What follows belongs to an exercise in optimizing a design on an open flow for a short achievable clock period and few clock cycles; a production flow would make more cautious choices. Only simulation tests tie the RTL to the original design; equivalence was not proved. Not every run is shown, and edits may drop behaviour that the tests do not exercise. Power figures rest on the tool's default switching activity, not on a simulated workload.

--- design/flow/flow/run.sh ---
#!/bin/bash
# Standard ORFS flow (standard.sh), with these changes:
#  - repair_timing aims well below the target period (larger setup margin),
#  - the reset and dwe pins are kept together on one edge, so that the
#    reset -> dwe gating path is short,
#  - if global routing fails on congestion after its timing repair, it is
#    run again without that repair.
set -euo pipefail
HERE=$(pwd)
sed -e 's/SETUP_SLACK_MARGIN=[^ ]*/SETUP_SLACK_MARGIN=6/' \
    -e "s|\"\${@:-finish}\"|IO_CONSTRAINTS=$HERE/flow/io.tcl \"\${@:-finish}\"|" \
    standard.sh > my_standard.sh
if ! bash my_standard.sh > flow_make.log 2>&1; then
    sed -i -e "s|IO_CONSTRAINTS=|SKIP_INCREMENTAL_REPAIR=1 IO_CONSTRAINTS=|" my_standard.sh
    bash my_standard.sh > flow_make2.log 2>&1
fi
--- design/flow/flow/io.tcl ---
set_io_pin_constraint -group -order -pin_names {dwe[0] dwe[1] reset dwe[2] dwe[3]}
--- design/flow/standard.sh ---
#!/bin/bash
# synth_recipe.tcl (not shown) runs the flow's synth.tcl, then flattens the netlist and writes it again
# the make line also repeats each setting of config.mk as NAME=value (left out here)
make -C /OpenROAD-flow-scripts/flow DESIGN_CONFIG=/design/flow/config.mk WORK_HOME=/design/flow/orfs CLKGATE_MAP_FILE= SYNTH_SCRIPT=/design/flow/synth_recipe.tcl "${@:-finish}"
--- design/flow/config.mk ---
export PLATFORM = sky130hd
export DESIGN_NAME = cpu
export DESIGN_NICKNAME = cpu
export VERILOG_FILES = /design/flow/design.v
export SDC_FILE = /design/flow/constraint.sdc
export NUM_CORES = 8
export LEC_CHECK = 0
export CAP_MARGIN = 30
export CELL_PAD_IN_SITES_DETAIL_PLACEMENT = 1
export CELL_PAD_IN_SITES_GLOBAL_PLACEMENT = 1
export CORE_MARGIN = 2
export CORE_UTILIZATION = 30
export PLACE_DENSITY = 0.45
export SETUP_SLACK_MARGIN = 4
export SLEW_MARGIN = 40
export TNS_END_PERCENT = 25
--- design/flow/constraint.sdc ---
create_clock -name core_clock -period 11.5 [get_ports {clk}]
set_input_delay 2.3000 -clock core_clock [delete_from_list [all_inputs] [get_ports {clk}]]
set_output_delay 2.3000 -clock core_clock [all_outputs]
set_load 0.01 [all_outputs]
--- design/flow/design.v ---
module control ( input [31:0] idata,     
                 output lui, output auipc, output jal, output jalr, output br,
                 output ld, output st, output opi, output op,
                 output wen,             
                 output usea,            
                 output useb,            
                 output useimm,          
                 output sub,             
                 output sra,             
                 output [2:0] f3,
                 output [4:0] rs1, output [4:0] rs2, output [4:0] rd
               );
    wire [6:0] opc = idata[6:0];
    assign f3  = idata[14:12];
    assign rs1 = idata[19:15];
    assign rs2 = idata[24:20];
    assign rd  = idata[11:7];
    assign lui   = opc == 7'b0110111;
    assign auipc = opc == 7'b0010111;
    assign jal   = opc == 7'b1101111;
    assign jalr  = opc == 7'b1100111;
    assign br    = opc == 7'b1100011 && f3[2:1] != 2'b01;
    assign ld    = opc == 7'b0000011;
    assign st    = opc == 7'b0100011;
    assign opi   = opc == 7'b0010011;
    assign op    = opc == 7'b0110011;
    assign wen    = (lui | auipc | jal | jalr | ld | opi | op) && rd != 5'd0;
    assign usea   = ~(lui | auipc | jal);
    assign useb   = op | br | st;
    assign useimm = ~op;
    assign sub    = op && f3 == 3'd0 && idata[30];
    assign sra    = (op | opi) && f3 == 3'd5 && idata[30];
endmodule
module imm_gen ( input [31:0] idata,      
                 output [31:0] imm,
                 output [31:0] timm
               );
    wire [6:0] opc = idata[6:0];
    wire [31:0] i_imm = {{20{idata[31]}}, idata[31:20]};
    wire [31:0] s_imm = {{20{idata[31]}}, idata[31:25], idata[11:7]};
    wire [31:0] u_imm = {idata[31:12], 12'd0};
    wire [31:0] b_imm = {{20{idata[31]}}, idata[7], idata[30:25], idata[11:8], 1'b0};
    wire [31:0] j_imm = {{12{idata[31]}}, idata[19:12], idata[20], idata[30:21], 1'b0};
    assign imm  = (opc == 7'b0100011) ? s_imm :
                  (opc[4:2] == 3'b101) ? u_imm : i_imm;
    assign timm = (opc[3:2] == 2'b11) ? j_imm :
                  (opc[4:2] == 3'b101) ? u_imm : b_imm;
endmodule
module alu ( input [8:0] sel,       
             input sub,
             input sra,
             input [31:0] a,
             input [31:0] b,         
             input [31:0] c,         
             output [31:0] out,
             output [31:0] sum
           );
    add32c ad (.a(a), .b(b ^ {32{sub}}), .c(sub), .s(sum));
    wire [31:0] sll = a << b[4:0];
    wire [63:0] sre = {{32{sra & a[31]}}, a} >> b[4:0];
    wire seq_, slt, sltu;
    cmp32 sc (.a(a), .b(b), .eq(seq_), .lt(slt), .ltu(sltu));
    assign out = ({32{sel[0]}} & sum) | ({32{sel[1]}} & sll) |
                 {31'd0, (sel[2] & slt) | (sel[3] & sltu)} |
                 ({32{sel[4]}} & (a ^ b)) | ({32{sel[5]}} & sre[31:0]) |
                 ({32{sel[6]}} & (a | b)) | ({32{sel[7]}} & (a & b)) |
                 ({32{sel[8]}} & c);
endmodule
module cmp32 ( input [31:0] a,
               input [31:0] b,
               output eq,
               output lt,      
               output ltu      
             );
    wire [31:0] g0 = a & ~b;
    wire [31:0] e0 = ~(a ^ b);
    wire [15:0] g1, e1;
    wire [7:0]  g2, e2;
    wire [3:0]  g3, e3;
    wire [1:0]  g4, e4;
    genvar i;
    generate
        for (i = 0; i < 16; i = i + 1) begin : l1
            if (i == 15) begin : top
                assign g1[i] = g0[30];
                assign e1[i] = e0[30];
            end else begin : mid
                assign g1[i] = g0[2*i+1] | (e0[2*i+1] & g0[2*i]);
                assign e1[i] = e0[2*i+1] & e0[2*i];
            end
        end
        for (i = 0; i < 8; i = i + 1) begin : l2
            assign g2[i] = g1[2*i+1] | (e1[2*i+1] & g1[2*i]);
            assign e2[i] = e1[2*i+1] & e1[2*i];
        end
        for (i = 0; i < 4; i = i + 1) begin : l3
            assign g3[i] = g2[2*i+1] | (e2[2*i+1] & g2[2*i]);
            assign e3[i] = e2[2*i+1] & e2[2*i];
        end
        for (i = 0; i < 2; i = i + 1) begin : l4
            assign g4[i] = g3[2*i+1] | (e3[2*i+1] & g3[2*i]);
            assign e4[i] = e3[2*i+1] & e3[2*i];
        end
    endgenerate
    wire glo  = g4[1] | (e4[1] & g4[0]);     
    wire elo  = e4[1] & e4[0];               
    wire ltlo = ~glo & ~elo;                 
    wire d31  = a[31] ^ b[31];
    assign eq  = elo & ~d31;
    assign ltu = d31 ? b[31] : ltlo;
    assign lt  = d31 ? a[31] : ltlo;
endmodule
module ldalign ( input [2:0] f3,
                 input [1:0] lo,
                 input [31:0] d,
                 output reg [31:0] v
               );
    always @(*) begin
        case (f3)
            3'd0: case (lo)
                    2'd0: v = {{24{d[7]}},  d[7:0]};
                    2'd1: v = {{24{d[15]}}, d[15:8]};
                    2'd2: v = {{24{d[23]}}, d[23:16]};
                    default: v = {{24{d[31]}}, d[31:24]};
                  endcase
            3'd1: case (lo)
                    2'd0: v = {{16{d[15]}}, d[15:0]};
                    2'd2: v = {{16{d[31]}}, d[31:16]};
                    default: v = 32'd0;
                  endcase
            3'd2: v = d;
            3'd4: case (lo)
                    2'd0: v = {24'd0, d[7:0]};
                    2'd1: v = {24'd0, d[15:8]};
                    2'd2: v = {24'd0, d[23:16]};
                    default: v = {24'd0, d[31:24]};
                  endcase
            3'd5: case (lo)
                    2'd0: v = {16'd0, d[15:0]};
                    2'd2: v = {16'd0, d[31:16]};
                    default: v = 32'd0;
                  endcase
            default: v = 32'd0;
        endcase
    end
endmodule
module add32 ( input [31:0] a, input [31:0] b, output [31:0] s );
    assign s = a + b;
endmodule
module add32c ( input [31:0] a, input [31:0] b, input c, output [31:0] s );
    assign s = a + b + {31'd0, c};
endmodule
module regfile ( input clk,            
                 input reset,          
                 input [4:0] ra0, input [4:0] rb0,    
                 input [4:0] ra1, input [4:0] rb1,    
                 output [31:0] va0, output [31:0] vb0,
                 output [31:0] va1, output [31:0] vb1,
                 input we0, input [4:0] rd0, input [31:0] wd0,
                 input we1, input [4:0] rd1, input [31:0] wd1
               );
    reg [31:0] regs [0:31];
    integer i;
    always @(posedge clk) begin
        for (i = 1; i < 32; i = i + 1)
            if (reset)
                regs[i] <= 32'd0;
            else if (we1 && rd1 == i)
                regs[i] <= wd1;
            else if (we0 && rd0 == i)
                regs[i] <= wd0;
    end
    wire [31:0] rv [0:31];
    genvar g;
    generate
        for (g = 0; g < 32; g = g + 1) begin : rdv
            if (g == 0) assign rv[g] = 32'd0;
            else assign rv[g] = regs[g];
        end
    endgenerate
    assign va0 = rv[ra0];
    assign vb0 = rv[rb0];
    assign va1 = rv[ra1];
    assign vb1 = rv[rb1];
endmodule
module cpu ( input clk,              
             input reset,            
             output [31:0] iaddr,    
             input [31:0] idata,     
             output [31:0] daddr,    
             input [31:0] drdata,    
             output [31:0] dwdata,   
             output [3:0] dwe        
           );
    localparam BW = 5;                  
    localparam CW = 6;                  
    reg  [31:0] pc;
    reg         d_v0, d_v1, d_pred0, d_pred1, d_hit0, d_hit1;
    reg  [1:0]  d_ctr0, d_ctr1;
    reg         d_fold;
    reg  [31:0] d_inst0, d_inst1, d_pc, d_pc1, d_ptgt, d_ptgt0, d_ptgt1;
    reg  [31:0] d_pc4r, d_pc14r;       
    reg         e_v0, e_v1, e_pred0, e_pred1, e_sfb;
    reg         e_hit0, e_hit1;
    reg  [1:0]  e_ctr0, e_ctr1;
    reg         e_jal0, e_jalr0, e_br0, e_ld0, e_st0, e_alu0, e_wen0;
    reg         e_jal1, e_jalr1, e_br1, e_ld1, e_st1, e_alu1, e_wen1;
    reg         e_useimm0, e_sub0, e_sra0, e_useimm1, e_sub1, e_sra1;
    reg  [2:0]  e_f30, e_f31;
    reg  [4:0]  e_rd0, e_rd1;
    reg  [31:0] e_pc, e_pc4, e_pc1, e_pc14, e_tgt0, e_tgt1, e_imm0, e_imm1, e_inst1;
    reg         e_fold;
    reg  [31:0] e_ptgt, e_ptgt0, e_ptgt1;
    reg  [31:0] e_tgt04, e_tgt14, e_pc8, e_pc18;
    reg  [31:0] e_c0, e_c1, e_ra0, e_rb0, e_ra1, e_rb1;
    reg  [1:0]  e_fa0, e_fb0, e_fa1, e_fb1;
    reg  [3:0]  e_fi0, e_fi1;
    reg  [8:0]  e_sel0, e_sel1;
    reg         m_wen0, m_wen1, m_ld0, m_ld1;
    reg  [4:0]  m_rd0, m_rd1;
    reg  [2:0]  m_f3;
    reg  [31:0] m_res0, m_res1, m_addr, m_sdata;
    reg  [3:0]  m_mask;
    reg  [31:0] m_res0n, m_res1n;        
    reg  [31:BW+2] bt_tag [0:(1<<BW)-1];
    reg  [31:2]    bt_tgt [0:(1<<BW)-1];
    reg  [31:2]    bt_tgt4 [0:(1<<BW)-1];   
    reg  [31:0]    bt_ti [0:(1<<BW)-1];     
    reg  [(1<<BW)-1:0] bt_tiv;
    reg  [1:0]     bt_ctr [0:(1<<BW)-1];
    reg  [(1<<BW)-1:0] bt_v;
    reg  [31:0]        ic_d [0:(1<<CW)-1];
    reg  [31:CW+2]     ic_t [0:(1<<CW)-1];
    reg  [(1<<CW)-1:0] ic_v;
    reg  [31:0] pcn;
    assign iaddr = ~pcn;
    wire [31:0] f_pc4 = pc + 32'd4;
    wire [31:0] f_pc8 = pc + 32'd8;
    reg  [(1<<CW)-1:0] coh;
    reg  [(1<<BW)-1:0] boh;
    wire [(1<<BW)-1:0] boh1 = {boh[(1<<BW)-2:0], boh[(1<<BW)-1]};    
    wire [(1<<CW)-1:0] coh1 = {coh[(1<<CW)-2:0], coh[(1<<CW)-1]};    
    reg  [(1<<CW)-1:0] cm, cm1;
    reg  [(1<<BW)-1:0] bm, bm1;
    reg         f_c1, f_c2, f_hit0, f_hit1, f_pred0, f_pred1, f_tiv, f_tiv1;
    reg  [31:0] f_i1, f_i2;
    reg  [1:0]  f_ctr0, f_ctr1;
    reg  [31:2] f_btgt0, f_btgt1, f_btgt04;
    reg  [31:0] f_ti, f_ti1;
    integer j;
    always @(*) begin
        for (j = 0; j < (1<<CW); j = j + 1) begin
            cm[j]  = ic_v[j] && ic_t[j] == pc[31:CW+2];
            cm1[j] = ic_v[j] && ic_t[j] == (j == 0 ? f_pc4[31:CW+2] : pc[31:CW+2]);
        end
        for (j = 0; j < (1<<BW); j = j + 1) begin
            bm[j]  = bt_v[j] && bt_tag[j] == pc[31:BW+2];
            bm1[j] = bt_v[j] && bt_tag[j] == (j == 0 ? f_pc4[31:BW+2] : pc[31:BW+2]);
        end
        f_c1 = |(coh & cm);
        f_c2 = |(coh1 & cm1);
        f_i1 = 32'd0; f_i2 = 32'd0;
        for (j = 0; j < (1<<CW); j = j + 1) begin
            f_i1 = f_i1 | ({32{coh[j]}} & ic_d[j]);
            f_i2 = f_i2 | ({32{coh1[j]}} & ic_d[j]);
        end
        f_hit0 = |(boh & bm);
        f_hit1 = |(boh1 & bm1);
        f_pred0 = 1'b0; f_pred1 = 1'b0; f_tiv = 1'b0; f_tiv1 = 1'b0;
        f_ctr0 = 2'd0; f_ctr1 = 2'd0;
        f_btgt0 = 30'd0; f_btgt1 = 30'd0; f_btgt04 = 30'd0; f_ti = 32'd0; f_ti1 = 32'd0;
        for (j = 0; j < (1<<BW); j = j + 1) begin
            f_pred0 = f_pred0 | (boh[j] & bm[j] & bt_ctr[j][1]);
            f_pred1 = f_pred1 | (boh1[j] & bm1[j] & bt_ctr[j][1]);
            f_tiv = f_tiv | (boh[j] & bt_tiv[j]);
            f_tiv1 = f_tiv1 | (boh1[j] & bt_tiv[j]);
            f_ctr0 = f_ctr0 | ({2{boh[j]}} & bt_ctr[j]);
            f_ctr1 = f_ctr1 | ({2{boh1[j]}} & bt_ctr[j]);
            f_btgt0 = f_btgt0 | ({30{boh[j]}} & bt_tgt[j]);
            f_btgt1 = f_btgt1 | ({30{boh1[j]}} & bt_tgt[j]);
            f_btgt04 = f_btgt04 | ({30{boh[j]}} & bt_tgt4[j]);
            f_ti = f_ti | ({32{boh[j]}} & bt_ti[j]);
            f_ti1 = f_ti1 | ({32{boh1[j]}} & bt_ti[j]);
        end
    end
    wire        f_tok = f_tiv && f_ti[6:0] != 7'b1101111 &&
                        f_ti[6:0] != 7'b1100111 && f_ti[6:0] != 7'b1100011;
    wire [31:0] f_s1  = f_pred0 ? f_ti : f_i1;
    wire [6:0] op0 = idata[6:0];
    wire [6:0] op1 = f_s1[6:0];
    wire f_wen0 = (op0 == 7'b0110111 || op0 == 7'b0010111 || op0 == 7'b1101111 ||
                   op0 == 7'b1100111 || op0 == 7'b0000011 || op0 == 7'b0010011 ||
                   op0 == 7'b0110011) && idata[11:7] != 5'd0;
    wire f_mem0 = op0 == 7'b0000011 || op0 == 7'b0100011;
    wire f_mem1 = op1 == 7'b0000011 || op1 == 7'b0100011;
    wire f_usea1 = !(op1 == 7'b0110111 || op1 == 7'b0010111 || op1 == 7'b1101111);
    wire f_useb1 = op1 == 7'b0110011 || op1 == 7'b1100011 || op1 == 7'b0100011;
    wire f_dep = f_wen0 && ((f_usea1 && idata[11:7] == f_s1[19:15]) ||
                            (f_useb1 && idata[11:7] == f_s1[24:20]));
    wire f_p1 = (f_pred0 ? f_tok : f_c1) & ~f_dep & ~(f_mem0 & f_mem1);
    wire [31:0] f_bt0 = {f_btgt0, 2'b00};
    wire [31:0] f_bt1 = {f_btgt1, 2'b00};
    wire [31:0] f_bt04 = {f_btgt04, 2'b00};
    wire [31:0] f_nx1 = f_pred0 ? f_bt04 : f_pred1 ? f_bt1 : f_pc8;    
    wire [31:0] f_nx0 = f_pred0 ? f_bt0 : f_pc4;                       
    wire [31:0] f_next = f_p1 ? f_nx1 : f_nx0;
    wire        lui0, auipc0, jal0, jalr0, br0, ld0, st0, opi0, opr0;
    wire        wen0, usea0, useb0, useimm0, sub0, sra0;
    wire [2:0]  f30;
    wire [4:0]  rs10, rs20, rd0;
    wire [31:0] imm0, timm0;
    control dec0 (
        .idata(d_inst0),
        .lui(lui0), .auipc(auipc0), .jal(jal0), .jalr(jalr0), .br(br0),
        .ld(ld0), .st(st0), .opi(opi0), .op(opr0),
        .wen(wen0), .usea(usea0), .useb(useb0), .useimm(useimm0),
        .sub(sub0), .sra(sra0), .f3(f30), .rs1(rs10), .rs2(rs20), .rd(rd0)
    );
    imm_gen ig0 (.idata(d_inst0), .imm(imm0), .timm(timm0));
    wire        lui1, auipc1, jal1, jalr1, br1, ld1, st1, opi1, opr1;
    wire        wen1, usea1, useb1, useimm1, sub1, sra1;
    wire [2:0]  f31;
    wire [4:0]  rs11, rs21, rd1;
    wire [31:0] imm1, timm1;
    control dec1 (
        .idata(d_inst1),
        .lui(lui1), .auipc(auipc1), .jal(jal1), .jalr(jalr1), .br(br1),
        .ld(ld1), .st(st1), .opi(opi1), .op(opr1),
        .wen(wen1), .usea(usea1), .useb(useb1), .useimm(useimm1),
        .sub(sub1), .sra(sra1), .f3(f31), .rs1(rs11), .rs2(rs21), .rd(rd1)
    );
    imm_gen ig1 (.idata(d_inst1), .imm(imm1), .timm(timm1));
    wire [31:0] rv_a0, rv_b0, rv_a1, rv_b1;
    regfile rf (
        .clk(clk), .reset(reset),
        .ra0(rs10), .rb0(rs20), .ra1(rs11), .rb1(rs21),
        .va0(rv_a0), .vb0(rv_b0), .va1(rv_a1), .vb1(rv_b1),
        .we0(m_wen0), .rd0(m_rd0), .wd0(m_val0),
        .we1(m_wen1), .rd1(m_rd1), .wd1(m_val1)
    );
    wire [31:0] m_val0 = m_ld0 ? ldv : ~m_res0n;
    wire [31:0] m_val1 = m_ld1 ? ldv : ~m_res1n;
    function [31:0] wbyp(input [4:0] rs, input [31:0] rv);
        wbyp = (m_wen1 && m_rd1 == rs) ? m_val1 :
               (m_wen0 && m_rd0 == rs) ? m_val0 : rv;
    endfunction
    function [1:0] fsel(input [4:0] rs);
        fsel[1] = x1 && e_wen1 && e_rd1 == rs;
        fsel[0] = !fsel[1] && e_v0 && e_wen0 && e_rd0 == rs;
    endfunction
    wire [1:0]  fs_b0 = fsel(rs20);
    wire [1:0]  fs_b1 = fsel(rs21);
    wire [31:0] d_pc4  = d_pc4r;
    wire [31:0] d_pc14 = d_pc14r;
    wire [31:0] d_tgt0, d_tgt1;
    add32 ad_t0 (.a(d_pc), .b(timm0), .s(d_tgt0));
    add32 ad_t1 (.a(d_pc1), .b(timm1), .s(d_tgt1));
    wire [31:0] d_tgt04, d_tgt14;
    add32 ad_t04 (.a(d_pc4r), .b(timm0), .s(d_tgt04));
    add32 ad_t14 (.a(d_pc14r), .b(timm1), .s(d_tgt14));
    function uses(input [4:0] r);
        uses = r != 5'd0 && ((d_v0 && ((usea0 && rs10 == r) || (useb0 && rs20 == r))) ||
                             (d_v1 && ((usea1 && rs11 == r) || (useb1 && rs21 == r))));
    endfunction
    wire stall = (e_v0 && e_ld0 && e_wen0 && uses(e_rd0)) ||
                 (e_v1 && e_ld1 && e_wen1 && uses(e_rd1));
    function [31:0] fwd(input [1:0] s, input [31:0] rv);
        fwd = ({32{s[1]}} & m_res1) | ({32{s[0]}} & m_res0) |
              ({32{s == 2'd0}} & rv);
    endfunction
    wire [31:0] a0 = fwd(e_fa0, e_ra0);
    wire [31:0] b0 = fwd(e_fb0, e_rb0);
    wire [31:0] a1 = fwd(e_fa1, e_ra1);
    wire [31:0] b1 = fwd(e_fb1, e_rb1);
    function [31:0] fwdi(input [3:0] s, input [31:0] rv, input [31:0] iv);
        fwdi = ({32{s[3]}} & m_res1) | ({32{s[2]}} & m_res0) |
               ({32{s[1]}} & rv) | ({32{s[0]}} & iv);
    endfunction
    wire [31:0] bi0 = fwdi(e_fi0, e_rb0, e_imm0);
    wire [31:0] bi1 = fwdi(e_fi1, e_rb1, e_imm1);
    wire [31:0] alu0, alu1;
    alu alu_0 (.sel(e_sel0), .sub(e_sub0), .sra(e_sra0), .a(a0),
               .b(bi0), .c(e_c0), .out(alu0), .sum(as0));
    alu alu_1 (.sel(e_sel1), .sub(e_sub1), .sra(e_sra1), .a(a1),
               .b(bi1), .c(e_c1), .out(alu1), .sum(as1));
    wire [31:0] as0, as1;
    wire eq0, lt0, ltu0, eq1, lt1, ltu1;
    cmp32 bc0 (.a(a0), .b(b0), .eq(eq0), .lt(lt0), .ltu(ltu0));
    cmp32 bc1 (.a(a1), .b(b1), .eq(eq1), .lt(lt1), .ltu(ltu1));
    wire cond0 = e_f30[2] ? ((e_f30[1] ? ltu0 : lt0) ^ e_f30[0]) : (eq0 ^ e_f30[0]);
    wire cond1 = e_f31[2] ? ((e_f31[1] ? ltu1 : lt1) ^ e_f31[0]) : (eq1 ^ e_f31[0]);
    wire tk0 = e_jal0 | (e_br0 & cond0);
    wire tk1 = e_jal1 | (e_br1 & cond1);
    wire skip = e_v0 & e_v1 & e_sfb & cond0 & ~e_pred0 & ~e_pred1;
    wire e_tgtok0 = e_ptgt0 == e_tgt0;       
    wire e_tgtok1 = e_ptgt == e_tgt1;        
    wire e_bt1ok  = e_ptgt1 == e_tgt1;       
    wire jr0  = e_v0 & e_jalr0;
    wire mb0  = e_v0 & ~e_jalr0 & (tk0 ? ~(e_pred0 & e_tgtok0) & ~skip : e_pred0);
    wire mis0 = jr0 | mb0;
    wire x1   = e_v1 & ~mis0 & ~skip;             
    wire jr1  = x1 & e_jalr1;
    wire mb1  = x1 & ~e_jalr1 & (tk1 ? ~(e_pred1 & e_tgtok1) : e_pred1);
    wire mis  = mb0 | mb1;
    wire jr   = jr0 | jr1;
    wire [31:0] fix = mb0 ? (tk0 ? e_tgt0 : e_pc4) : (tk1 ? e_tgt1 : e_pc14);
    wire [32:0] fixi = mb0 ? (tk0 ? {e_at0[32] & e_tgtok0, e_at0[31:0]} : e_an0) :
                             (tk1 ? {e_at1[32] & e_bt1ok, e_at1[31:0]} : e_an1);
    wire        inj  = fixi[32];
    wire [31:0] fix4 = mb0 ? (tk0 ? e_tgt04 : e_pc8) : (tk1 ? e_tgt14 : e_pc18);
    wire [31:0] res0 = alu0;
    wire [31:0] res1 = alu1;
    wire        mem0  = e_ld0 | e_st0;
    wire [31:0] asm   = mem0 ? as0 : as1;
    wire [2:0]  mf3   = mem0 ? e_f30 : e_f31;
    wire [31:0] sb    = mem0 ? b0 : b1;
    wire        st_go = (e_v0 & e_st0) | (x1 & e_st1);
    reg  [3:0]  smask;
    always @(*) begin
        case (mf3)
            3'd0: smask = 4'b0001 << asm[1:0];
            3'd1: smask = (asm[1:0] == 2'd0) ? 4'b0011 :
                          (asm[1:0] == 2'd2) ? 4'b1100 : 4'b0000;
            3'd2: smask = (asm[1:0] == 2'd0) ? 4'b1111 : 4'b0000;
            default: smask = 4'b0000;
        endcase
    end
    wire [31:0] ldv;
    ldalign la (.f3(m_f3), .lo(m_addr[1:0]), .d(drdata), .v(ldv));
    assign daddr  = m_addr;
    assign dwdata = m_sdata;
    assign dwe    = {4{~reset}} & m_mask;
    function [(1<<CW)-1:0] cdec(input [CW-1:0] x);
        cdec = {{((1<<CW)-1){1'b0}}, 1'b1} << x;
    endfunction
    function [(1<<BW)-1:0] bdec(input [BW-1:0] x);
        bdec = {{((1<<BW)-1){1'b0}}, 1'b1} << x;
    endfunction
    wire [(1<<CW)-1:0] coh_f  = cdec(fix[CW+1:2]);
    wire [(1<<CW)-1:0] coh_f4 = cdec(fix4[CW+1:2]);
    wire [(1<<CW)-1:0] coh_n1 = f_pred0 ? cdec(f_bt04[CW+1:2]) : f_pred1 ? cdec(f_bt1[CW+1:2]) :
                                {coh[(1<<CW)-3:0], coh[(1<<CW)-1:(1<<CW)-2]};
    wire [(1<<CW)-1:0] coh_n0 = f_pred0 ? cdec(f_bt0[CW+1:2]) : coh1;
    wire [(1<<BW)-1:0] boh_f  = bdec(fix[BW+1:2]);
    wire [(1<<BW)-1:0] boh_f4 = bdec(fix4[BW+1:2]);
    wire [(1<<BW)-1:0] boh_n1 = f_pred0 ? bdec(f_bt04[BW+1:2]) : f_pred1 ? bdec(f_bt1[BW+1:2]) :
                                {boh[(1<<BW)-3:0], boh[(1<<BW)-1:(1<<BW)-2]};
    wire [(1<<BW)-1:0] boh_n0 = f_pred0 ? bdec(f_bt0[BW+1:2]) : boh1;
    wire [(1<<CW)-1:0] coh_j  = cdec(jr_tgt[CW+1:2]);
    wire [(1<<BW)-1:0] boh_j  = bdec(jr_tgt[BW+1:2]);
    integer k;
    reg         jr_pend;
    reg  [32:0] d_at0, d_at1, d_an0, d_an1, e_at0, e_at1, e_an0, e_an1;
    reg         cw_v;
    reg  [(1<<CW)-1:0] cw_oh;
    reg  [31:CW+2] cw_t;
    reg  [31:0] cw_d;
    reg  [31:0] jr_tgt;
    reg         u0, u1, u_tk0, u_tk1;
    reg  [BW-1:0] u_i0, u_i1;
    reg  [31:BW+2] u_tag0, u_tag1;
    reg  [31:2] u_tgt0, u_tgt1;
    reg  [1:0]  u_ctr0, u_ctr1;
    reg         u_tiv0, u_tiv1;
    reg  [31:0] u_ti0, u_ti1;
    wire [BW-1:0] ei0 = e_pc[BW+1:2];
    wire [BW-1:0] ei1 = e_pc1[BW+1:2];
    wire upd0 = e_v0 && (e_br0 || e_jal0);
    wire upd1 = x1 && (e_br1 || e_jal1);
    always @(posedge clk) begin
        jr_pend <= ~reset & jr;
        jr_tgt <= jr0 ? {as0[31:1], 1'b0} : {as1[31:1], 1'b0};
        if (reset) begin
            pc <= 32'd0;
            pcn <= ~32'd0;
            coh <= 1;
            boh <= 1;
        end else if (jr_pend) begin
            pc <= jr_tgt;
            pcn <= ~jr_tgt;
            coh <= coh_j;
            boh <= boh_j;
        end else if (mis) begin
            pc <= inj ? fix4 : fix;
            pcn <= inj ? ~fix4 : ~fix;
            coh <= inj ? coh_f4 : coh_f;
            boh <= inj ? boh_f4 : boh_f;
        end else if (!stall) begin
            pc <= f_next;
            pcn <= ~f_next;
            coh <= f_p1 ? coh_n1 : coh_n0;
            boh <= f_p1 ? boh_n1 : boh_n0;
        end
        cw_v <= ~reset;
        cw_oh <= {coh[0], coh[(1<<CW)-1:1]};
        cw_t <= coh[0] ? pc[31:CW+2] - 1'b1 : pc[31:CW+2];
        cw_d <= idata;
        for (k = 0; k < (1<<CW); k = k + 1) begin
            if (reset)
                ic_v[k] <= 1'b0;
            else if (cw_v && cw_oh[k])
                ic_v[k] <= 1'b1;
            if (cw_oh[k]) begin
                ic_d[k] <= cw_d;
                ic_t[k] <= cw_t;
            end
        end
        if (reset || jr_pend) begin
            d_v0 <= 1'b0;
            d_v1 <= 1'b0;
        end else if (mis) begin
            d_v0 <= inj;
            d_v1 <= 1'b0;
        end else if (!stall) begin
            d_v0 <= 1'b1;
            d_v1 <= f_p1;
        end
        if (mis) begin
            d_inst0 <= fixi[31:0];
            d_pc <= fix;
            d_pc1 <= fix4;
            d_pc4r <= fix4;
            d_pc14r <= fix4;
            d_fold <= 1'b0;
            d_ptgt0 <= fix4;
            d_ptgt1 <= fix4;
            d_pred0 <= 1'b0;
            d_pred1 <= 1'b0;
            d_hit0 <= 1'b0;
            d_hit1 <= 1'b0;
            d_ptgt <= fix4;
            d_at0 <= 33'd0; d_at1 <= 33'd0; d_an0 <= 33'd0; d_an1 <= 33'd0;
        end else if (!stall) begin
            d_at0 <= {f_hit0 & f_tiv, f_ti};
            d_an0 <= {f_c1, f_i1};
            d_at1 <= {~f_pred0 & f_hit1 & f_tiv1, f_ti1};
            d_an1 <= {~f_pred0 & f_c2, f_i2};
            d_inst0 <= idata;
            d_inst1 <= f_s1;
            d_pc <= pc;
            d_pc1 <= f_pred0 ? f_bt0 : f_pc4;
            d_pc4r <= f_pc4;
            d_pc14r <= f_pred0 ? f_bt04 : f_pc8;
            d_fold <= f_pred0;
            d_ptgt0 <= f_bt0;
            d_ptgt1 <= f_bt1;
            d_pred0 <= f_pred0;
            d_pred1 <= ~f_pred0 & f_p1 & f_pred1;
            d_hit0 <= f_hit0;
            d_hit1 <= f_hit1;
            d_ctr0 <= f_ctr0;
            d_ctr1 <= f_ctr1;
            d_ptgt <= f_next;
        end
        if (reset || mis || jr || jr_pend || stall) begin
            e_v0 <= 1'b0;
            e_v1 <= 1'b0;
        end else begin
            e_v0 <= d_v0;
            e_v1 <= d_v1;
        end
        e_pred0 <= d_pred0;
        e_pred1 <= d_pred1;
        e_ptgt <= d_ptgt;
        e_ptgt0 <= d_ptgt0;
        e_ptgt1 <= d_ptgt1;
        e_sfb <= br0 && timm0 == 32'd8;
        e_hit0 <= d_hit0; e_hit1 <= d_hit1;
        e_ctr0 <= d_ctr0; e_ctr1 <= d_ctr1;
        e_jal0 <= jal0; e_jalr0 <= jalr0; e_br0 <= br0; e_ld0 <= ld0; e_st0 <= st0;
        e_alu0 <= opi0 | opr0; e_wen0 <= wen0;
        e_sel0 <= (opi0 | opr0) ? {1'b0, 8'b1 << f30} : auipc0 ? 9'b000000001 : 9'b100000000;
        e_sel1 <= (opi1 | opr1) ? {1'b0, 8'b1 << f31} : auipc1 ? 9'b000000001 : 9'b100000000;
        e_jal1 <= jal1; e_jalr1 <= jalr1; e_br1 <= br1; e_ld1 <= ld1; e_st1 <= st1;
        e_alu1 <= opi1 | opr1; e_wen1 <= wen1;
        e_useimm0 <= useimm0; e_sub0 <= sub0; e_sra0 <= sra0;
        e_useimm1 <= useimm1; e_sub1 <= sub1; e_sra1 <= sra1;
        e_f30 <= f30; e_f31 <= f31;
        e_rd0 <= rd0; e_rd1 <= rd1;
        e_pc <= d_pc; e_pc4 <= d_pc4; e_pc1 <= d_pc1; e_pc14 <= d_pc14;
        e_fold <= d_fold; e_inst1 <= d_inst1;
        e_tgt04 <= d_tgt04; e_tgt14 <= d_tgt14;
        e_at0 <= d_at0; e_at1 <= d_at1; e_an0 <= d_an0; e_an1 <= d_an1;
        e_pc8 <= d_pc4r + 32'd4; e_pc18 <= d_pc14r + 32'd4;
        e_tgt0 <= d_tgt0; e_tgt1 <= d_tgt1;
        e_imm0 <= imm0; e_imm1 <= imm1;
        e_c0 <= lui0 ? imm0 : d_pc4;
        e_c1 <= lui1 ? imm1 : d_pc14;
        e_ra0 <= auipc0 ? d_pc : wbyp(rs10, rv_a0);
        e_rb0 <= wbyp(rs20, rv_b0);
        e_ra1 <= auipc1 ? d_pc1 : wbyp(rs11, rv_a1);
        e_rb1 <= wbyp(rs21, rv_b1);
        e_fa0 <= auipc0 ? 2'd0 : fsel(rs10);
        e_fb0 <= fsel(rs20);
        e_fi0 <= useimm0 ? 4'b0001 : {fs_b0, fs_b0 == 2'd0, 1'b0};
        e_fi1 <= useimm1 ? 4'b0001 : {fs_b1, fs_b1 == 2'd0, 1'b0};
        e_fa1 <= auipc1 ? 2'd0 : fsel(rs11);
        e_fb1 <= fsel(rs21);
        if (reset) begin
            m_wen0 <= 1'b0;
            m_wen1 <= 1'b0;
            m_mask <= 4'd0;
        end else begin
            m_wen0 <= e_v0 & e_wen0;
            m_wen1 <= x1 & e_wen1;
            m_mask <= st_go ? smask : 4'd0;
        end
        m_ld0 <= e_ld0; m_ld1 <= e_ld1;
        m_rd0 <= e_rd0; m_rd1 <= e_rd1;
        m_res0 <= res0; m_res1 <= res1;
        m_res0n <= ~res0; m_res1n <= ~res1;
        m_f3 <= mf3;
        m_addr <= asm;
        m_sdata <= (mf3[1:0] == 2'd0) ? {4{sb[7:0]}} :
                   (mf3[1:0] == 2'd1) ? {2{sb[15:0]}} : sb;
        u0 <= !reset && upd0 && (tk0 ? !(e_sfb && e_br0 && !e_hit0) : e_hit0);
        u1 <= !reset && upd1 && (tk1 || e_hit1);
        u_tk0 <= tk0; u_tk1 <= tk1;
        u_i0 <= ei0; u_i1 <= ei1;
        u_tag0 <= e_pc[31:BW+2]; u_tag1 <= e_pc1[31:BW+2];
        u_tiv0 <= (e_fold && e_v1) || (d_v0 && d_pc == e_tgt0);
        u_ti0 <= (e_fold && e_v1) ? e_inst1 : d_inst0;
        u_tiv1 <= d_v0 && d_pc == e_tgt1;
        u_ti1 <= d_inst0;
        u_tgt0 <= e_tgt0[31:2]; u_tgt1 <= e_tgt1[31:2];
        u_ctr0 <= !tk0 ? ((e_ctr0 == 2'b00) ? 2'b00 : e_ctr0 - 2'b01) :
                  !e_hit0 ? 2'b10 : (e_ctr0 == 2'b11) ? 2'b11 : e_ctr0 + 2'b01;
        u_ctr1 <= !tk1 ? ((e_ctr1 == 2'b00) ? 2'b00 : e_ctr1 - 2'b01) :
                  !e_hit1 ? 2'b10 : (e_ctr1 == 2'b11) ? 2'b11 : e_ctr1 + 2'b01;
        for (k = 0; k < (1<<BW); k = k + 1) begin
            if (reset)
                bt_v[k] <= 1'b0;
            else if ((u0 && u_tk0 && u_i0 == k) || (u1 && u_tk1 && u_i1 == k))
                bt_v[k] <= 1'b1;
            if (reset)
                bt_tiv[k] <= 1'b0;
            else if (u1 && u_tk1 && u_i1 == k)
                bt_tiv[k] <= u_tiv1;
            else if (u0 && u_tk0 && u_i0 == k)
                bt_tiv[k] <= u_tiv0;
            if (u1 && u_i1 == k) begin
                bt_tag[k] <= u_tag1;
                bt_tgt[k] <= u_tgt1;
                bt_ctr[k] <= u_ctr1;
                if (u_tk1) begin
                    bt_tgt4[k] <= u_tgt1 + 30'd1;
                    bt_ti[k] <= u_ti1;
                end
            end else if (u0 && u_i0 == k) begin
                bt_tag[k] <= u_tag0;
                bt_tgt[k] <= u_tgt0;
                bt_ctr[k] <= u_ctr0;
                if (u_tk0) begin
                    bt_tgt4[k] <= u_tgt0 + 30'd1;
                    bt_ti[k] <= u_ti0;
                end
            end
        end
    end
endmodule
==> run_1/registers.png <==
Other sequential cells in the stronger grey, the rest of the logic in the fainter grey.
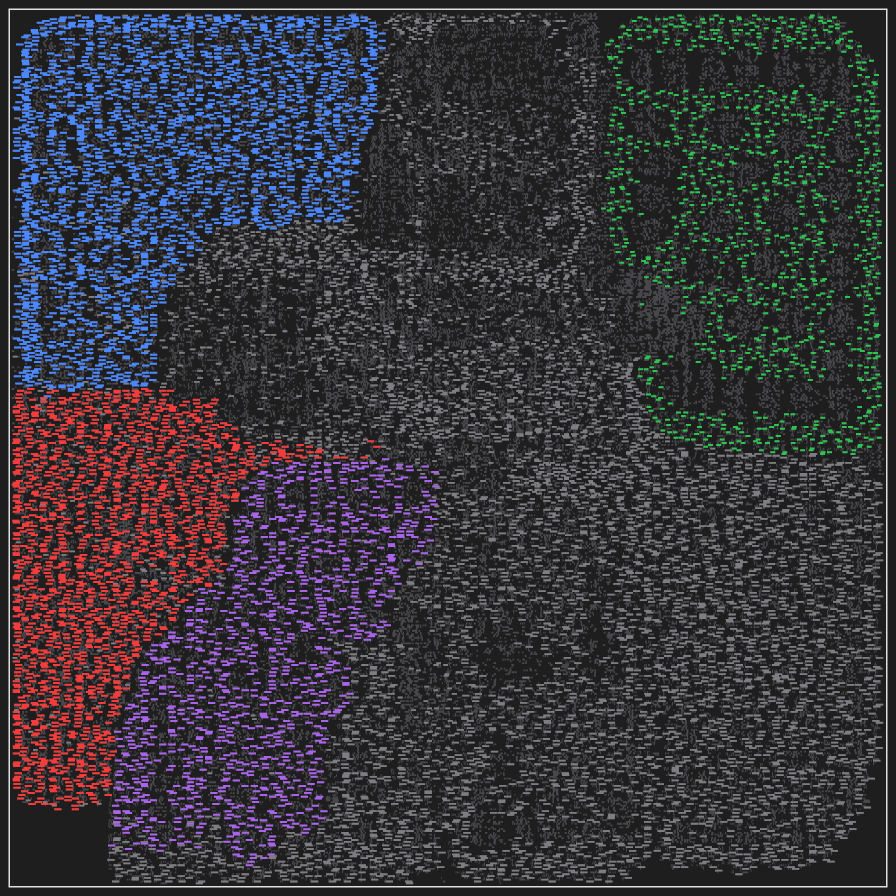
[purple] bt_ti | sequential cells: 1024
[green] rf.regs | sequential cells: 992
[blue] ic_d | sequential cells: 2048 | where: upper left
[red] ic_t | sequential cells: 1536
not coloured: 4939
Sequential Power: 41.9 mW
FF+latch area: 0.2891 sq mm

==> run_1/final_worst_path.png <==
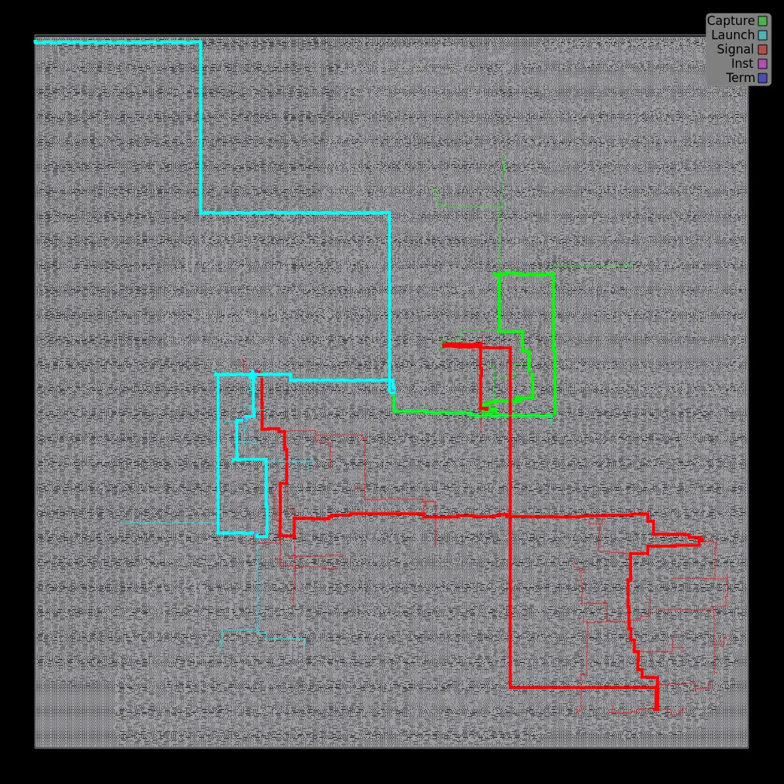
post-route insts no fill: 76400
final core occ: 36.30%
min cycle time layout: 6009 ps

==> run_1/port_nets.png <==
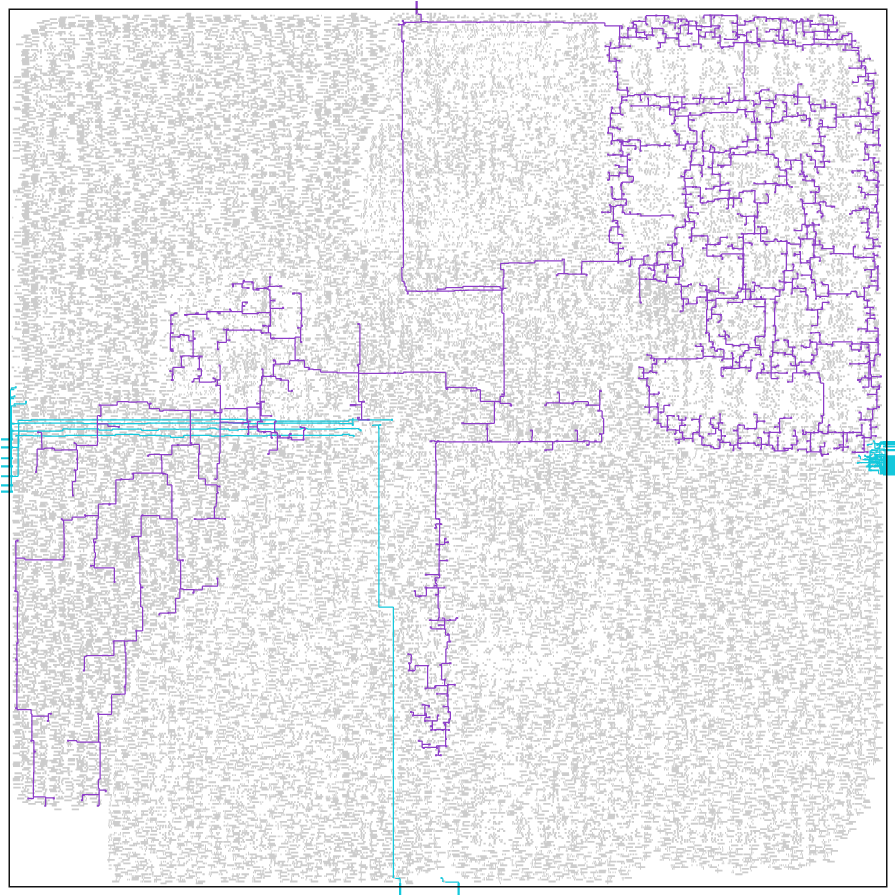
[cyan] iaddr | bits: 32 | direction: output | edge: 23 right, 7 left, 2 bottom | end cells: 32 | buffers: 32 | wire: 4320 um
[purple] reset | bits: 1 | direction: input | edge: top | end cells: 1252 | buffers: 19 | wire: 22.8 mm
IO Pins: 166
PortBufs: 165

==> reports/results.txt, run 1 <==
Synth Area in Compound Gates -> 18.19%
Gpl congestion -> 0.9780
Adder-Cell Fraction of Synth Area -> 1.079%
Post-Syn Area per Cell -> 10.10 sq um
WL/cell -> 55.05 um
CTS root buf -> clkbuf_16
Reg clk slew, reported paths -> 60 ps
Met1 Usage GRT -> 56.75%
Max Clock Freq -> 166.4 MHz
Top-count cell post-synth -> nand2_1
Post-CTS Resized -> 961
Post-synth EDFFs -> 7680
Setup TNS Final -> 0 ps
Worst Hold Endpoint -> u_tag0[24]
Area fraction of the dominant cell type after synthesis -> 44.33%
Post-Synth Simple-Gate Area -> 15.34%
Multi-input combinational area share -> 35.68%
Setup-failing EPs final -> 0
Post-synthesis sequential area ratio -> 55.34%
Crit-path max FO -> 27
RSZ-0062 raised after global routing -> true
Reg2reg path depth -> 13
Starting Density -> 30.09%
Met3 WL post-DR -> 485.9 mm
Clk cell area share -> 6.915%
CTS max path bufs -> 6
Routed vias/inst -> 6.870
Via count -> 524900
Most flop-heavy register -> ic_d
Hpwl dp -> 2632 mm
Seq/total area -> 46.06%
Signal inverters -> 431
Power Density -> 148.2 mW/mm^2
Synthesized Nets -> 52010
Net switching power -> 24.95 mW
Antenna violations before repair -> 628
Worst Setup End Kind -> register
Synth-to-Final Area Change -> 20.66%
Multiplexer area fraction after synthesis -> 1.067%
Post-CTS Hold Fix Bufs -> 0
LEAKAGE -> 220.4 nW
Clk pwr -> 43.9 mW
CP arrival -> 7260 ps
Layout Check Fails -> antenna rules
Worst-Skew Late Latency -> 1450 ps
Routed Wire Length -> 4206 mm
XOR/XNOR Fraction of Synth Area -> 5.097%
Largest net degree at the start of global routing -> 150
Worst setup path category -> register to register
Max FFs per register -> 2048
Largest family of logic cells by synthesized area -> compound AO/OA/AOI/OAI gates
Synth Instances -> 51500
Hold_sp -> e_pc[24]
Number of signal-net buffers in the layout -> 3456
Top post-synthesis cells by count -> nand2_1, edfxtp_1, clkbuf_1, nor2_1, dfxtp_1
Fill count -> 187200
Clock tree sinks -> 10540
Worst path depth -> 13
WL met2 -> 1752 mm
Final instance area -> 0.6277 sq mm
Multi-input logic area -> 0.2240 sq mm
DRC -> 0
Worst hold margin -> 293.8 ps
Final Slew Violations -> 0
Layout Nets -> 52070
Worst path bufs/invs -> 4
Pre-CTS setup slack -> 2725 ps
Status -> complete, but fails checks
M1 wire length -> 1562 mm
Top Consumer -> the clock network
Crit path to -> pcn[26]
Largest cell class -> registers
Total track usage -> 46.05%
Crit-path cells -> buf_4, buf_4, buf_4, buf_4, a22oi_1, nand4_1, or4_4, nor2_1, a21oi_2, a21oi_1, or3_4, a311o_2, a21o_1
Multi-input gate count -> 35760
Clk pwr share -> 47.2%
Clock buffer cells -> 1834
Synthesized area -> 0.5202 sq mm
Type of the tightest min-delay check -> register to register
Max-cap check violation count -> 0
Die area -> 1.745 sq mm
Final ANT Viol Nets -> 3
Crit. Startpoint -> boh[28]
Commonest non-fill, non-tap cell in the layout -> nand2_1
Delay-heaviest family, CP -> buffers and inverters
Synth warn -> 11
Regs by FF count -> ic_d (2048), ic_t (1536), bt_ti (1024)
Setup ws final -> 5491 ps
Die Y -> 1.321 mm
CTS tree -> yes
Sequential power share -> 45.1%
Peak supply drop -> 0.0001342 V
Hold Violations, Final -> 0
Comb pwr share -> 7.7%
Met3 GRT Util -> 13.99%
Slew Limit Headroom -> 24.05%
Clock H-tree levels -> 7
Switching share of power -> 26.83%
Ant. Diodes -> 766
Most frequent cells in the layout -> nand2_1, edfxtp_1, nor2_1
Slowest library cell on the worst path -> dfxtp_4
Share of async-settable or async-resettable flops after synthesis -> 0%
FP Rows -> 483
Initial DRC Count -> 97080
Core area -> 1.729 sq mm
Internal power -> 68.06 mW
R2R Setup Slk -> 5490 ps
Power Total -> 93.01 mW
Combinational group power -> 7.14 mW
CP most frequent cell -> buf_4
Setup Buffers After CTS -> 369
Setup crit start kind -> register
Reg2Reg Capture Point -> pcn[26]
Top cells by area, synth -> edfxtp_1, dfxtp_1, nand2_1
Vias in the first global route -> 487000
CP Data Required Time -> 12750 ps
Die W -> 1.321 mm
Main flop type after synthesis -> edfxtp_1
Initial DRT Pass Iterations -> 15
Post-synth top area cell -> edfxtp_1
Slew @ Worst Pin -> 1139 ps
Tap cells -> 23040
GRT busiest layer -> met2
FF+latch count, synth -> 10540
Gr ovfl total -> 0
Worst clock skew -> 130.7 ps
R2r startpoint -> boh[28]
CTS Buf Count -> 1372
First-pass GRT wire length -> 5309 mm
Cell variety after synth -> 109
Placed Area -> 0.5650 sq mm
CP max stage delay -> 800 ps
Hold Path Depth -> 0
Layout cells sized above 1 -> 13.98%
Placed cells -> 72470
Met2 Usage GRT -> 67.03%
Top Metal Used -> met5
Buffering overhead -> 6.172%
Final period util -> 52.25%
Seq_cells -> 10540
Testbench counts for the RTL of run 1, summed over its fixed seeds: cycles 748,237.
==> run_1/wire_density.png <==
Bar = 500 um. 33 x 33 tiles, from black (low) to pale yellow (high), scaled to the fullest tile. Values are wire area over tile area, all layers added.
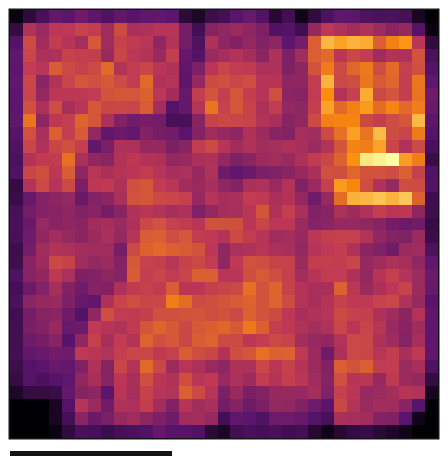

--- run 2 (diff from run 1) ---
--- a/design/flow/design.v
+++ b/design/flow/design.v
@@ -110,39 +110,16 @@
     assign ltu = d31 ? b[31] : ltlo;
     assign lt  = d31 ? a[31] : ltlo;
 endmodule
-module ldalign ( input [2:0] f3,
-                 input [1:0] lo,
+module ldalign ( input [12:0] sel,
                  input [31:0] d,
-                 output reg [31:0] v
+                 output [31:0] v
                );
-    always @(*) begin
-        case (f3)
-            3'd0: case (lo)
-                    2'd0: v = {{24{d[7]}},  d[7:0]};
-                    2'd1: v = {{24{d[15]}}, d[15:8]};
-                    2'd2: v = {{24{d[23]}}, d[23:16]};
-                    default: v = {{24{d[31]}}, d[31:24]};
-                  endcase
-            3'd1: case (lo)
-                    2'd0: v = {{16{d[15]}}, d[15:0]};
-                    2'd2: v = {{16{d[31]}}, d[31:16]};
-                    default: v = 32'd0;
-                  endcase
-            3'd2: v = d;
-            3'd4: case (lo)
-                    2'd0: v = {24'd0, d[7:0]};
-                    2'd1: v = {24'd0, d[15:8]};
-                    2'd2: v = {24'd0, d[23:16]};
-                    default: v = {24'd0, d[31:24]};
-                  endcase
-            3'd5: case (lo)
-                    2'd0: v = {16'd0, d[15:0]};
-                    2'd2: v = {16'd0, d[31:16]};
-                    default: v = 32'd0;
-                  endcase
-            default: v = 32'd0;
-        endcase
-    end
+    wire sgn = (sel[2] & d[7]) | (sel[3] & d[15]) | (sel[4] & d[23]) | (sel[5] & d[31]);
+    assign v[7:0]   = ({8{sel[9]}} & d[7:0]) | ({8{sel[10]}} & d[15:8]) |
+                      ({8{sel[11]}} & d[23:16]) | ({8{sel[12]}} & d[31:24]);
+    assign v[15:8]  = ({8{sel[7]}} & d[15:8]) | ({8{sel[8]}} & d[31:24]) |
+                      {8{sel[1] & sgn}};
+    assign v[31:16] = ({16{sel[6]}} & d[31:16]) | {16{sel[0] & sgn}};
 endmodule
 module add32 ( input [31:0] a, input [31:0] b, output [31:0] s );
     assign s = a + b;
@@ -213,12 +190,12 @@
     reg  [31:0] e_ptgt, e_ptgt0, e_ptgt1;
     reg  [31:0] e_tgt04, e_tgt14, e_pc8, e_pc18;
     reg  [31:0] e_c0, e_c1, e_ra0, e_rb0, e_ra1, e_rb1;
-    reg  [1:0]  e_fa0, e_fb0, e_fa1, e_fb1;
-    reg  [3:0]  e_fi0, e_fi1;
+    reg  [2:0]  e_fa0, e_fb0, e_fa1, e_fb1;
+    reg  [4:0]  e_fi0, e_fi1;
     reg  [8:0]  e_sel0, e_sel1;
     reg         m_wen0, m_wen1, m_ld0, m_ld1;
     reg  [4:0]  m_rd0, m_rd1;
-    reg  [2:0]  m_f3;
+    reg  [12:0] m_lsel;      
     reg  [31:0] m_res0, m_res1, m_addr, m_sdata;
     reg  [3:0]  m_mask;
     reg  [31:0] m_res0n, m_res1n;        
@@ -344,12 +321,18 @@
         wbyp = (m_wen1 && m_rd1 == rs) ? m_val1 :
                (m_wen0 && m_rd0 == rs) ? m_val0 : rv;
     endfunction
-    function [1:0] fsel(input [4:0] rs);
-        fsel[1] = x1 && e_wen1 && e_rd1 == rs;
-        fsel[0] = !fsel[1] && e_v0 && e_wen0 && e_rd0 == rs;
+    function [2:0] fsel(input [4:0] rs);
+        reg h1, h0;
+        begin
+            h1 = x1 && e_wen1 && e_rd1 == rs;
+            h0 = !h1 && e_v0 && e_wen0 && e_rd0 == rs;
+            fsel[2] = h1 && !e_ld1;
+            fsel[1] = h0 && !e_ld0;
+            fsel[0] = (h1 && e_ld1) || (h0 && e_ld0);    
+        end
     endfunction
-    wire [1:0]  fs_b0 = fsel(rs20);
-    wire [1:0]  fs_b1 = fsel(rs21);
+    wire [2:0]  fs_b0 = fsel(rs20);
+    wire [2:0]  fs_b1 = fsel(rs21);
     wire [31:0] d_pc4  = d_pc4r;
     wire [31:0] d_pc14 = d_pc14r;
     wire [31:0] d_tgt0, d_tgt1;
@@ -358,22 +341,30 @@
     wire [31:0] d_tgt04, d_tgt14;
     add32 ad_t04 (.a(d_pc4r), .b(timm0), .s(d_tgt04));
     add32 ad_t14 (.a(d_pc14r), .b(timm1), .s(d_tgt14));
-    function uses(input [4:0] r);
-        uses = r != 5'd0 && ((d_v0 && ((usea0 && rs10 == r) || (useb0 && rs20 == r))) ||
-                             (d_v1 && ((usea1 && rs11 == r) || (useb1 && rs21 == r))));
+    function ldu(input [4:0] r);
+        ldu = r != 5'd0 && ((d_v0 && br0 && (rs10 == r || rs20 == r)) ||
+                            (d_v1 && br1 && (rs11 == r || rs21 == r)));
     endfunction
-    wire stall = (e_v0 && e_ld0 && e_wen0 && uses(e_rd0)) ||
-                 (e_v1 && e_ld1 && e_wen1 && uses(e_rd1));
-    function [31:0] fwd(input [1:0] s, input [31:0] rv);
-        fwd = ({32{s[1]}} & m_res1) | ({32{s[0]}} & m_res0) |
-              ({32{s == 2'd0}} & rv);
+    wire stall = (e_v0 && e_ld0 && e_wen0 && ldu(e_rd0)) ||
+                 (e_v1 && e_ld1 && e_wen1 && ldu(e_rd1));
+    function [31:0] fwd(input [2:0] s, input [31:0] rv);
+        fwd = ({32{s[2]}} & m_res1) | ({32{s[1]}} & m_res0) | ({32{s[0]}} & ldv) |
+              ({32{s == 3'd0}} & rv);
     endfunction
     wire [31:0] a0 = fwd(e_fa0, e_ra0);
     wire [31:0] b0 = fwd(e_fb0, e_rb0);
     wire [31:0] a1 = fwd(e_fa1, e_ra1);
     wire [31:0] b1 = fwd(e_fb1, e_rb1);
-    function [31:0] fwdi(input [3:0] s, input [31:0] rv, input [31:0] iv);
-        fwdi = ({32{s[3]}} & m_res1) | ({32{s[2]}} & m_res0) |
+    function [31:0] fwdb(input [2:0] s, input [31:0] rv);
+        fwdb = ({32{s[2]}} & m_res1) | ({32{s[1]}} & m_res0) |
+               ({32{s == 3'd0}} & rv);
+    endfunction
+    wire [31:0] ca0 = fwdb(e_fa0, e_ra0);
+    wire [31:0] cb0 = fwdb(e_fb0, e_rb0);
+    wire [31:0] ca1 = fwdb(e_fa1, e_ra1);
+    wire [31:0] cb1 = fwdb(e_fb1, e_rb1);
+    function [31:0] fwdi(input [4:0] s, input [31:0] rv, input [31:0] iv);
+        fwdi = ({32{s[4]}} & m_res1) | ({32{s[3]}} & m_res0) | ({32{s[2]}} & ldv) |
                ({32{s[1]}} & rv) | ({32{s[0]}} & iv);
     endfunction
     wire [31:0] bi0 = fwdi(e_fi0, e_rb0, e_imm0);
@@ -385,8 +376,8 @@
                .b(bi1), .c(e_c1), .out(alu1), .sum(as1));
     wire [31:0] as0, as1;
     wire eq0, lt0, ltu0, eq1, lt1, ltu1;
-    cmp32 bc0 (.a(a0), .b(b0), .eq(eq0), .lt(lt0), .ltu(ltu0));
-    cmp32 bc1 (.a(a1), .b(b1), .eq(eq1), .lt(lt1), .ltu(ltu1));
+    cmp32 bc0 (.a(ca0), .b(cb0), .eq(eq0), .lt(lt0), .ltu(ltu0));
+    cmp32 bc1 (.a(ca1), .b(cb1), .eq(eq1), .lt(lt1), .ltu(ltu1));
     wire cond0 = e_f30[2] ? ((e_f30[1] ? ltu0 : lt0) ^ e_f30[0]) : (eq0 ^ e_f30[0]);
     wire cond1 = e_f31[2] ? ((e_f31[1] ? ltu1 : lt1) ^ e_f31[0]) : (eq1 ^ e_f31[0]);
     wire tk0 = e_jal0 | (e_br0 & cond0);
@@ -412,6 +403,22 @@
     wire [31:0] res1 = alu1;
     wire        mem0  = e_ld0 | e_st0;
     wire [31:0] asm   = mem0 ? as0 : as1;
+    function [12:0] ldsel(input [2:0] f3, input [1:0] lo);
+        reg bt, hf, sg;
+        begin
+            bt = f3 == 3'd0 || f3 == 3'd4;
+            hf = (f3 == 3'd1 || f3 == 3'd5) && !lo[0];
+            sg = f3 == 3'd0 || f3 == 3'd1;
+            ldsel[12:9] = bt ? (4'b0001 << lo) : hf ? (lo[1] ? 4'b0100 : 4'b0001) :
+                          (f3 == 3'd2) ? 4'b0001 : 4'b0000;
+            ldsel[8:7]  = hf ? (lo[1] ? 2'b10 : 2'b01) : (f3 == 3'd2) ? 2'b01 : 2'b00;
+            ldsel[6]    = f3 == 3'd2;
+            ldsel[5:2]  = (bt && sg) ? (4'b0001 << lo) :
+                          (hf && sg) ? (lo[1] ? 4'b1000 : 4'b0010) : 4'b0000;
+            ldsel[1]    = bt && sg;
+            ldsel[0]    = (bt || hf) && sg;
+        end
+    endfunction
     wire [2:0]  mf3   = mem0 ? e_f30 : e_f31;
     wire [31:0] sb    = mem0 ? b0 : b1;
     wire        st_go = (e_v0 & e_st0) | (x1 & e_st1);
@@ -426,7 +433,7 @@
         endcase
     end
     wire [31:0] ldv;
-    ldalign la (.f3(m_f3), .lo(m_addr[1:0]), .d(drdata), .v(ldv));
+    ldalign la (.sel(m_lsel), .d(drdata), .v(ldv));
     assign daddr  = m_addr;
     assign dwdata = m_sdata;
     assign dwe    = {4{~reset}} & m_mask;
@@ -590,11 +597,11 @@
         e_rb0 <= wbyp(rs20, rv_b0);
         e_ra1 <= auipc1 ? d_pc1 : wbyp(rs11, rv_a1);
         e_rb1 <= wbyp(rs21, rv_b1);
-        e_fa0 <= auipc0 ? 2'd0 : fsel(rs10);
+        e_fa0 <= auipc0 ? 3'd0 : fsel(rs10);
         e_fb0 <= fsel(rs20);
-        e_fi0 <= useimm0 ? 4'b0001 : {fs_b0, fs_b0 == 2'd0, 1'b0};
-        e_fi1 <= useimm1 ? 4'b0001 : {fs_b1, fs_b1 == 2'd0, 1'b0};
-        e_fa1 <= auipc1 ? 2'd0 : fsel(rs11);
+        e_fi0 <= useimm0 ? 5'b00001 : {fs_b0, fs_b0 == 3'd0, 1'b0};
+        e_fi1 <= useimm1 ? 5'b00001 : {fs_b1, fs_b1 == 3'd0, 1'b0};
+        e_fa1 <= auipc1 ? 3'd0 : fsel(rs11);
         e_fb1 <= fsel(rs21);
         if (reset) begin
             m_wen0 <= 1'b0;
@@ -609,7 +616,7 @@
         m_rd0 <= e_rd0; m_rd1 <= e_rd1;
         m_res0 <= res0; m_res1 <= res1;
         m_res0n <= ~res0; m_res1n <= ~res1;
-        m_f3 <= mf3;
+        m_lsel <= ldsel(mf3, asm[1:0]);
         m_addr <= asm;
         m_sdata <= (mf3[1:0] == 2'd0) ? {4{sb[7:0]}} :
                    (mf3[1:0] == 2'd1) ? {2{sb[15:0]}} : sb;
==> design/flow/flow/run.sh (replaced) <==
#!/bin/bash
# Standard ORFS flow (standard.sh), with these changes:
#  - repair_timing aims well below the target period (larger setup margin),
#  - the reset and dwe pins are kept together on one edge, so that the
#    reset -> dwe gating path is short,
#  - antenna repair after detailed routing may take up to 20 rounds,
#  - if global routing fails on congestion after its timing repair, it is
#    run again without that repair.
set -euo pipefail
HERE=$(pwd)
sed -e 's/SETUP_SLACK_MARGIN=[^ ]*/SETUP_SLACK_MARGIN=6/' \
    -e "s|\"\${@:-finish}\"|MAX_REPAIR_ANTENNAS_ITER_DRT=20 IO_CONSTRAINTS=$HERE/flow/io.tcl \"\${@:-finish}\"|" \
    standard.sh > my_standard.sh
if ! bash my_standard.sh > flow_make.log 2>&1; then
    sed -i -e "s|IO_CONSTRAINTS=|SKIP_INCREMENTAL_REPAIR=1 IO_CONSTRAINTS=|" my_standard.sh
    bash my_standard.sh > flow_make2.log 2>&1
fi
==> run_2/wire_density.png <==
Bar = 500 um. 33 x 33 tiles, from black (low) to pale yellow (high), scaled to the fullest tile. Values are wire area over tile area, all layers added.
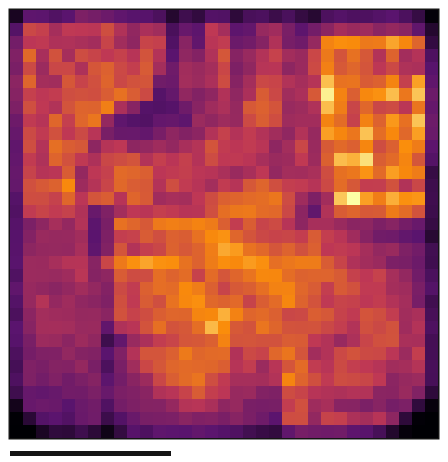
nearly empty tiles: 0.90%
emptiest ninth of the die: lower left
fullest tile: 0.94
via count: 542000
WL/cell: 55.89 um
Routed Wire Length: 4333 mm

==> run_2/met2.png <==
Bar = 500 um.
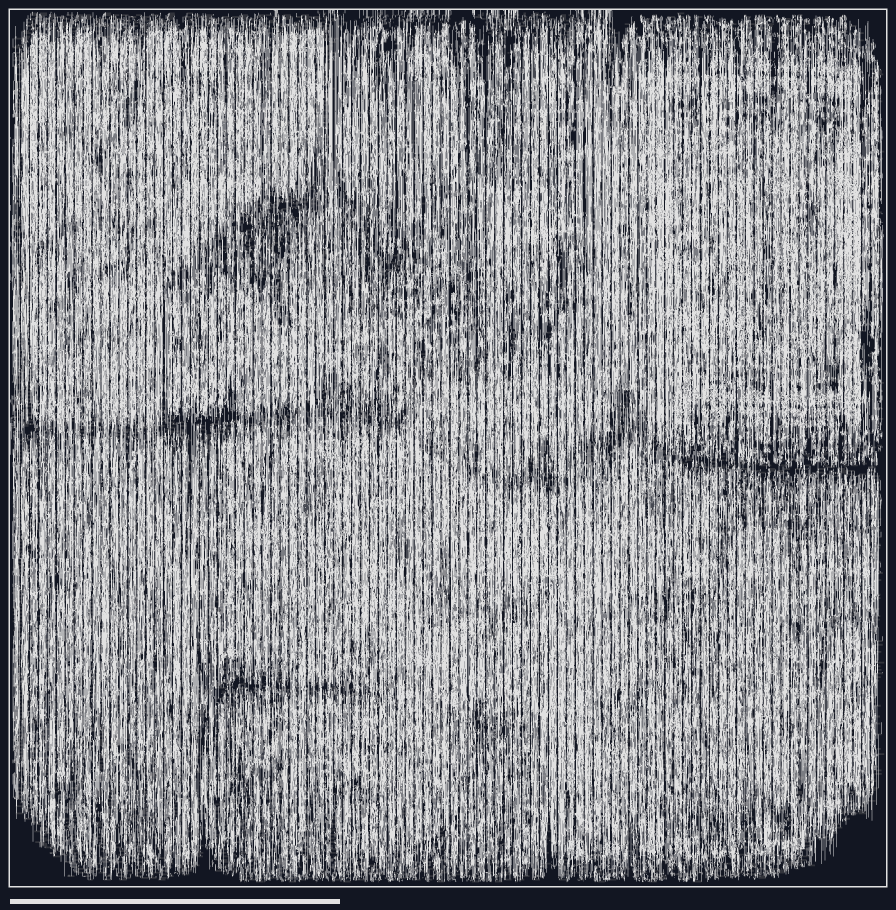
longest straight run: 375 um
main direction: vertical
met2 Usage GRT: 66.37%

==> run_2/final_worst_path.png <==
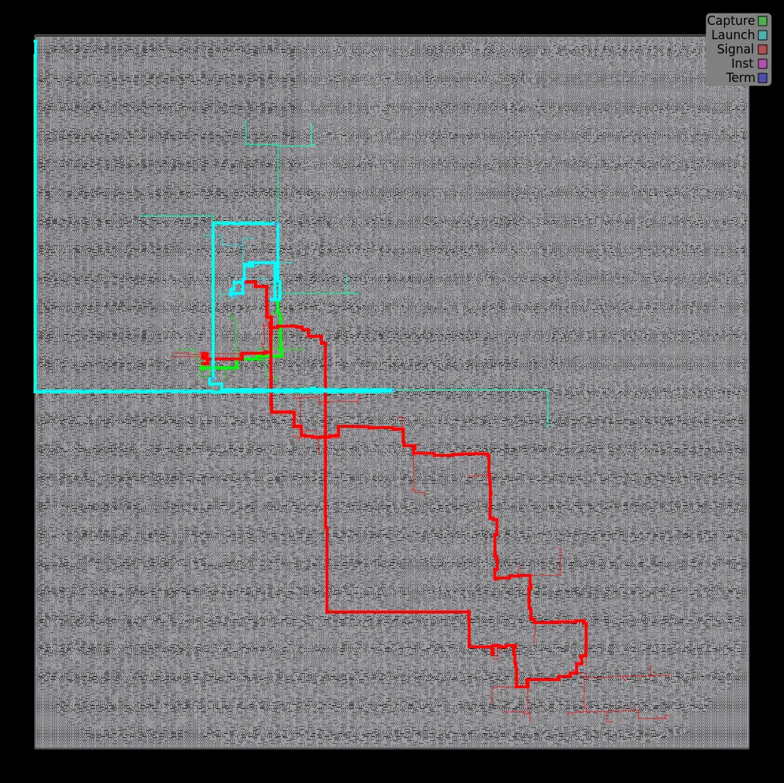
Setup TNS Final: 0 ps
min cycle time layout: 6128 ps
final core occ: 36.33%
post-route insts no fill: 77520

==> run 2 against run 1 <==
Against the previous run: now clean on timing, DRC and antenna; register-to-register slack worse by 120 ps; setup slack got worse by 120 ps; first-iteration DRC count is 4.8% higher; combinational power grew 9.7%; non-clock buffer count up 226; power grew 1.2%; largest cell class unchanged; largest power group unchanged.
==> reports/results.txt, run 2 <==
Core area -> 1.750 sq mm
FF+latch count, synth -> 10560
CTS tree -> yes
Setup Buffers After CTS -> 456
Slew @ Worst Pin -> 1243 ps
Ant. Diodes -> 649
Hold Path Depth -> 0
Hpwl dp -> 2725 mm
Die area -> 1.765 sq mm
CTS max path bufs -> 6
Area fraction of the dominant cell type after synthesis -> 43.82%
Worst Setup End Kind -> register
WL met2 -> 1766 mm
Crit-path max FO -> 25
M1 wire length -> 1617 mm
GRT busiest layer -> met2
Largest cell class -> registers
LEAKAGE -> 221.6 nW
FF+latch area -> 0.2894 sq mm
Worst path bufs/invs -> 4
Crit. Startpoint -> boh[14]
Final period util -> 53.28%
XOR/XNOR Fraction of Synth Area -> 5.059%
Starting Density -> 30.07%
Top Consumer -> the clock network
Peak supply drop -> 0.0001275 V
Largest net degree at the start of global routing -> 158
Post-synthesis sequential area ratio -> 54.76%
Status -> no timing/DRC/antenna violations
Clk cell area share -> 6.832%
PortBufs -> 165
Worst-Skew Late Latency -> 1480 ps
Reg2Reg Capture Point -> coh[56]
Layout Nets -> 53170
CTS root buf -> clkbuf_16
CP arrival -> 7460 ps
Gr ovfl total -> 0
Antenna violations before repair -> 671
Setup-failing EPs final -> 0
Die Y -> 1.328 mm
Met3 WL post-DR -> 528.7 mm
Power Total -> 94.12 mW
Net switching power -> 25.78 mW
Reg clk slew, reported paths -> 70 ps
Layout cells sized above 1 -> 14.49%
Cell variety after synth -> 109
Vias in the first global route -> 499500
Synth Area in Compound Gates -> 18.31%
Worst path depth -> 15
First-pass GRT wire length -> 5450 mm
Top post-synthesis cells by count -> nand2_1, edfxtp_1, clkbuf_1, nor2_1, a22oi_1
Internal power -> 68.34 mW
Post-synth top area cell -> edfxtp_1
Synth Instances -> 52470
Max-cap check violation count -> 0
Regs by FF count -> ic_d (2048), ic_t (1536), bt_ti (1024)
Final ANT Viol Nets -> 0
Met3 GRT Util -> 15.50%
R2r startpoint -> boh[14]
DRC -> 0
Signal inverters -> 410
RSZ-0062 raised after global routing -> true
Routed vias/inst -> 6.992
Tap cells -> 23180
Testbench counts for the RTL of run 2, summed over its fixed seeds: cycles 723,595.
==> run_2/port_nets.png <==
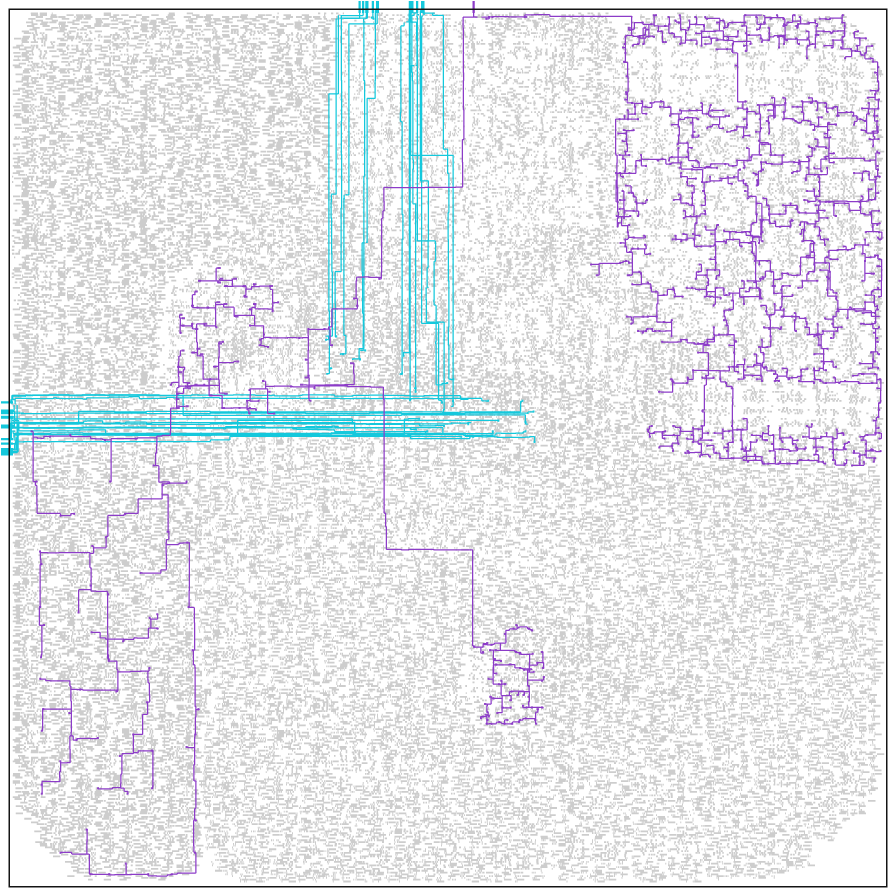

--- run 3 (diff from run 2) ---
--- a/design/flow/config.mk
+++ b/design/flow/config.mk
@@ -9,8 +9,8 @@
 export CELL_PAD_IN_SITES_DETAIL_PLACEMENT = 1
 export CELL_PAD_IN_SITES_GLOBAL_PLACEMENT = 1
 export CORE_MARGIN = 2
-export CORE_UTILIZATION = 30
-export PLACE_DENSITY = 0.45
+export CORE_UTILIZATION = 35
+export PLACE_DENSITY = 0.5
 export SETUP_SLACK_MARGIN = 4
 export SLEW_MARGIN = 40
 export TNS_END_PERCENT = 25
==> run_3/port_nets.png <==
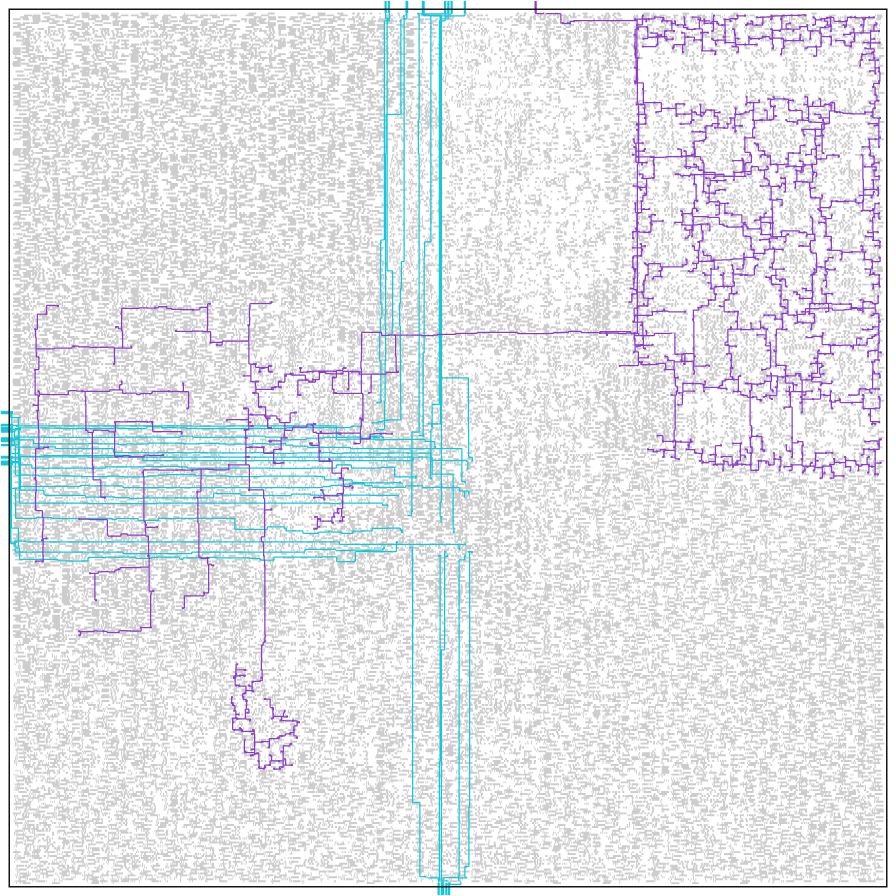

==> run_3/final_worst_path.png <==
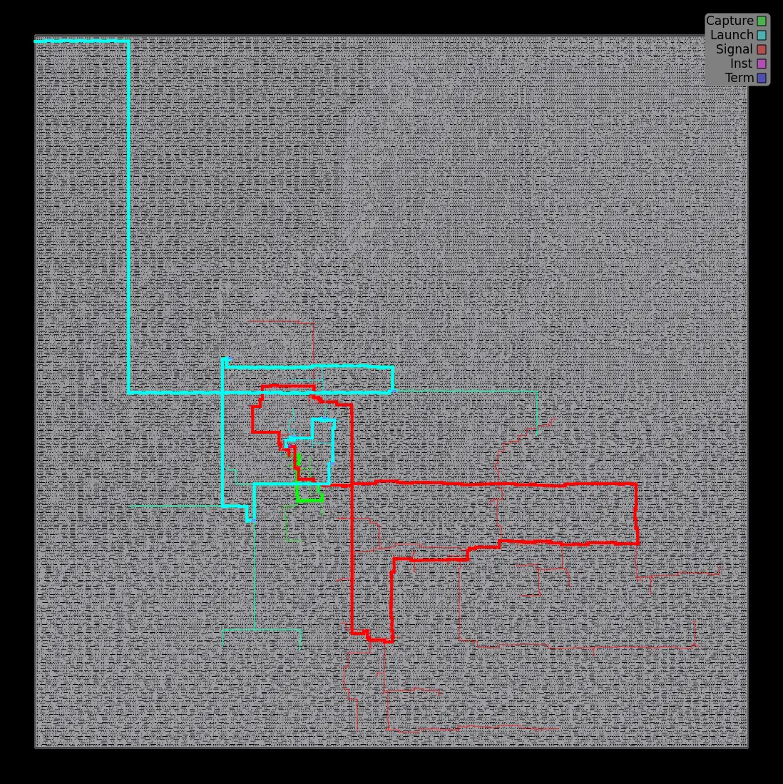
final core occ: 41.87%
setup ws final: 4966 ps

==> run 3 against run 2 <==
Against the previous run: still clean on timing, DRC and antenna; sequential power about the same; combinational power is 2.6% lower; synthesized cell count did not move; sequential share of layout area rose by 0.54 points; die area is 14% lower; cell count is 4.4% lower; critical path depth is the same; count of clock-buffer cells in the layout shrank 59; critical path type unchanged; highest routed layer unchanged.
==> reports/results.txt, run 3 <==
Status -> no timing/DRC/antenna violations
IO Pins -> 166
Buffering overhead -> 6.045%
Post-CTS Resized -> 941
Met1 Usage GRT -> 63.99%
Number of signal-net buffers in the layout -> 3523
Synthesized area -> 0.5263 sq mm
Setup-failing EPs final -> 0
Hold Violations, Final -> 0
Top-count cell post-synth -> nand2_1
Post-route insts no fill -> 74090
Final ANT Viol Nets -> 0
Hold_sp -> e_pc[22]
Ant. Diodes -> 722
Worst setup path category -> register to register
Reg clk slew, reported paths -> 70 ps
Slew Limit Headroom -> 17.72%
Layout Nets -> 52970
Die Y -> 1.230 mm
Antenna violations before repair -> 643
DRC -> 0
Met2 Usage GRT -> 71.12%
Initial DRT Pass Iterations -> 20
Multi-input gate count -> 36630
Core area -> 1.501 sq mm
Via count -> 551300
Placed Area -> 0.5658 sq mm
Reg2reg path depth -> 15
Switching share of power -> 27.06%
Crit-path max FO -> 22
Area fraction of the dominant cell type after synthesis -> 43.82%
WL met2 -> 1629 mm
Slew @ Worst Pin -> 1234 ps
Adder-Cell Fraction of Synth Area -> 1.067%
Largest family of logic cells by synthesized area -> compound AO/OA/AOI/OAI gates
Power Total -> 93.38 mW
Vias in the first global route -> 501800
Multiplexer area fraction after synthesis -> 1.164%
Synth-to-Final Area Change -> 19.37%
CTS Buf Count -> 1344
Worst Setup End Kind -> register
Clk cell area share -> 6.836%
CP arrival -> 7810 ps
Post-Synth Simple-Gate Area -> 15.76%
Crit-path cells -> buf_4, buf_6, buf_4, buf_4, a22oi_1, nand4_1, or4_1, nand2b_1, nor2_1, clkinvlp_4, nor3_1, a21oi_1, a211oi_1, a21oi_2, o21ai_1
CTS max path bufs -> 6
Final Slew Violations -> 0
Max FFs per register -> 2048
Final instance area -> 0.6282 sq mm
Cell variety after synth -> 109
Met3 WL post-DR -> 596.4 mm
Delay-heaviest family, CP -> buffers and inverters
Fill count -> 161100
CP most frequent cell -> buf_4
Clock buffer cells -> 1798
WL/cell -> 55.72 um
Worst-Skew Late Latency -> 1440 ps
FP Rows -> 450
Worst clock skew -> 122.8 ps
Synth Instances -> 52470
Worst path depth -> 15
GRT busiest layer -> met2
Final period util -> 56.82%
Met3 GRT Util -> 20.76%
Top cells by area, synth -> edfxtp_1, dfxtp_1, nand2_1
Tap cells -> 19890
Synth warn -> 10
Pre-CTS setup slack -> 2575 ps
Layout cells sized above 1 -> 14.05%
Hold Path Depth -> 0
Post-Syn Area per Cell -> 10.03 sq um
Top Metal Used -> met5
Most flop-heavy register -> ic_d
CP max stage delay -> 790 ps
Net switching power -> 25.27 mW
Initial DRC Count -> 110200
Regs by FF count -> ic_d (2048), ic_t (1536), bt_ti (1024)
Comb pwr share -> 8.2%
Routed vias/inst -> 7.441
Largest net degree at the start of global routing -> 131
Reg2Reg Capture Point -> boh[21]
Worst hold margin -> 266.5 ps
Placed cells -> 70150
Signal inverters -> 409
Type of the tightest min-delay check -> register to register
Crit path to -> boh[21]
Synthesized Nets -> 52980
R2r startpoint -> boh[28]
Setup TNS Final -> 0 ps
Max-cap check violation count -> 0
Internal power -> 68.11 mW
First-pass GRT wire length -> 5229 mm
Gpl congestion -> 1.022
XOR/XNOR Fraction of Synth Area -> 5.059%
Die area -> 1.513 sq mm
M1 wire length -> 1477 mm
Setup Buffers After CTS -> 434
Combinational group power -> 7.63 mW
Crit. Startpoint -> boh[28]
PortBufs -> 165
Clock H-tree levels -> 7
Hpwl dp -> 2569 mm
Sequential power share -> 45.2%
Clk pwr share -> 46.6%
CP Data Required Time -> 12780 ps
Clk pwr -> 43.5 mW
Largest cell class -> registers
Gr ovfl total -> 0
Starting Density -> 35.07%
Routed Wire Length -> 4128 mm
Multi-input logic area -> 0.2295 sq mm
CTS root buf -> clkbuf_16
Most frequent cells in the layout -> nand2_1, edfxtp_1, nor2_1
Commonest non-fill, non-tap cell in the layout -> nand2_1
FF+latch count, synth -> 10560
Power Density -> 148.6 mW/mm^2
Main flop type after synthesis -> edfxtp_1
Top Consumer -> the clock network
Synth Area in Compound Gates -> 18.31%
Worst path bufs/invs -> 5
Peak supply drop -> 0.0001246 V
Seq_cells -> 10560
Die W -> 1.230 mm
Post-synth EDFFs -> 7680
Setup crit start kind -> register
LEAKAGE -> 220.4 nW
Worst Hold Endpoint -> u_tag0[22]
Total track usage -> 51.93%
R2R Setup Slk -> 4970 ps
Min cycle time layout -> 6534 ps
CTS tree -> yes
Share of async-settable or async-resettable flops after synthesis -> 0%
Max Clock Freq -> 153.0 MHz
Top post-synthesis cells by count -> nand2_1, edfxtp_1, clkbuf_1, nor2_1, a22oi_1
Clock tree sinks -> 10560
Post-synth top area cell -> edfxtp_1
RSZ-0062 raised after global routing -> true
Multi-input combinational area share -> 36.54%
Slowest library cell on the worst path -> or4_1
Post-synthesis sequential area ratio -> 54.76%
Post-CTS Hold Fix Bufs -> 0
==> run_3/registers.png <==
Other sequential cells in the stronger grey, the rest of the logic in the fainter grey.
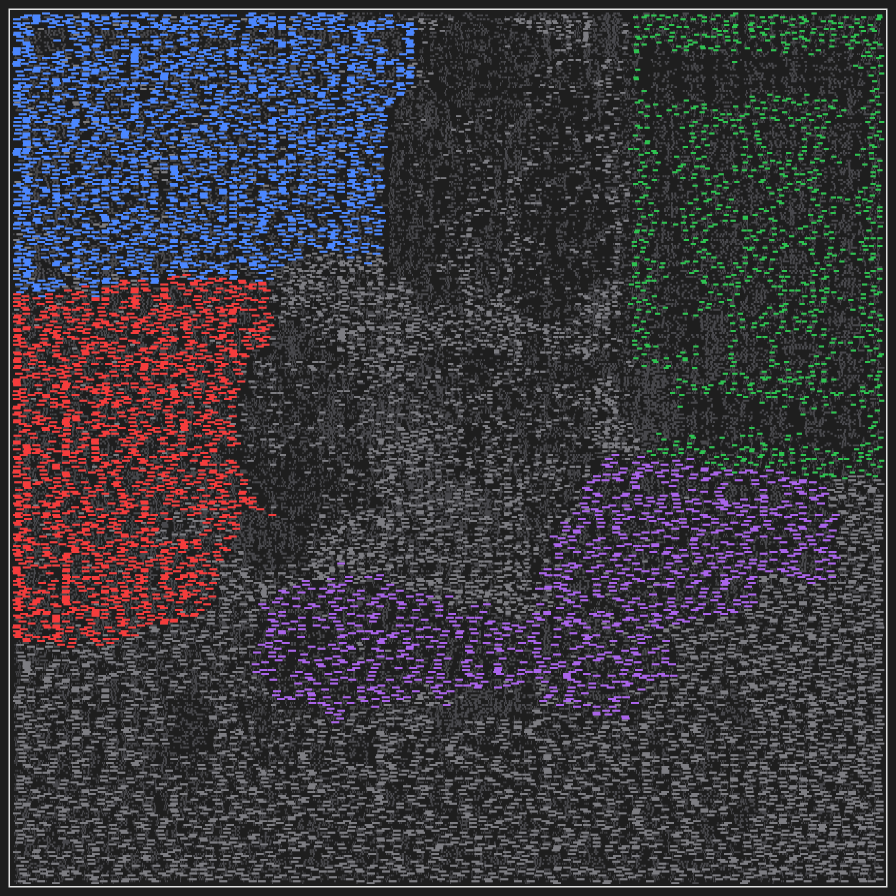
[red] ic_t | sequential cells: 1536 | where: middle left
[green] rf.regs | sequential cells: 992
[purple] bt_ti | sequential cells: 1024
[blue] ic_d | sequential cells: 2048 | where: upper left
Seq/total area: 46.07%
Sequential Power: 42.2 mW
FF+latch area: 0.2894 sq mm

==> run_3/met2.png <==
Bar = 200 um.
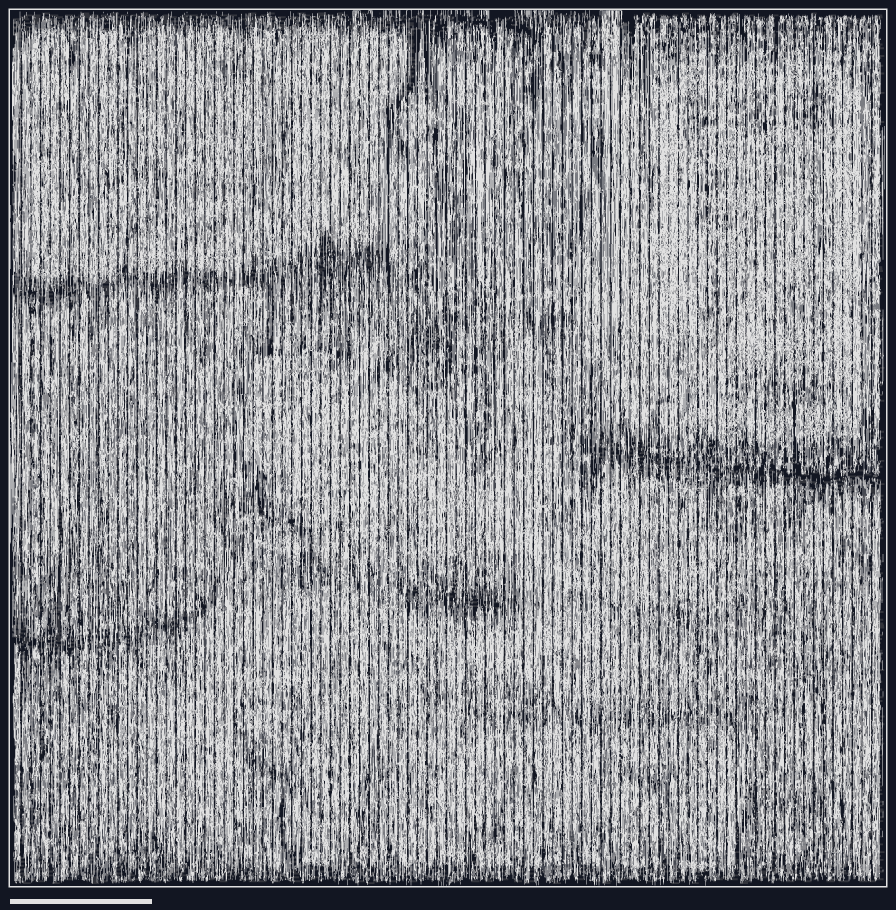

--- run 4 (diff from run 3) ---
--- a/design/flow/design.v
+++ b/design/flow/design.v
@@ -213,10 +213,12 @@
     assign iaddr = ~pcn;
     wire [31:0] f_pc4 = pc + 32'd4;
     wire [31:0] f_pc8 = pc + 32'd8;
-    reg  [(1<<CW)-1:0] coh;
-    reg  [(1<<BW)-1:0] boh;
-    wire [(1<<BW)-1:0] boh1 = {boh[(1<<BW)-2:0], boh[(1<<BW)-1]};    
-    wire [(1<<CW)-1:0] coh1 = {coh[(1<<CW)-2:0], coh[(1<<CW)-1]};    
+    reg  [(1<<CW)-1:0] coh, cohn;
+    reg  [(1<<BW)-1:0] boh, bohn;
+    wire [(1<<CW)-1:0] cohb = ~cohn;
+    wire [(1<<BW)-1:0] bohb = ~bohn;
+    wire [(1<<BW)-1:0] boh1 = {bohb[(1<<BW)-2:0], bohb[(1<<BW)-1]};    
+    wire [(1<<CW)-1:0] coh1 = {cohb[(1<<CW)-2:0], cohb[(1<<CW)-1]};    
     reg  [(1<<CW)-1:0] cm, cm1;
     reg  [(1<<BW)-1:0] bm, bm1;
     reg         f_c1, f_c2, f_hit0, f_hit1, f_pred0, f_pred1, f_tiv, f_tiv1;
@@ -481,22 +483,30 @@
             pc <= 32'd0;
             pcn <= ~32'd0;
             coh <= 1;
+            cohn <= ~(1);
             boh <= 1;
+            bohn <= ~(1);
         end else if (jr_pend) begin
             pc <= jr_tgt;
             pcn <= ~jr_tgt;
             coh <= coh_j;
+            cohn <= ~(coh_j);
             boh <= boh_j;
+            bohn <= ~(boh_j);
         end else if (mis) begin
             pc <= inj ? fix4 : fix;
             pcn <= inj ? ~fix4 : ~fix;
             coh <= inj ? coh_f4 : coh_f;
+            cohn <= ~(inj ? coh_f4 : coh_f);
             boh <= inj ? boh_f4 : boh_f;
+            bohn <= ~(inj ? boh_f4 : boh_f);
         end else if (!stall) begin
             pc <= f_next;
             pcn <= ~f_next;
             coh <= f_p1 ? coh_n1 : coh_n0;
+            cohn <= ~(f_p1 ? coh_n1 : coh_n0);
             boh <= f_p1 ? boh_n1 : boh_n0;
+            bohn <= ~(f_p1 ? boh_n1 : boh_n0);
         end
         cw_v <= ~reset;
         cw_oh <= {coh[0], coh[(1<<CW)-1:1]};
--- a/design/flow/config.mk
+++ b/design/flow/config.mk
@@ -9,8 +9,8 @@
 export CELL_PAD_IN_SITES_DETAIL_PLACEMENT = 1
 export CELL_PAD_IN_SITES_GLOBAL_PLACEMENT = 1
 export CORE_MARGIN = 2
-export CORE_UTILIZATION = 35
-export PLACE_DENSITY = 0.5
+export CORE_UTILIZATION = 30
+export PLACE_DENSITY = 0.45
 export SETUP_SLACK_MARGIN = 4
 export SLEW_MARGIN = 40
 export TNS_END_PERCENT = 25
==> run_4/met2.png <==
Bar = 500 um.
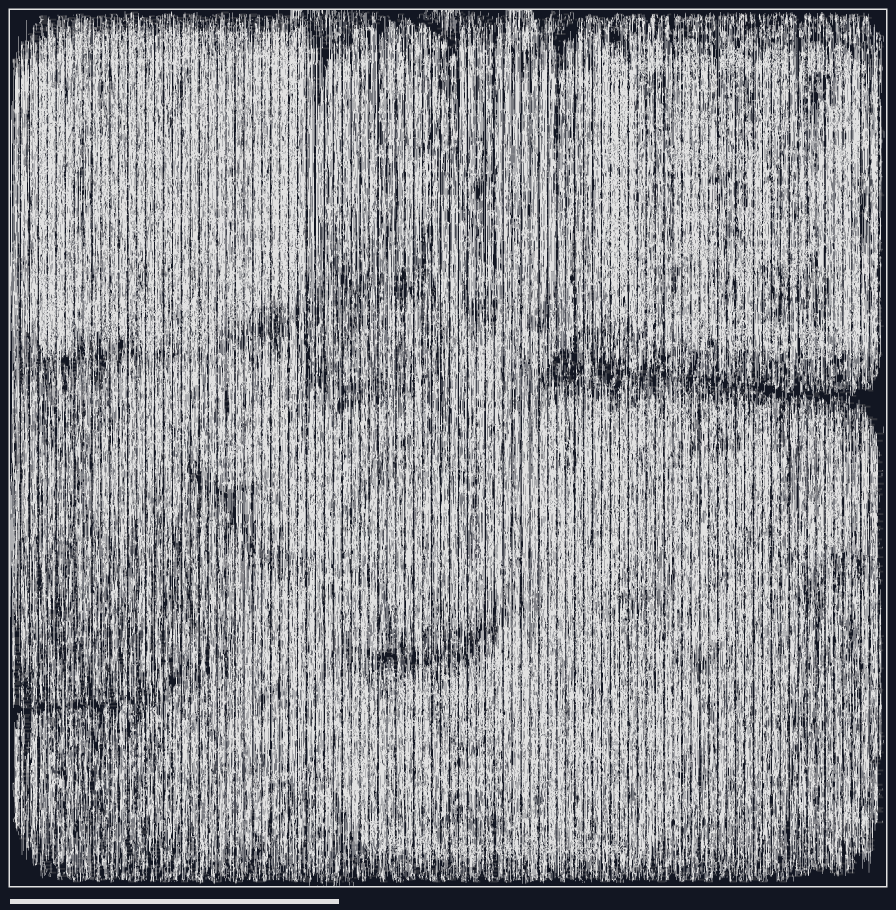
longest straight run: 410 um
main direction: vertical
share of all routed wire: 40%
met2 Usage GRT: 69.29%
Routed Wire Length: 4672 mm

==> run_4/registers.png <==
Other sequential cells in the stronger grey, the rest of the logic in the fainter grey.
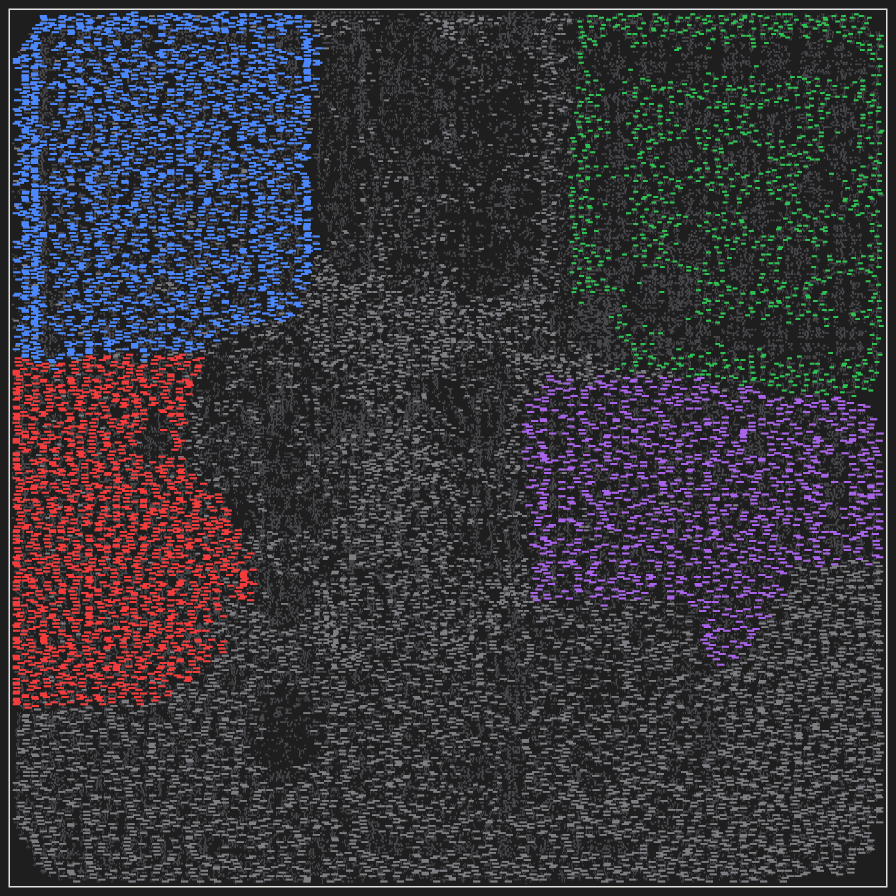
final core occ: 36.49%
Sequential Power: 42.7 mW
Seq/total area: 45.49%

==> run_4/wire_density.png <==
Bar = 500 um. 33 x 33 tiles, from black (low) to pale yellow (high), scaled to the fullest tile. Values are wire area over tile area, all layers added.
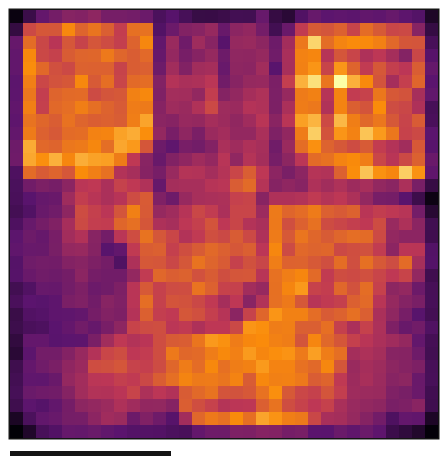
fullest tile: 1.0
nearly empty tiles: 0.20%
mean over tiles: 0.48
tiles over half the peak: 47%
total track usage: 50.45%
WL/cell: 59.54 um

==> run 4 against run 3 <==
Against the previous run: still clean on timing, DRC and antenna; die area grew 17%; critical path depth shrank 4; sequential share of layout area shrank 0.58 points; flip-flop and latch count grew 96; clock skew grew 24 ps; setup slack gained 320 ps; hold slack gained 36 ps; critical path type unchanged; critical endpoint is now e_rb0[24]; largest cell class unchanged; highest routed layer unchanged.
==> reports/results.txt, run 4 <==
Comb pwr share -> 9.2%
Reg2reg path depth -> 11
Placed cells -> 74020
Slowest library cell on the worst path -> nor2_4
Min cycle time layout -> 6210 ps
Sequential power share -> 44.4%
Hpwl dp -> 2973 mm
Clock tree sinks -> 10650
Met3 GRT Util -> 20.81%
Share of async-settable or async-resettable flops after synthesis -> 0%
Crit-path cells -> buf_4, nand2b_2, nor2_4, buf_4, buf_4, a22oi_1, nand3_1, a2111oi_0, nand4_1, nand2_1, o21ai_0
Synthesized area -> 0.5273 sq mm
CP most frequent cell -> buf_4
Delay-heaviest family, CP -> simple AND/OR/NAND/NOR gates
Worst Setup End Kind -> register
Synth Area in Compound Gates -> 18.48%
Worst path bufs/invs -> 3
Initial DRC Count -> 115200
Max Clock Freq -> 161.0 MHz
Combinational group power -> 8.83 mW
Peak supply drop -> 0.0002243 V
M1 wire length -> 1721 mm
Clk pwr -> 44.7 mW
Routed vias/inst -> 7.227
Top-count cell post-synth -> nand2_1
First-pass GRT wire length -> 5791 mm
Multi-input combinational area share -> 35.77%
Final ANT Viol Nets -> 0
Gr ovfl total -> 0
R2R Setup Slk -> 5290 ps
Type of the tightest min-delay check -> register to register
Worst path depth -> 11
Power Total -> 96.23 mW
PortBufs -> 165
Post-Synth Simple-Gate Area -> 15.24%
Final instance area -> 0.6405 sq mm
Largest cell class -> registers
Signal inverters -> 554
Clock buffer cells -> 1923
Reg2Reg Capture Point -> e_rb0[24]
Crit. Startpoint -> d_inst0[24]
Adder-Cell Fraction of Synth Area -> 1.064%
CTS max path bufs -> 6
Number of signal-net buffers in the layout -> 3850
WL met2 -> 1860 mm
DRC -> 0
Pre-CTS setup slack -> 3084 ps
Clk pwr share -> 46.4%
FP Rows -> 487
Top post-synthesis cells by count -> nand2_1, edfxtp_1, clkbuf_1, nor2_1, dfxtp_1
Crit path to -> e_rb0[24]
FF+latch count, synth -> 10650
Internal power -> 68.95 mW
Met1 Usage GRT -> 62.03%
Final Slew Violations -> 0
Gpl congestion -> 1.009
IO Pins -> 166
CTS tree -> yes
Worst-Skew Late Latency -> 1470 ps
Multi-input logic area -> 0.2291 sq mm
Post-CTS Resized -> 995
R2r startpoint -> d_inst0[24]
Hold_sp -> d_ctr1[0]
Top Consumer -> the clock network
Clk cell area share -> 6.845%
Clock H-tree levels -> 7
XOR/XNOR Fraction of Synth Area -> 4.996%
Die Y -> 1.330 mm
Hold Violations, Final -> 0
Ant. Diodes -> 1203
CP Data Required Time -> 12700 ps
Synth-to-Final Area Change -> 21.46%
Layout cells sized above 1 -> 14.87%
Vias in the first global route -> 499600
Post-synth top area cell -> edfxtp_1
Reg clk slew, reported paths -> 60 ps
Max-cap check violation count -> 0
Post-Syn Area per Cell -> 10.09 sq um
Seq_cells -> 10650
Starting Density -> 30.04%
Most frequent cells in the layout -> nand2_1, edfxtp_1, nor2_1
Slew Limit Headroom -> 24.49%
Switching share of power -> 28.35%
Setup crit start kind -> register
Largest net degree at the start of global routing -> 159
Met3 WL post-DR -> 641.4 mm
Status -> no timing/DRC/antenna violations
Crit-path max FO -> 16
Cell variety after synth -> 114
Post-route insts no fill -> 78480
CP max stage delay -> 880 ps
Top cells by area, synth -> edfxtp_1, dfxtp_1, nand2_1
Multiplexer area fraction after synthesis -> 1.239%
Setup-failing EPs final -> 0
Slew @ Worst Pin -> 1133 ps
Post-synth EDFFs -> 7680
Post-synthesis sequential area ratio -> 55.01%
GRT busiest layer -> met2
Layout Nets -> 53250
CTS root buf -> clkbuf_16
Max FFs per register -> 2048
Setup ws final -> 5290 ps
LEAKAGE -> 229.2 nW
Setup Buffers After CTS -> 405
Via count -> 567100
Hold Path Depth -> 0
Regs by FF count -> ic_d (2048), ic_t (1536), bt_ti (1024)
RSZ-0062 raised after global routing -> true
Placed Area -> 0.5767 sq mm
Synth Instances -> 52280
Core area -> 1.755 sq mm
CTS Buf Count -> 1410
Top Metal Used -> met5
Most flop-heavy register -> ic_d
Synth warn -> 10
Synthesized Nets -> 52790
Multi-input gate count -> 36270
Commonest non-fill, non-tap cell in the layout -> nand2_1
Worst clock skew -> 146.9 ps
Die W -> 1.330 mm
Fill count -> 190100
Worst setup path category -> register to register
Initial DRT Pass Iterations -> 13
Post-CTS Hold Fix Bufs -> 0
CP arrival -> 7410 ps
FF+latch area -> 0.2913 sq mm
Main flop type after synthesis -> edfxtp_1
Die area -> 1.768 sq mm
Area fraction of the dominant cell type after synthesis -> 43.74%
Power Density -> 150.2 mW/mm^2
Final period util -> 54.00%
Worst Hold Endpoint -> e_ctr1[0]
Worst hold margin -> 302.1 ps
Setup TNS Final -> 0 ps
Net switching power -> 27.28 mW
Antenna violations before repair -> 911
Buffering overhead -> 6.448%
Tap cells -> 23470
Largest family of logic cells by synthesized area -> compound AO/OA/AOI/OAI gates
Testbench counts for the RTL of run 4, summed over its fixed seeds: cycles 723,595.
==> run_4/final_worst_path.png <==
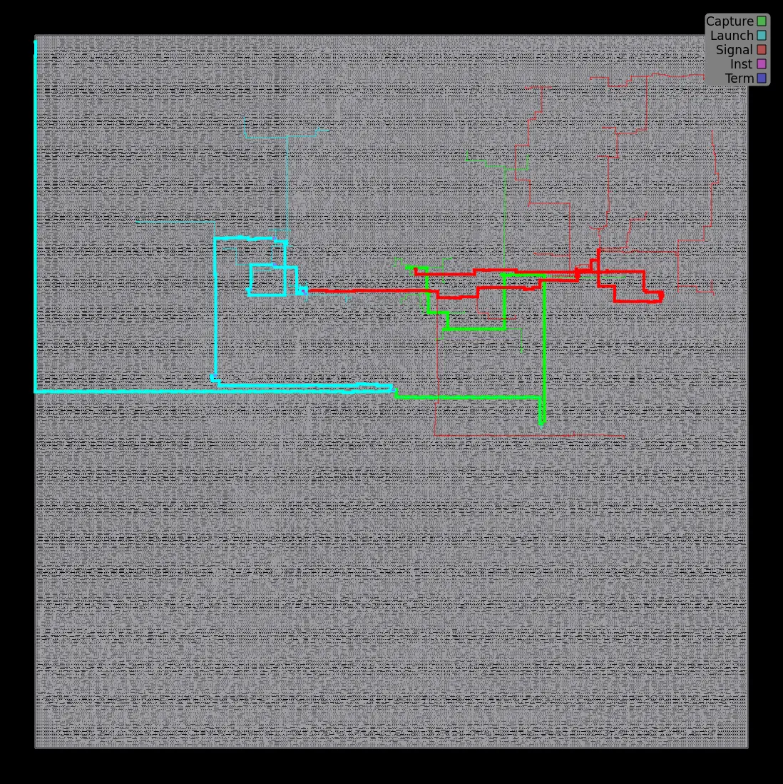

--- run 5 (diff from run 4) ---
--- a/design/flow/design.v
+++ b/design/flow/design.v
@@ -213,12 +213,13 @@
     assign iaddr = ~pcn;
     wire [31:0] f_pc4 = pc + 32'd4;
     wire [31:0] f_pc8 = pc + 32'd8;
-    reg  [(1<<CW)-1:0] coh, cohn;
-    reg  [(1<<BW)-1:0] boh, bohn;
+    reg  [(1<<CW)-1:0] coh, cohn, cohr;
+    reg  [(1<<BW)-1:0] boh, bohn, bohr, bohrn;
     wire [(1<<CW)-1:0] cohb = ~cohn;
     wire [(1<<BW)-1:0] bohb = ~bohn;
-    wire [(1<<BW)-1:0] boh1 = {bohb[(1<<BW)-2:0], bohb[(1<<BW)-1]};    
-    wire [(1<<CW)-1:0] coh1 = {cohb[(1<<CW)-2:0], cohb[(1<<CW)-1]};    
+    wire [(1<<BW)-1:0] boh1 = bohr;                  
+    wire [(1<<BW)-1:0] boh1d = ~bohrn;               
+    wire [(1<<CW)-1:0] coh1 = cohr;                  
     reg  [(1<<CW)-1:0] cm, cm1;
     reg  [(1<<BW)-1:0] bm, bm1;
     reg         f_c1, f_c2, f_hit0, f_hit1, f_pred0, f_pred1, f_tiv, f_tiv1;
@@ -240,26 +241,26 @@
         f_c2 = |(coh1 & cm1);
         f_i1 = 32'd0; f_i2 = 32'd0;
         for (j = 0; j < (1<<CW); j = j + 1) begin
-            f_i1 = f_i1 | ({32{coh[j]}} & ic_d[j]);
+            f_i1 = f_i1 | ({32{cohb[j]}} & ic_d[j]);
             f_i2 = f_i2 | ({32{coh1[j]}} & ic_d[j]);
         end
         f_hit0 = |(boh & bm);
-        f_hit1 = |(boh1 & bm1);
+        f_hit1 = |(boh1d & bm1);
         f_pred0 = 1'b0; f_pred1 = 1'b0; f_tiv = 1'b0; f_tiv1 = 1'b0;
         f_ctr0 = 2'd0; f_ctr1 = 2'd0;
         f_btgt0 = 30'd0; f_btgt1 = 30'd0; f_btgt04 = 30'd0; f_ti = 32'd0; f_ti1 = 32'd0;
         for (j = 0; j < (1<<BW); j = j + 1) begin
             f_pred0 = f_pred0 | (boh[j] & bm[j] & bt_ctr[j][1]);
             f_pred1 = f_pred1 | (boh1[j] & bm1[j] & bt_ctr[j][1]);
-            f_tiv = f_tiv | (boh[j] & bt_tiv[j]);
-            f_tiv1 = f_tiv1 | (boh1[j] & bt_tiv[j]);
-            f_ctr0 = f_ctr0 | ({2{boh[j]}} & bt_ctr[j]);
-            f_ctr1 = f_ctr1 | ({2{boh1[j]}} & bt_ctr[j]);
+            f_tiv = f_tiv | (bohb[j] & bt_tiv[j]);
+            f_tiv1 = f_tiv1 | (boh1d[j] & bt_tiv[j]);
+            f_ctr0 = f_ctr0 | ({2{bohb[j]}} & bt_ctr[j]);
+            f_ctr1 = f_ctr1 | ({2{boh1d[j]}} & bt_ctr[j]);
             f_btgt0 = f_btgt0 | ({30{boh[j]}} & bt_tgt[j]);
             f_btgt1 = f_btgt1 | ({30{boh1[j]}} & bt_tgt[j]);
             f_btgt04 = f_btgt04 | ({30{boh[j]}} & bt_tgt4[j]);
-            f_ti = f_ti | ({32{boh[j]}} & bt_ti[j]);
-            f_ti1 = f_ti1 | ({32{boh1[j]}} & bt_ti[j]);
+            f_ti = f_ti | ({32{bohb[j]}} & bt_ti[j]);
+            f_ti1 = f_ti1 | ({32{boh1d[j]}} & bt_ti[j]);
         end
     end
     wire        f_tok = f_tiv && f_ti[6:0] != 7'b1101111 &&
@@ -442,6 +443,12 @@
     function [(1<<CW)-1:0] cdec(input [CW-1:0] x);
         cdec = {{((1<<CW)-1){1'b0}}, 1'b1} << x;
     endfunction
+    function [(1<<CW)-1:0] rotc(input [(1<<CW)-1:0] x);
+        rotc = {x[(1<<CW)-2:0], x[(1<<CW)-1]};
+    endfunction
+    function [(1<<BW)-1:0] rotb(input [(1<<BW)-1:0] x);
+        rotb = {x[(1<<BW)-2:0], x[(1<<BW)-1]};
+    endfunction
     function [(1<<BW)-1:0] bdec(input [BW-1:0] x);
         bdec = {{((1<<BW)-1){1'b0}}, 1'b1} << x;
     endfunction
@@ -457,6 +464,16 @@
     wire [(1<<BW)-1:0] boh_n0 = f_pred0 ? bdec(f_bt0[BW+1:2]) : boh1;
     wire [(1<<CW)-1:0] coh_j  = cdec(jr_tgt[CW+1:2]);
     wire [(1<<BW)-1:0] boh_j  = bdec(jr_tgt[BW+1:2]);
+    wire [(1<<CW)-1:0] cohr_j  = rotc(coh_j);
+    wire [(1<<CW)-1:0] cohr_f  = rotc(coh_f);
+    wire [(1<<CW)-1:0] cohr_f4 = rotc(coh_f4);
+    wire [(1<<CW)-1:0] cohr_n1 = rotc(coh_n1);
+    wire [(1<<CW)-1:0] cohr_n0 = rotc(coh_n0);
+    wire [(1<<BW)-1:0] bohr_j  = rotb(boh_j);
+    wire [(1<<BW)-1:0] bohr_f  = rotb(boh_f);
+    wire [(1<<BW)-1:0] bohr_f4 = rotb(boh_f4);
+    wire [(1<<BW)-1:0] bohr_n1 = rotb(boh_n1);
+    wire [(1<<BW)-1:0] bohr_n0 = rotb(boh_n0);
     integer k;
     reg         jr_pend;
     reg  [32:0] d_at0, d_at1, d_an0, d_an1, e_at0, e_at1, e_an0, e_an1;
@@ -483,29 +500,41 @@
             pc <= 32'd0;
             pcn <= ~32'd0;
             coh <= 1;
+            cohr <= 2;
             cohn <= ~(1);
             boh <= 1;
+            bohr <= 2;
+            bohrn <= ~2;
             bohn <= ~(1);
         end else if (jr_pend) begin
             pc <= jr_tgt;
             pcn <= ~jr_tgt;
             coh <= coh_j;
+            cohr <= cohr_j;
             cohn <= ~(coh_j);
             boh <= boh_j;
+            bohr <= bohr_j;
+            bohrn <= ~bohr_j;
             bohn <= ~(boh_j);
         end else if (mis) begin
             pc <= inj ? fix4 : fix;
             pcn <= inj ? ~fix4 : ~fix;
             coh <= inj ? coh_f4 : coh_f;
+            cohr <= inj ? cohr_f4 : cohr_f;
             cohn <= ~(inj ? coh_f4 : coh_f);
             boh <= inj ? boh_f4 : boh_f;
+            bohr <= inj ? bohr_f4 : bohr_f;
+            bohrn <= ~(inj ? bohr_f4 : bohr_f);
             bohn <= ~(inj ? boh_f4 : boh_f);
         end else if (!stall) begin
             pc <= f_next;
             pcn <= ~f_next;
             coh <= f_p1 ? coh_n1 : coh_n0;
+            cohr <= f_p1 ? cohr_n1 : cohr_n0;
             cohn <= ~(f_p1 ? coh_n1 : coh_n0);
             boh <= f_p1 ? boh_n1 : boh_n0;
+            bohr <= f_p1 ? bohr_n1 : bohr_n0;
+            bohrn <= ~(f_p1 ? bohr_n1 : bohr_n0);
             bohn <= ~(f_p1 ? boh_n1 : boh_n0);
         end
         cw_v <= ~reset;
==> run_5/final_worst_path.png <==
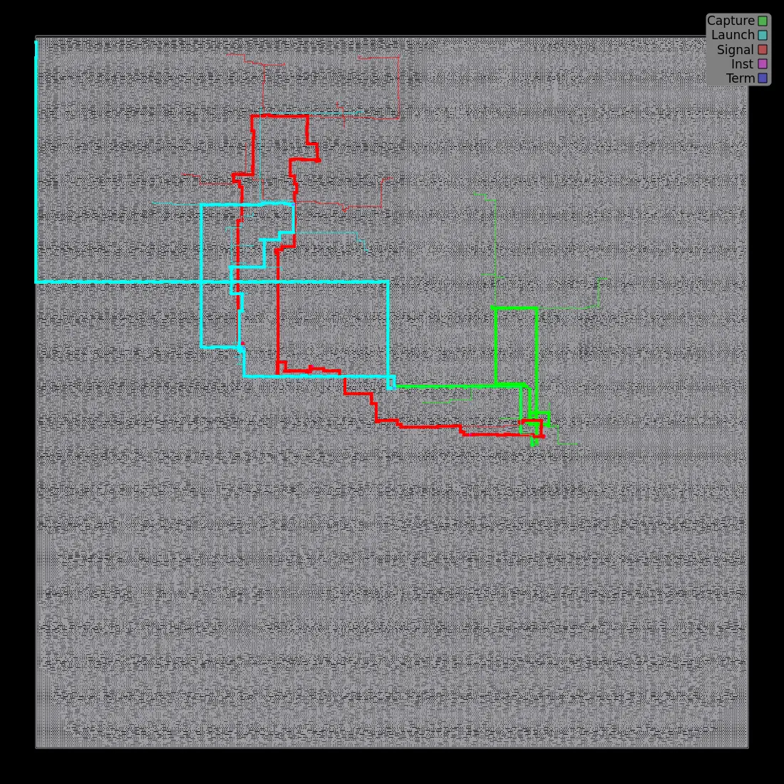
min cycle time layout: 6280 ps
final core occ: 36.45%
setup ws final: 5220 ps
post-route insts no fill: 78540

==> run_5/wire_density.png <==
Bar = 500 um. 33 x 33 tiles, from black (low) to pale yellow (high), scaled to the fullest tile. Values are wire area over tile area, all layers added.
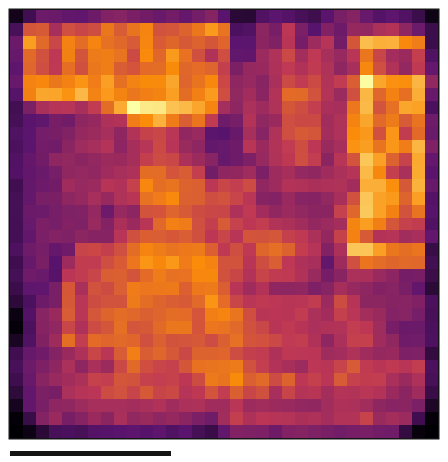
tiles over half the peak: 45%
fullest tile: 0.95
mean over tiles: 0.46
nearly empty tiles: 0.60%
WL/cell: 57.66 um
via count: 557300
Routed Wire Length: 4529 mm
total track usage: 48.72%

==> run_5/met2.png <==
Bar = 500 um.
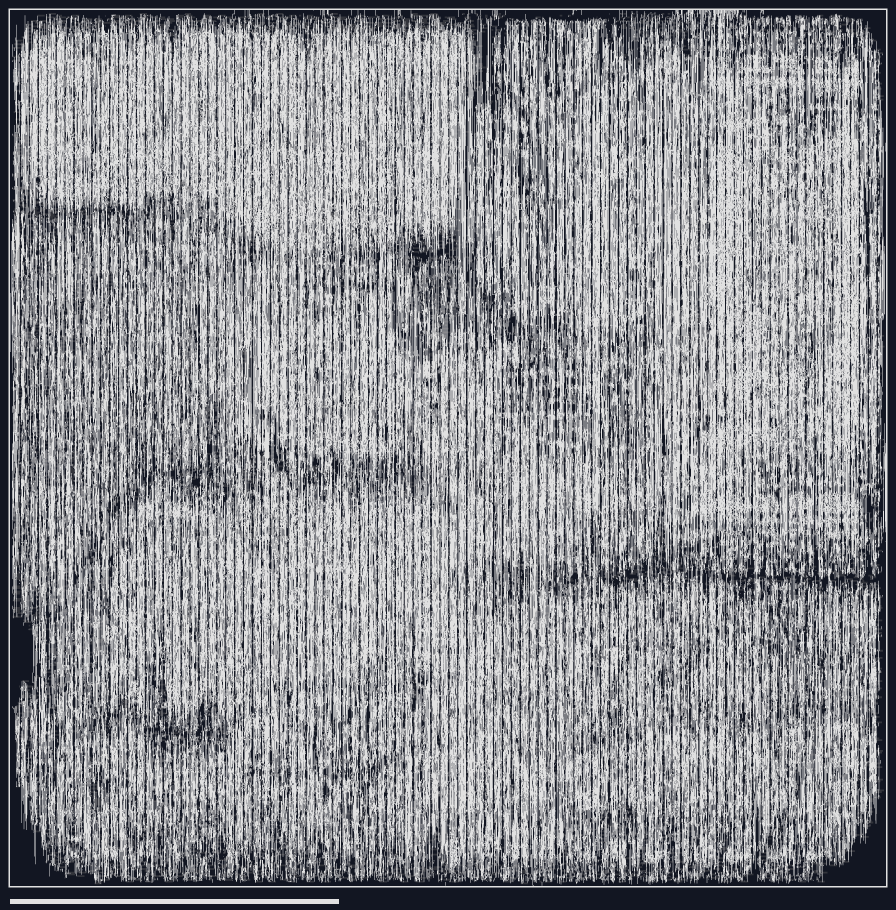
wire length on this layer: 1810 mm
nets with wire on the layer: 45672
main direction: vertical
longest straight run: 315 um
met2 Usage GRT: 67.52%

==> run 5 against run 4 <==
Against the previous run: flip-flop and latch count stayed put; largest power group unchanged; sequential power up 2%; first-iteration DRC count down 0.83%; critical endpoint is now pcn[23]; clock skew grew 150 ps; sequential share of layout area barely moved; critical path depth is 7 higher; core utilization about the same; synthesized cell count is 0.90% higher; die area grew 0.31%; register-to-register slack worse by 70 ps; clock power about the same; still clean on timing, DRC and antenna.
==> reports/results.txt, run 5 <==
Status -> no timing/DRC/antenna violations
Top-count cell post-synth -> nand2_1
Crit-path max FO -> 17
Slew Limit Headroom -> 25.00%
Slowest library cell on the worst path -> dfxtp_1
Synthesized area -> 0.5289 sq mm
FF+latch count, synth -> 10650
Post-synth top area cell -> edfxtp_1
Sequential power share -> 43.7%
Max Clock Freq -> 159.2 MHz
CTS tree -> yes
Synth Instances -> 52750
Worst-Skew Late Latency -> 1560 ps
Number of signal-net buffers in the layout -> 3717
Crit-path cells -> inv_2, buf_4, a22o_1, a221o_1, nor4_1, nand3_2, nand2_1, nor3_1, buf_4, mux2i_1, nor2b_1, a21o_1, nor3_4, buf_12, buf_12, mux2i_4, a211oi_4, a2111o_1
Die Y -> 1.332 mm
Synth Area in Compound Gates -> 18.17%
Seq/total area -> 45.47%
M1 wire length -> 1696 mm
Worst Hold Endpoint -> u_tag0[13]
Slew @ Worst Pin -> 1125 ps
Synthesized Nets -> 53260
Routed vias/inst -> 7.096
Fill count -> 190900
Cell variety after synth -> 118
Top cells by area, synth -> edfxtp_1, dfxtp_1, nand2_1
Share of async-settable or async-resettable flops after synthesis -> 0%
Post-Syn Area per Cell -> 10.03 sq um
Met3 GRT Util -> 16.84%
Layout cells sized above 1 -> 14.98%
Adder-Cell Fraction of Synth Area -> 1.061%
Combinational group power -> 11.4 mW
Top Metal Used -> met5
Most flop-heavy register -> ic_d
Power Total -> 99.60 mW
Met1 Usage GRT -> 61.74%
Net switching power -> 29.51 mW
Worst path bufs/invs -> 5
Type of the tightest min-delay check -> register to register
Setup crit start kind -> register
Largest cell class -> registers
Worst Setup End Kind -> register
Area fraction of the dominant cell type after synthesis -> 43.60%
Clock H-tree levels -> 7
Tap cells -> 23470
Clock buffer cells -> 1895
Seq_cells -> 10650
Gr ovfl total -> 0
Max FFs per register -> 2048
Initial DRC Count -> 114300
Starting Density -> 30.09%
Gpl congestion -> 1.007
Setup Buffers After CTS -> 551
Final ANT Viol Nets -> 0
RSZ-0062 raised after global routing -> true
Die W -> 1.332 mm
Delay-heaviest family, CP -> simple AND/OR/NAND/NOR gates
CP arrival -> 7500 ps
Antenna violations before repair -> 847
Regs by FF count -> ic_d (2048), ic_t (1536), bt_ti (1024)
Setup-failing EPs final -> 0
First-pass GRT wire length -> 5667 mm
Commonest non-fill, non-tap cell in the layout -> nand2_1
Vias in the first global route -> 502000
Hold Path Depth -> 0
CTS root buf -> clkbuf_16
Final Slew Violations -> 0
Placed Area -> 0.5763 sq mm
DRC -> 0
Synth-to-Final Area Change -> 21.16%
Crit. Startpoint -> cohn[23]
Core area -> 1.758 sq mm
Top post-synthesis cells by count -> nand2_1, edfxtp_1, clkbuf_1, nor2_1, dfxtp_1
Peak supply drop -> 0.0001535 V
Pre-CTS setup slack -> 2752 ps
Buffering overhead -> 6.225%
CTS Buf Count -> 1398
CP Data Required Time -> 12720 ps
LEAKAGE -> 226.8 nW
Hold Violations, Final -> 0
Initial DRT Pass Iterations -> 11
Multi-input gate count -> 36310
Met3 WL post-DR -> 588.7 mm
WL met2 -> 1812 mm
Clk pwr -> 44.7 mW
Crit path to -> pcn[23]
Synth warn -> 10
XOR/XNOR Fraction of Synth Area -> 5.030%
Post-CTS Hold Fix Bufs -> 0
Setup TNS Final -> 0 ps
Internal power -> 70.09 mW
GRT busiest layer -> met2
Final period util -> 54.61%
Comb pwr share -> 11.4%
FP Rows -> 487
Signal inverters -> 987
Hold_sp -> e_pc[13]
Clk cell area share -> 6.873%
Hpwl dp -> 2881 mm
Top Consumer -> the clock network
Switching share of power -> 29.63%
Worst hold margin -> 211.9 ps
Reg clk slew, reported paths -> 60 ps
CP max stage delay -> 690 ps
PortBufs -> 165
Die area -> 1.774 sq mm
Final instance area -> 0.6408 sq mm
Ant. Diodes -> 935
Main flop type after synthesis -> edfxtp_1
Largest net degree at the start of global routing -> 178
CTS max path bufs -> 6
R2r startpoint -> cohn[23]
Largest family of logic cells by synthesized area -> compound AO/OA/AOI/OAI gates
Power Density -> 155.4 mW/mm^2
IO Pins -> 166
Reg2Reg Capture Point -> pcn[23]
Max-cap check violation count -> 0
Worst clock skew -> 296.3 ps
Layout Nets -> 53580
FF+latch area -> 0.2914 sq mm
Worst setup path category -> register to register
Multi-input combinational area share -> 35.85%
Reg2reg path depth -> 18
Multi-input logic area -> 0.2298 sq mm
Post-CTS Resized -> 1444
Worst path depth -> 18
Clock tree sinks -> 10650
Post-synth EDFFs -> 7680
Sequential Power -> 43.5 mW
Multiplexer area fraction after synthesis -> 1.379%
Post-Synth Simple-Gate Area -> 15.27%
Most frequent cells in the layout -> nand2_1, edfxtp_1, nor2_1
Post-synthesis sequential area ratio -> 54.85%
Clk pwr share -> 44.9%
Placed cells -> 74310
R2R Setup Slk -> 5220 ps
Testbench counts for the RTL of run 5, summed over its fixed seeds: cycles 723,595.

what the ideal ports hide:
The flow's constraints put no driver on any port. The routed layouts listed below were extracted and timed again, unchanged, in two steps.
Step 1 assumes that a clkbuf_16 drives the clock port and a buf_2 every other input.
Step 2 moves the port delays by t, midway between the first and last clock arrival at a register: inputs arrive t later, outputs are due t later. That takes back most of the time a late clock gives input paths.
a / b / c = ideal / step 1 / step 2; a / b = the first two.
| run | t (ns) | slack for setup (ns) | worst setup path at the end | worst slew at a driven data input, ns |
|---|---|---|---|---|
| run 1 | 1.624 | 5.491 / 5.491 / 4.472 | input to register | 0.36 |
| run 2 | 1.607 | 5.372 / 5.372 / 4.366 | input to register | 0.12 |
| run 3 | 1.601 | 4.966 / 4.966 / 4.293 | input to register | 0.49 |
| run 4 | 1.624 | 5.290 / 5.290 / 4.511 | input to register | 0.50 |
| run 5 | 1.615 | 5.220 / 5.220 / 4.232 | input to register | 0.41 |
For run 1, which loses most, drivers alone change the setup slack by 0.000 ns; drivers and shift together by -1.019 ns.
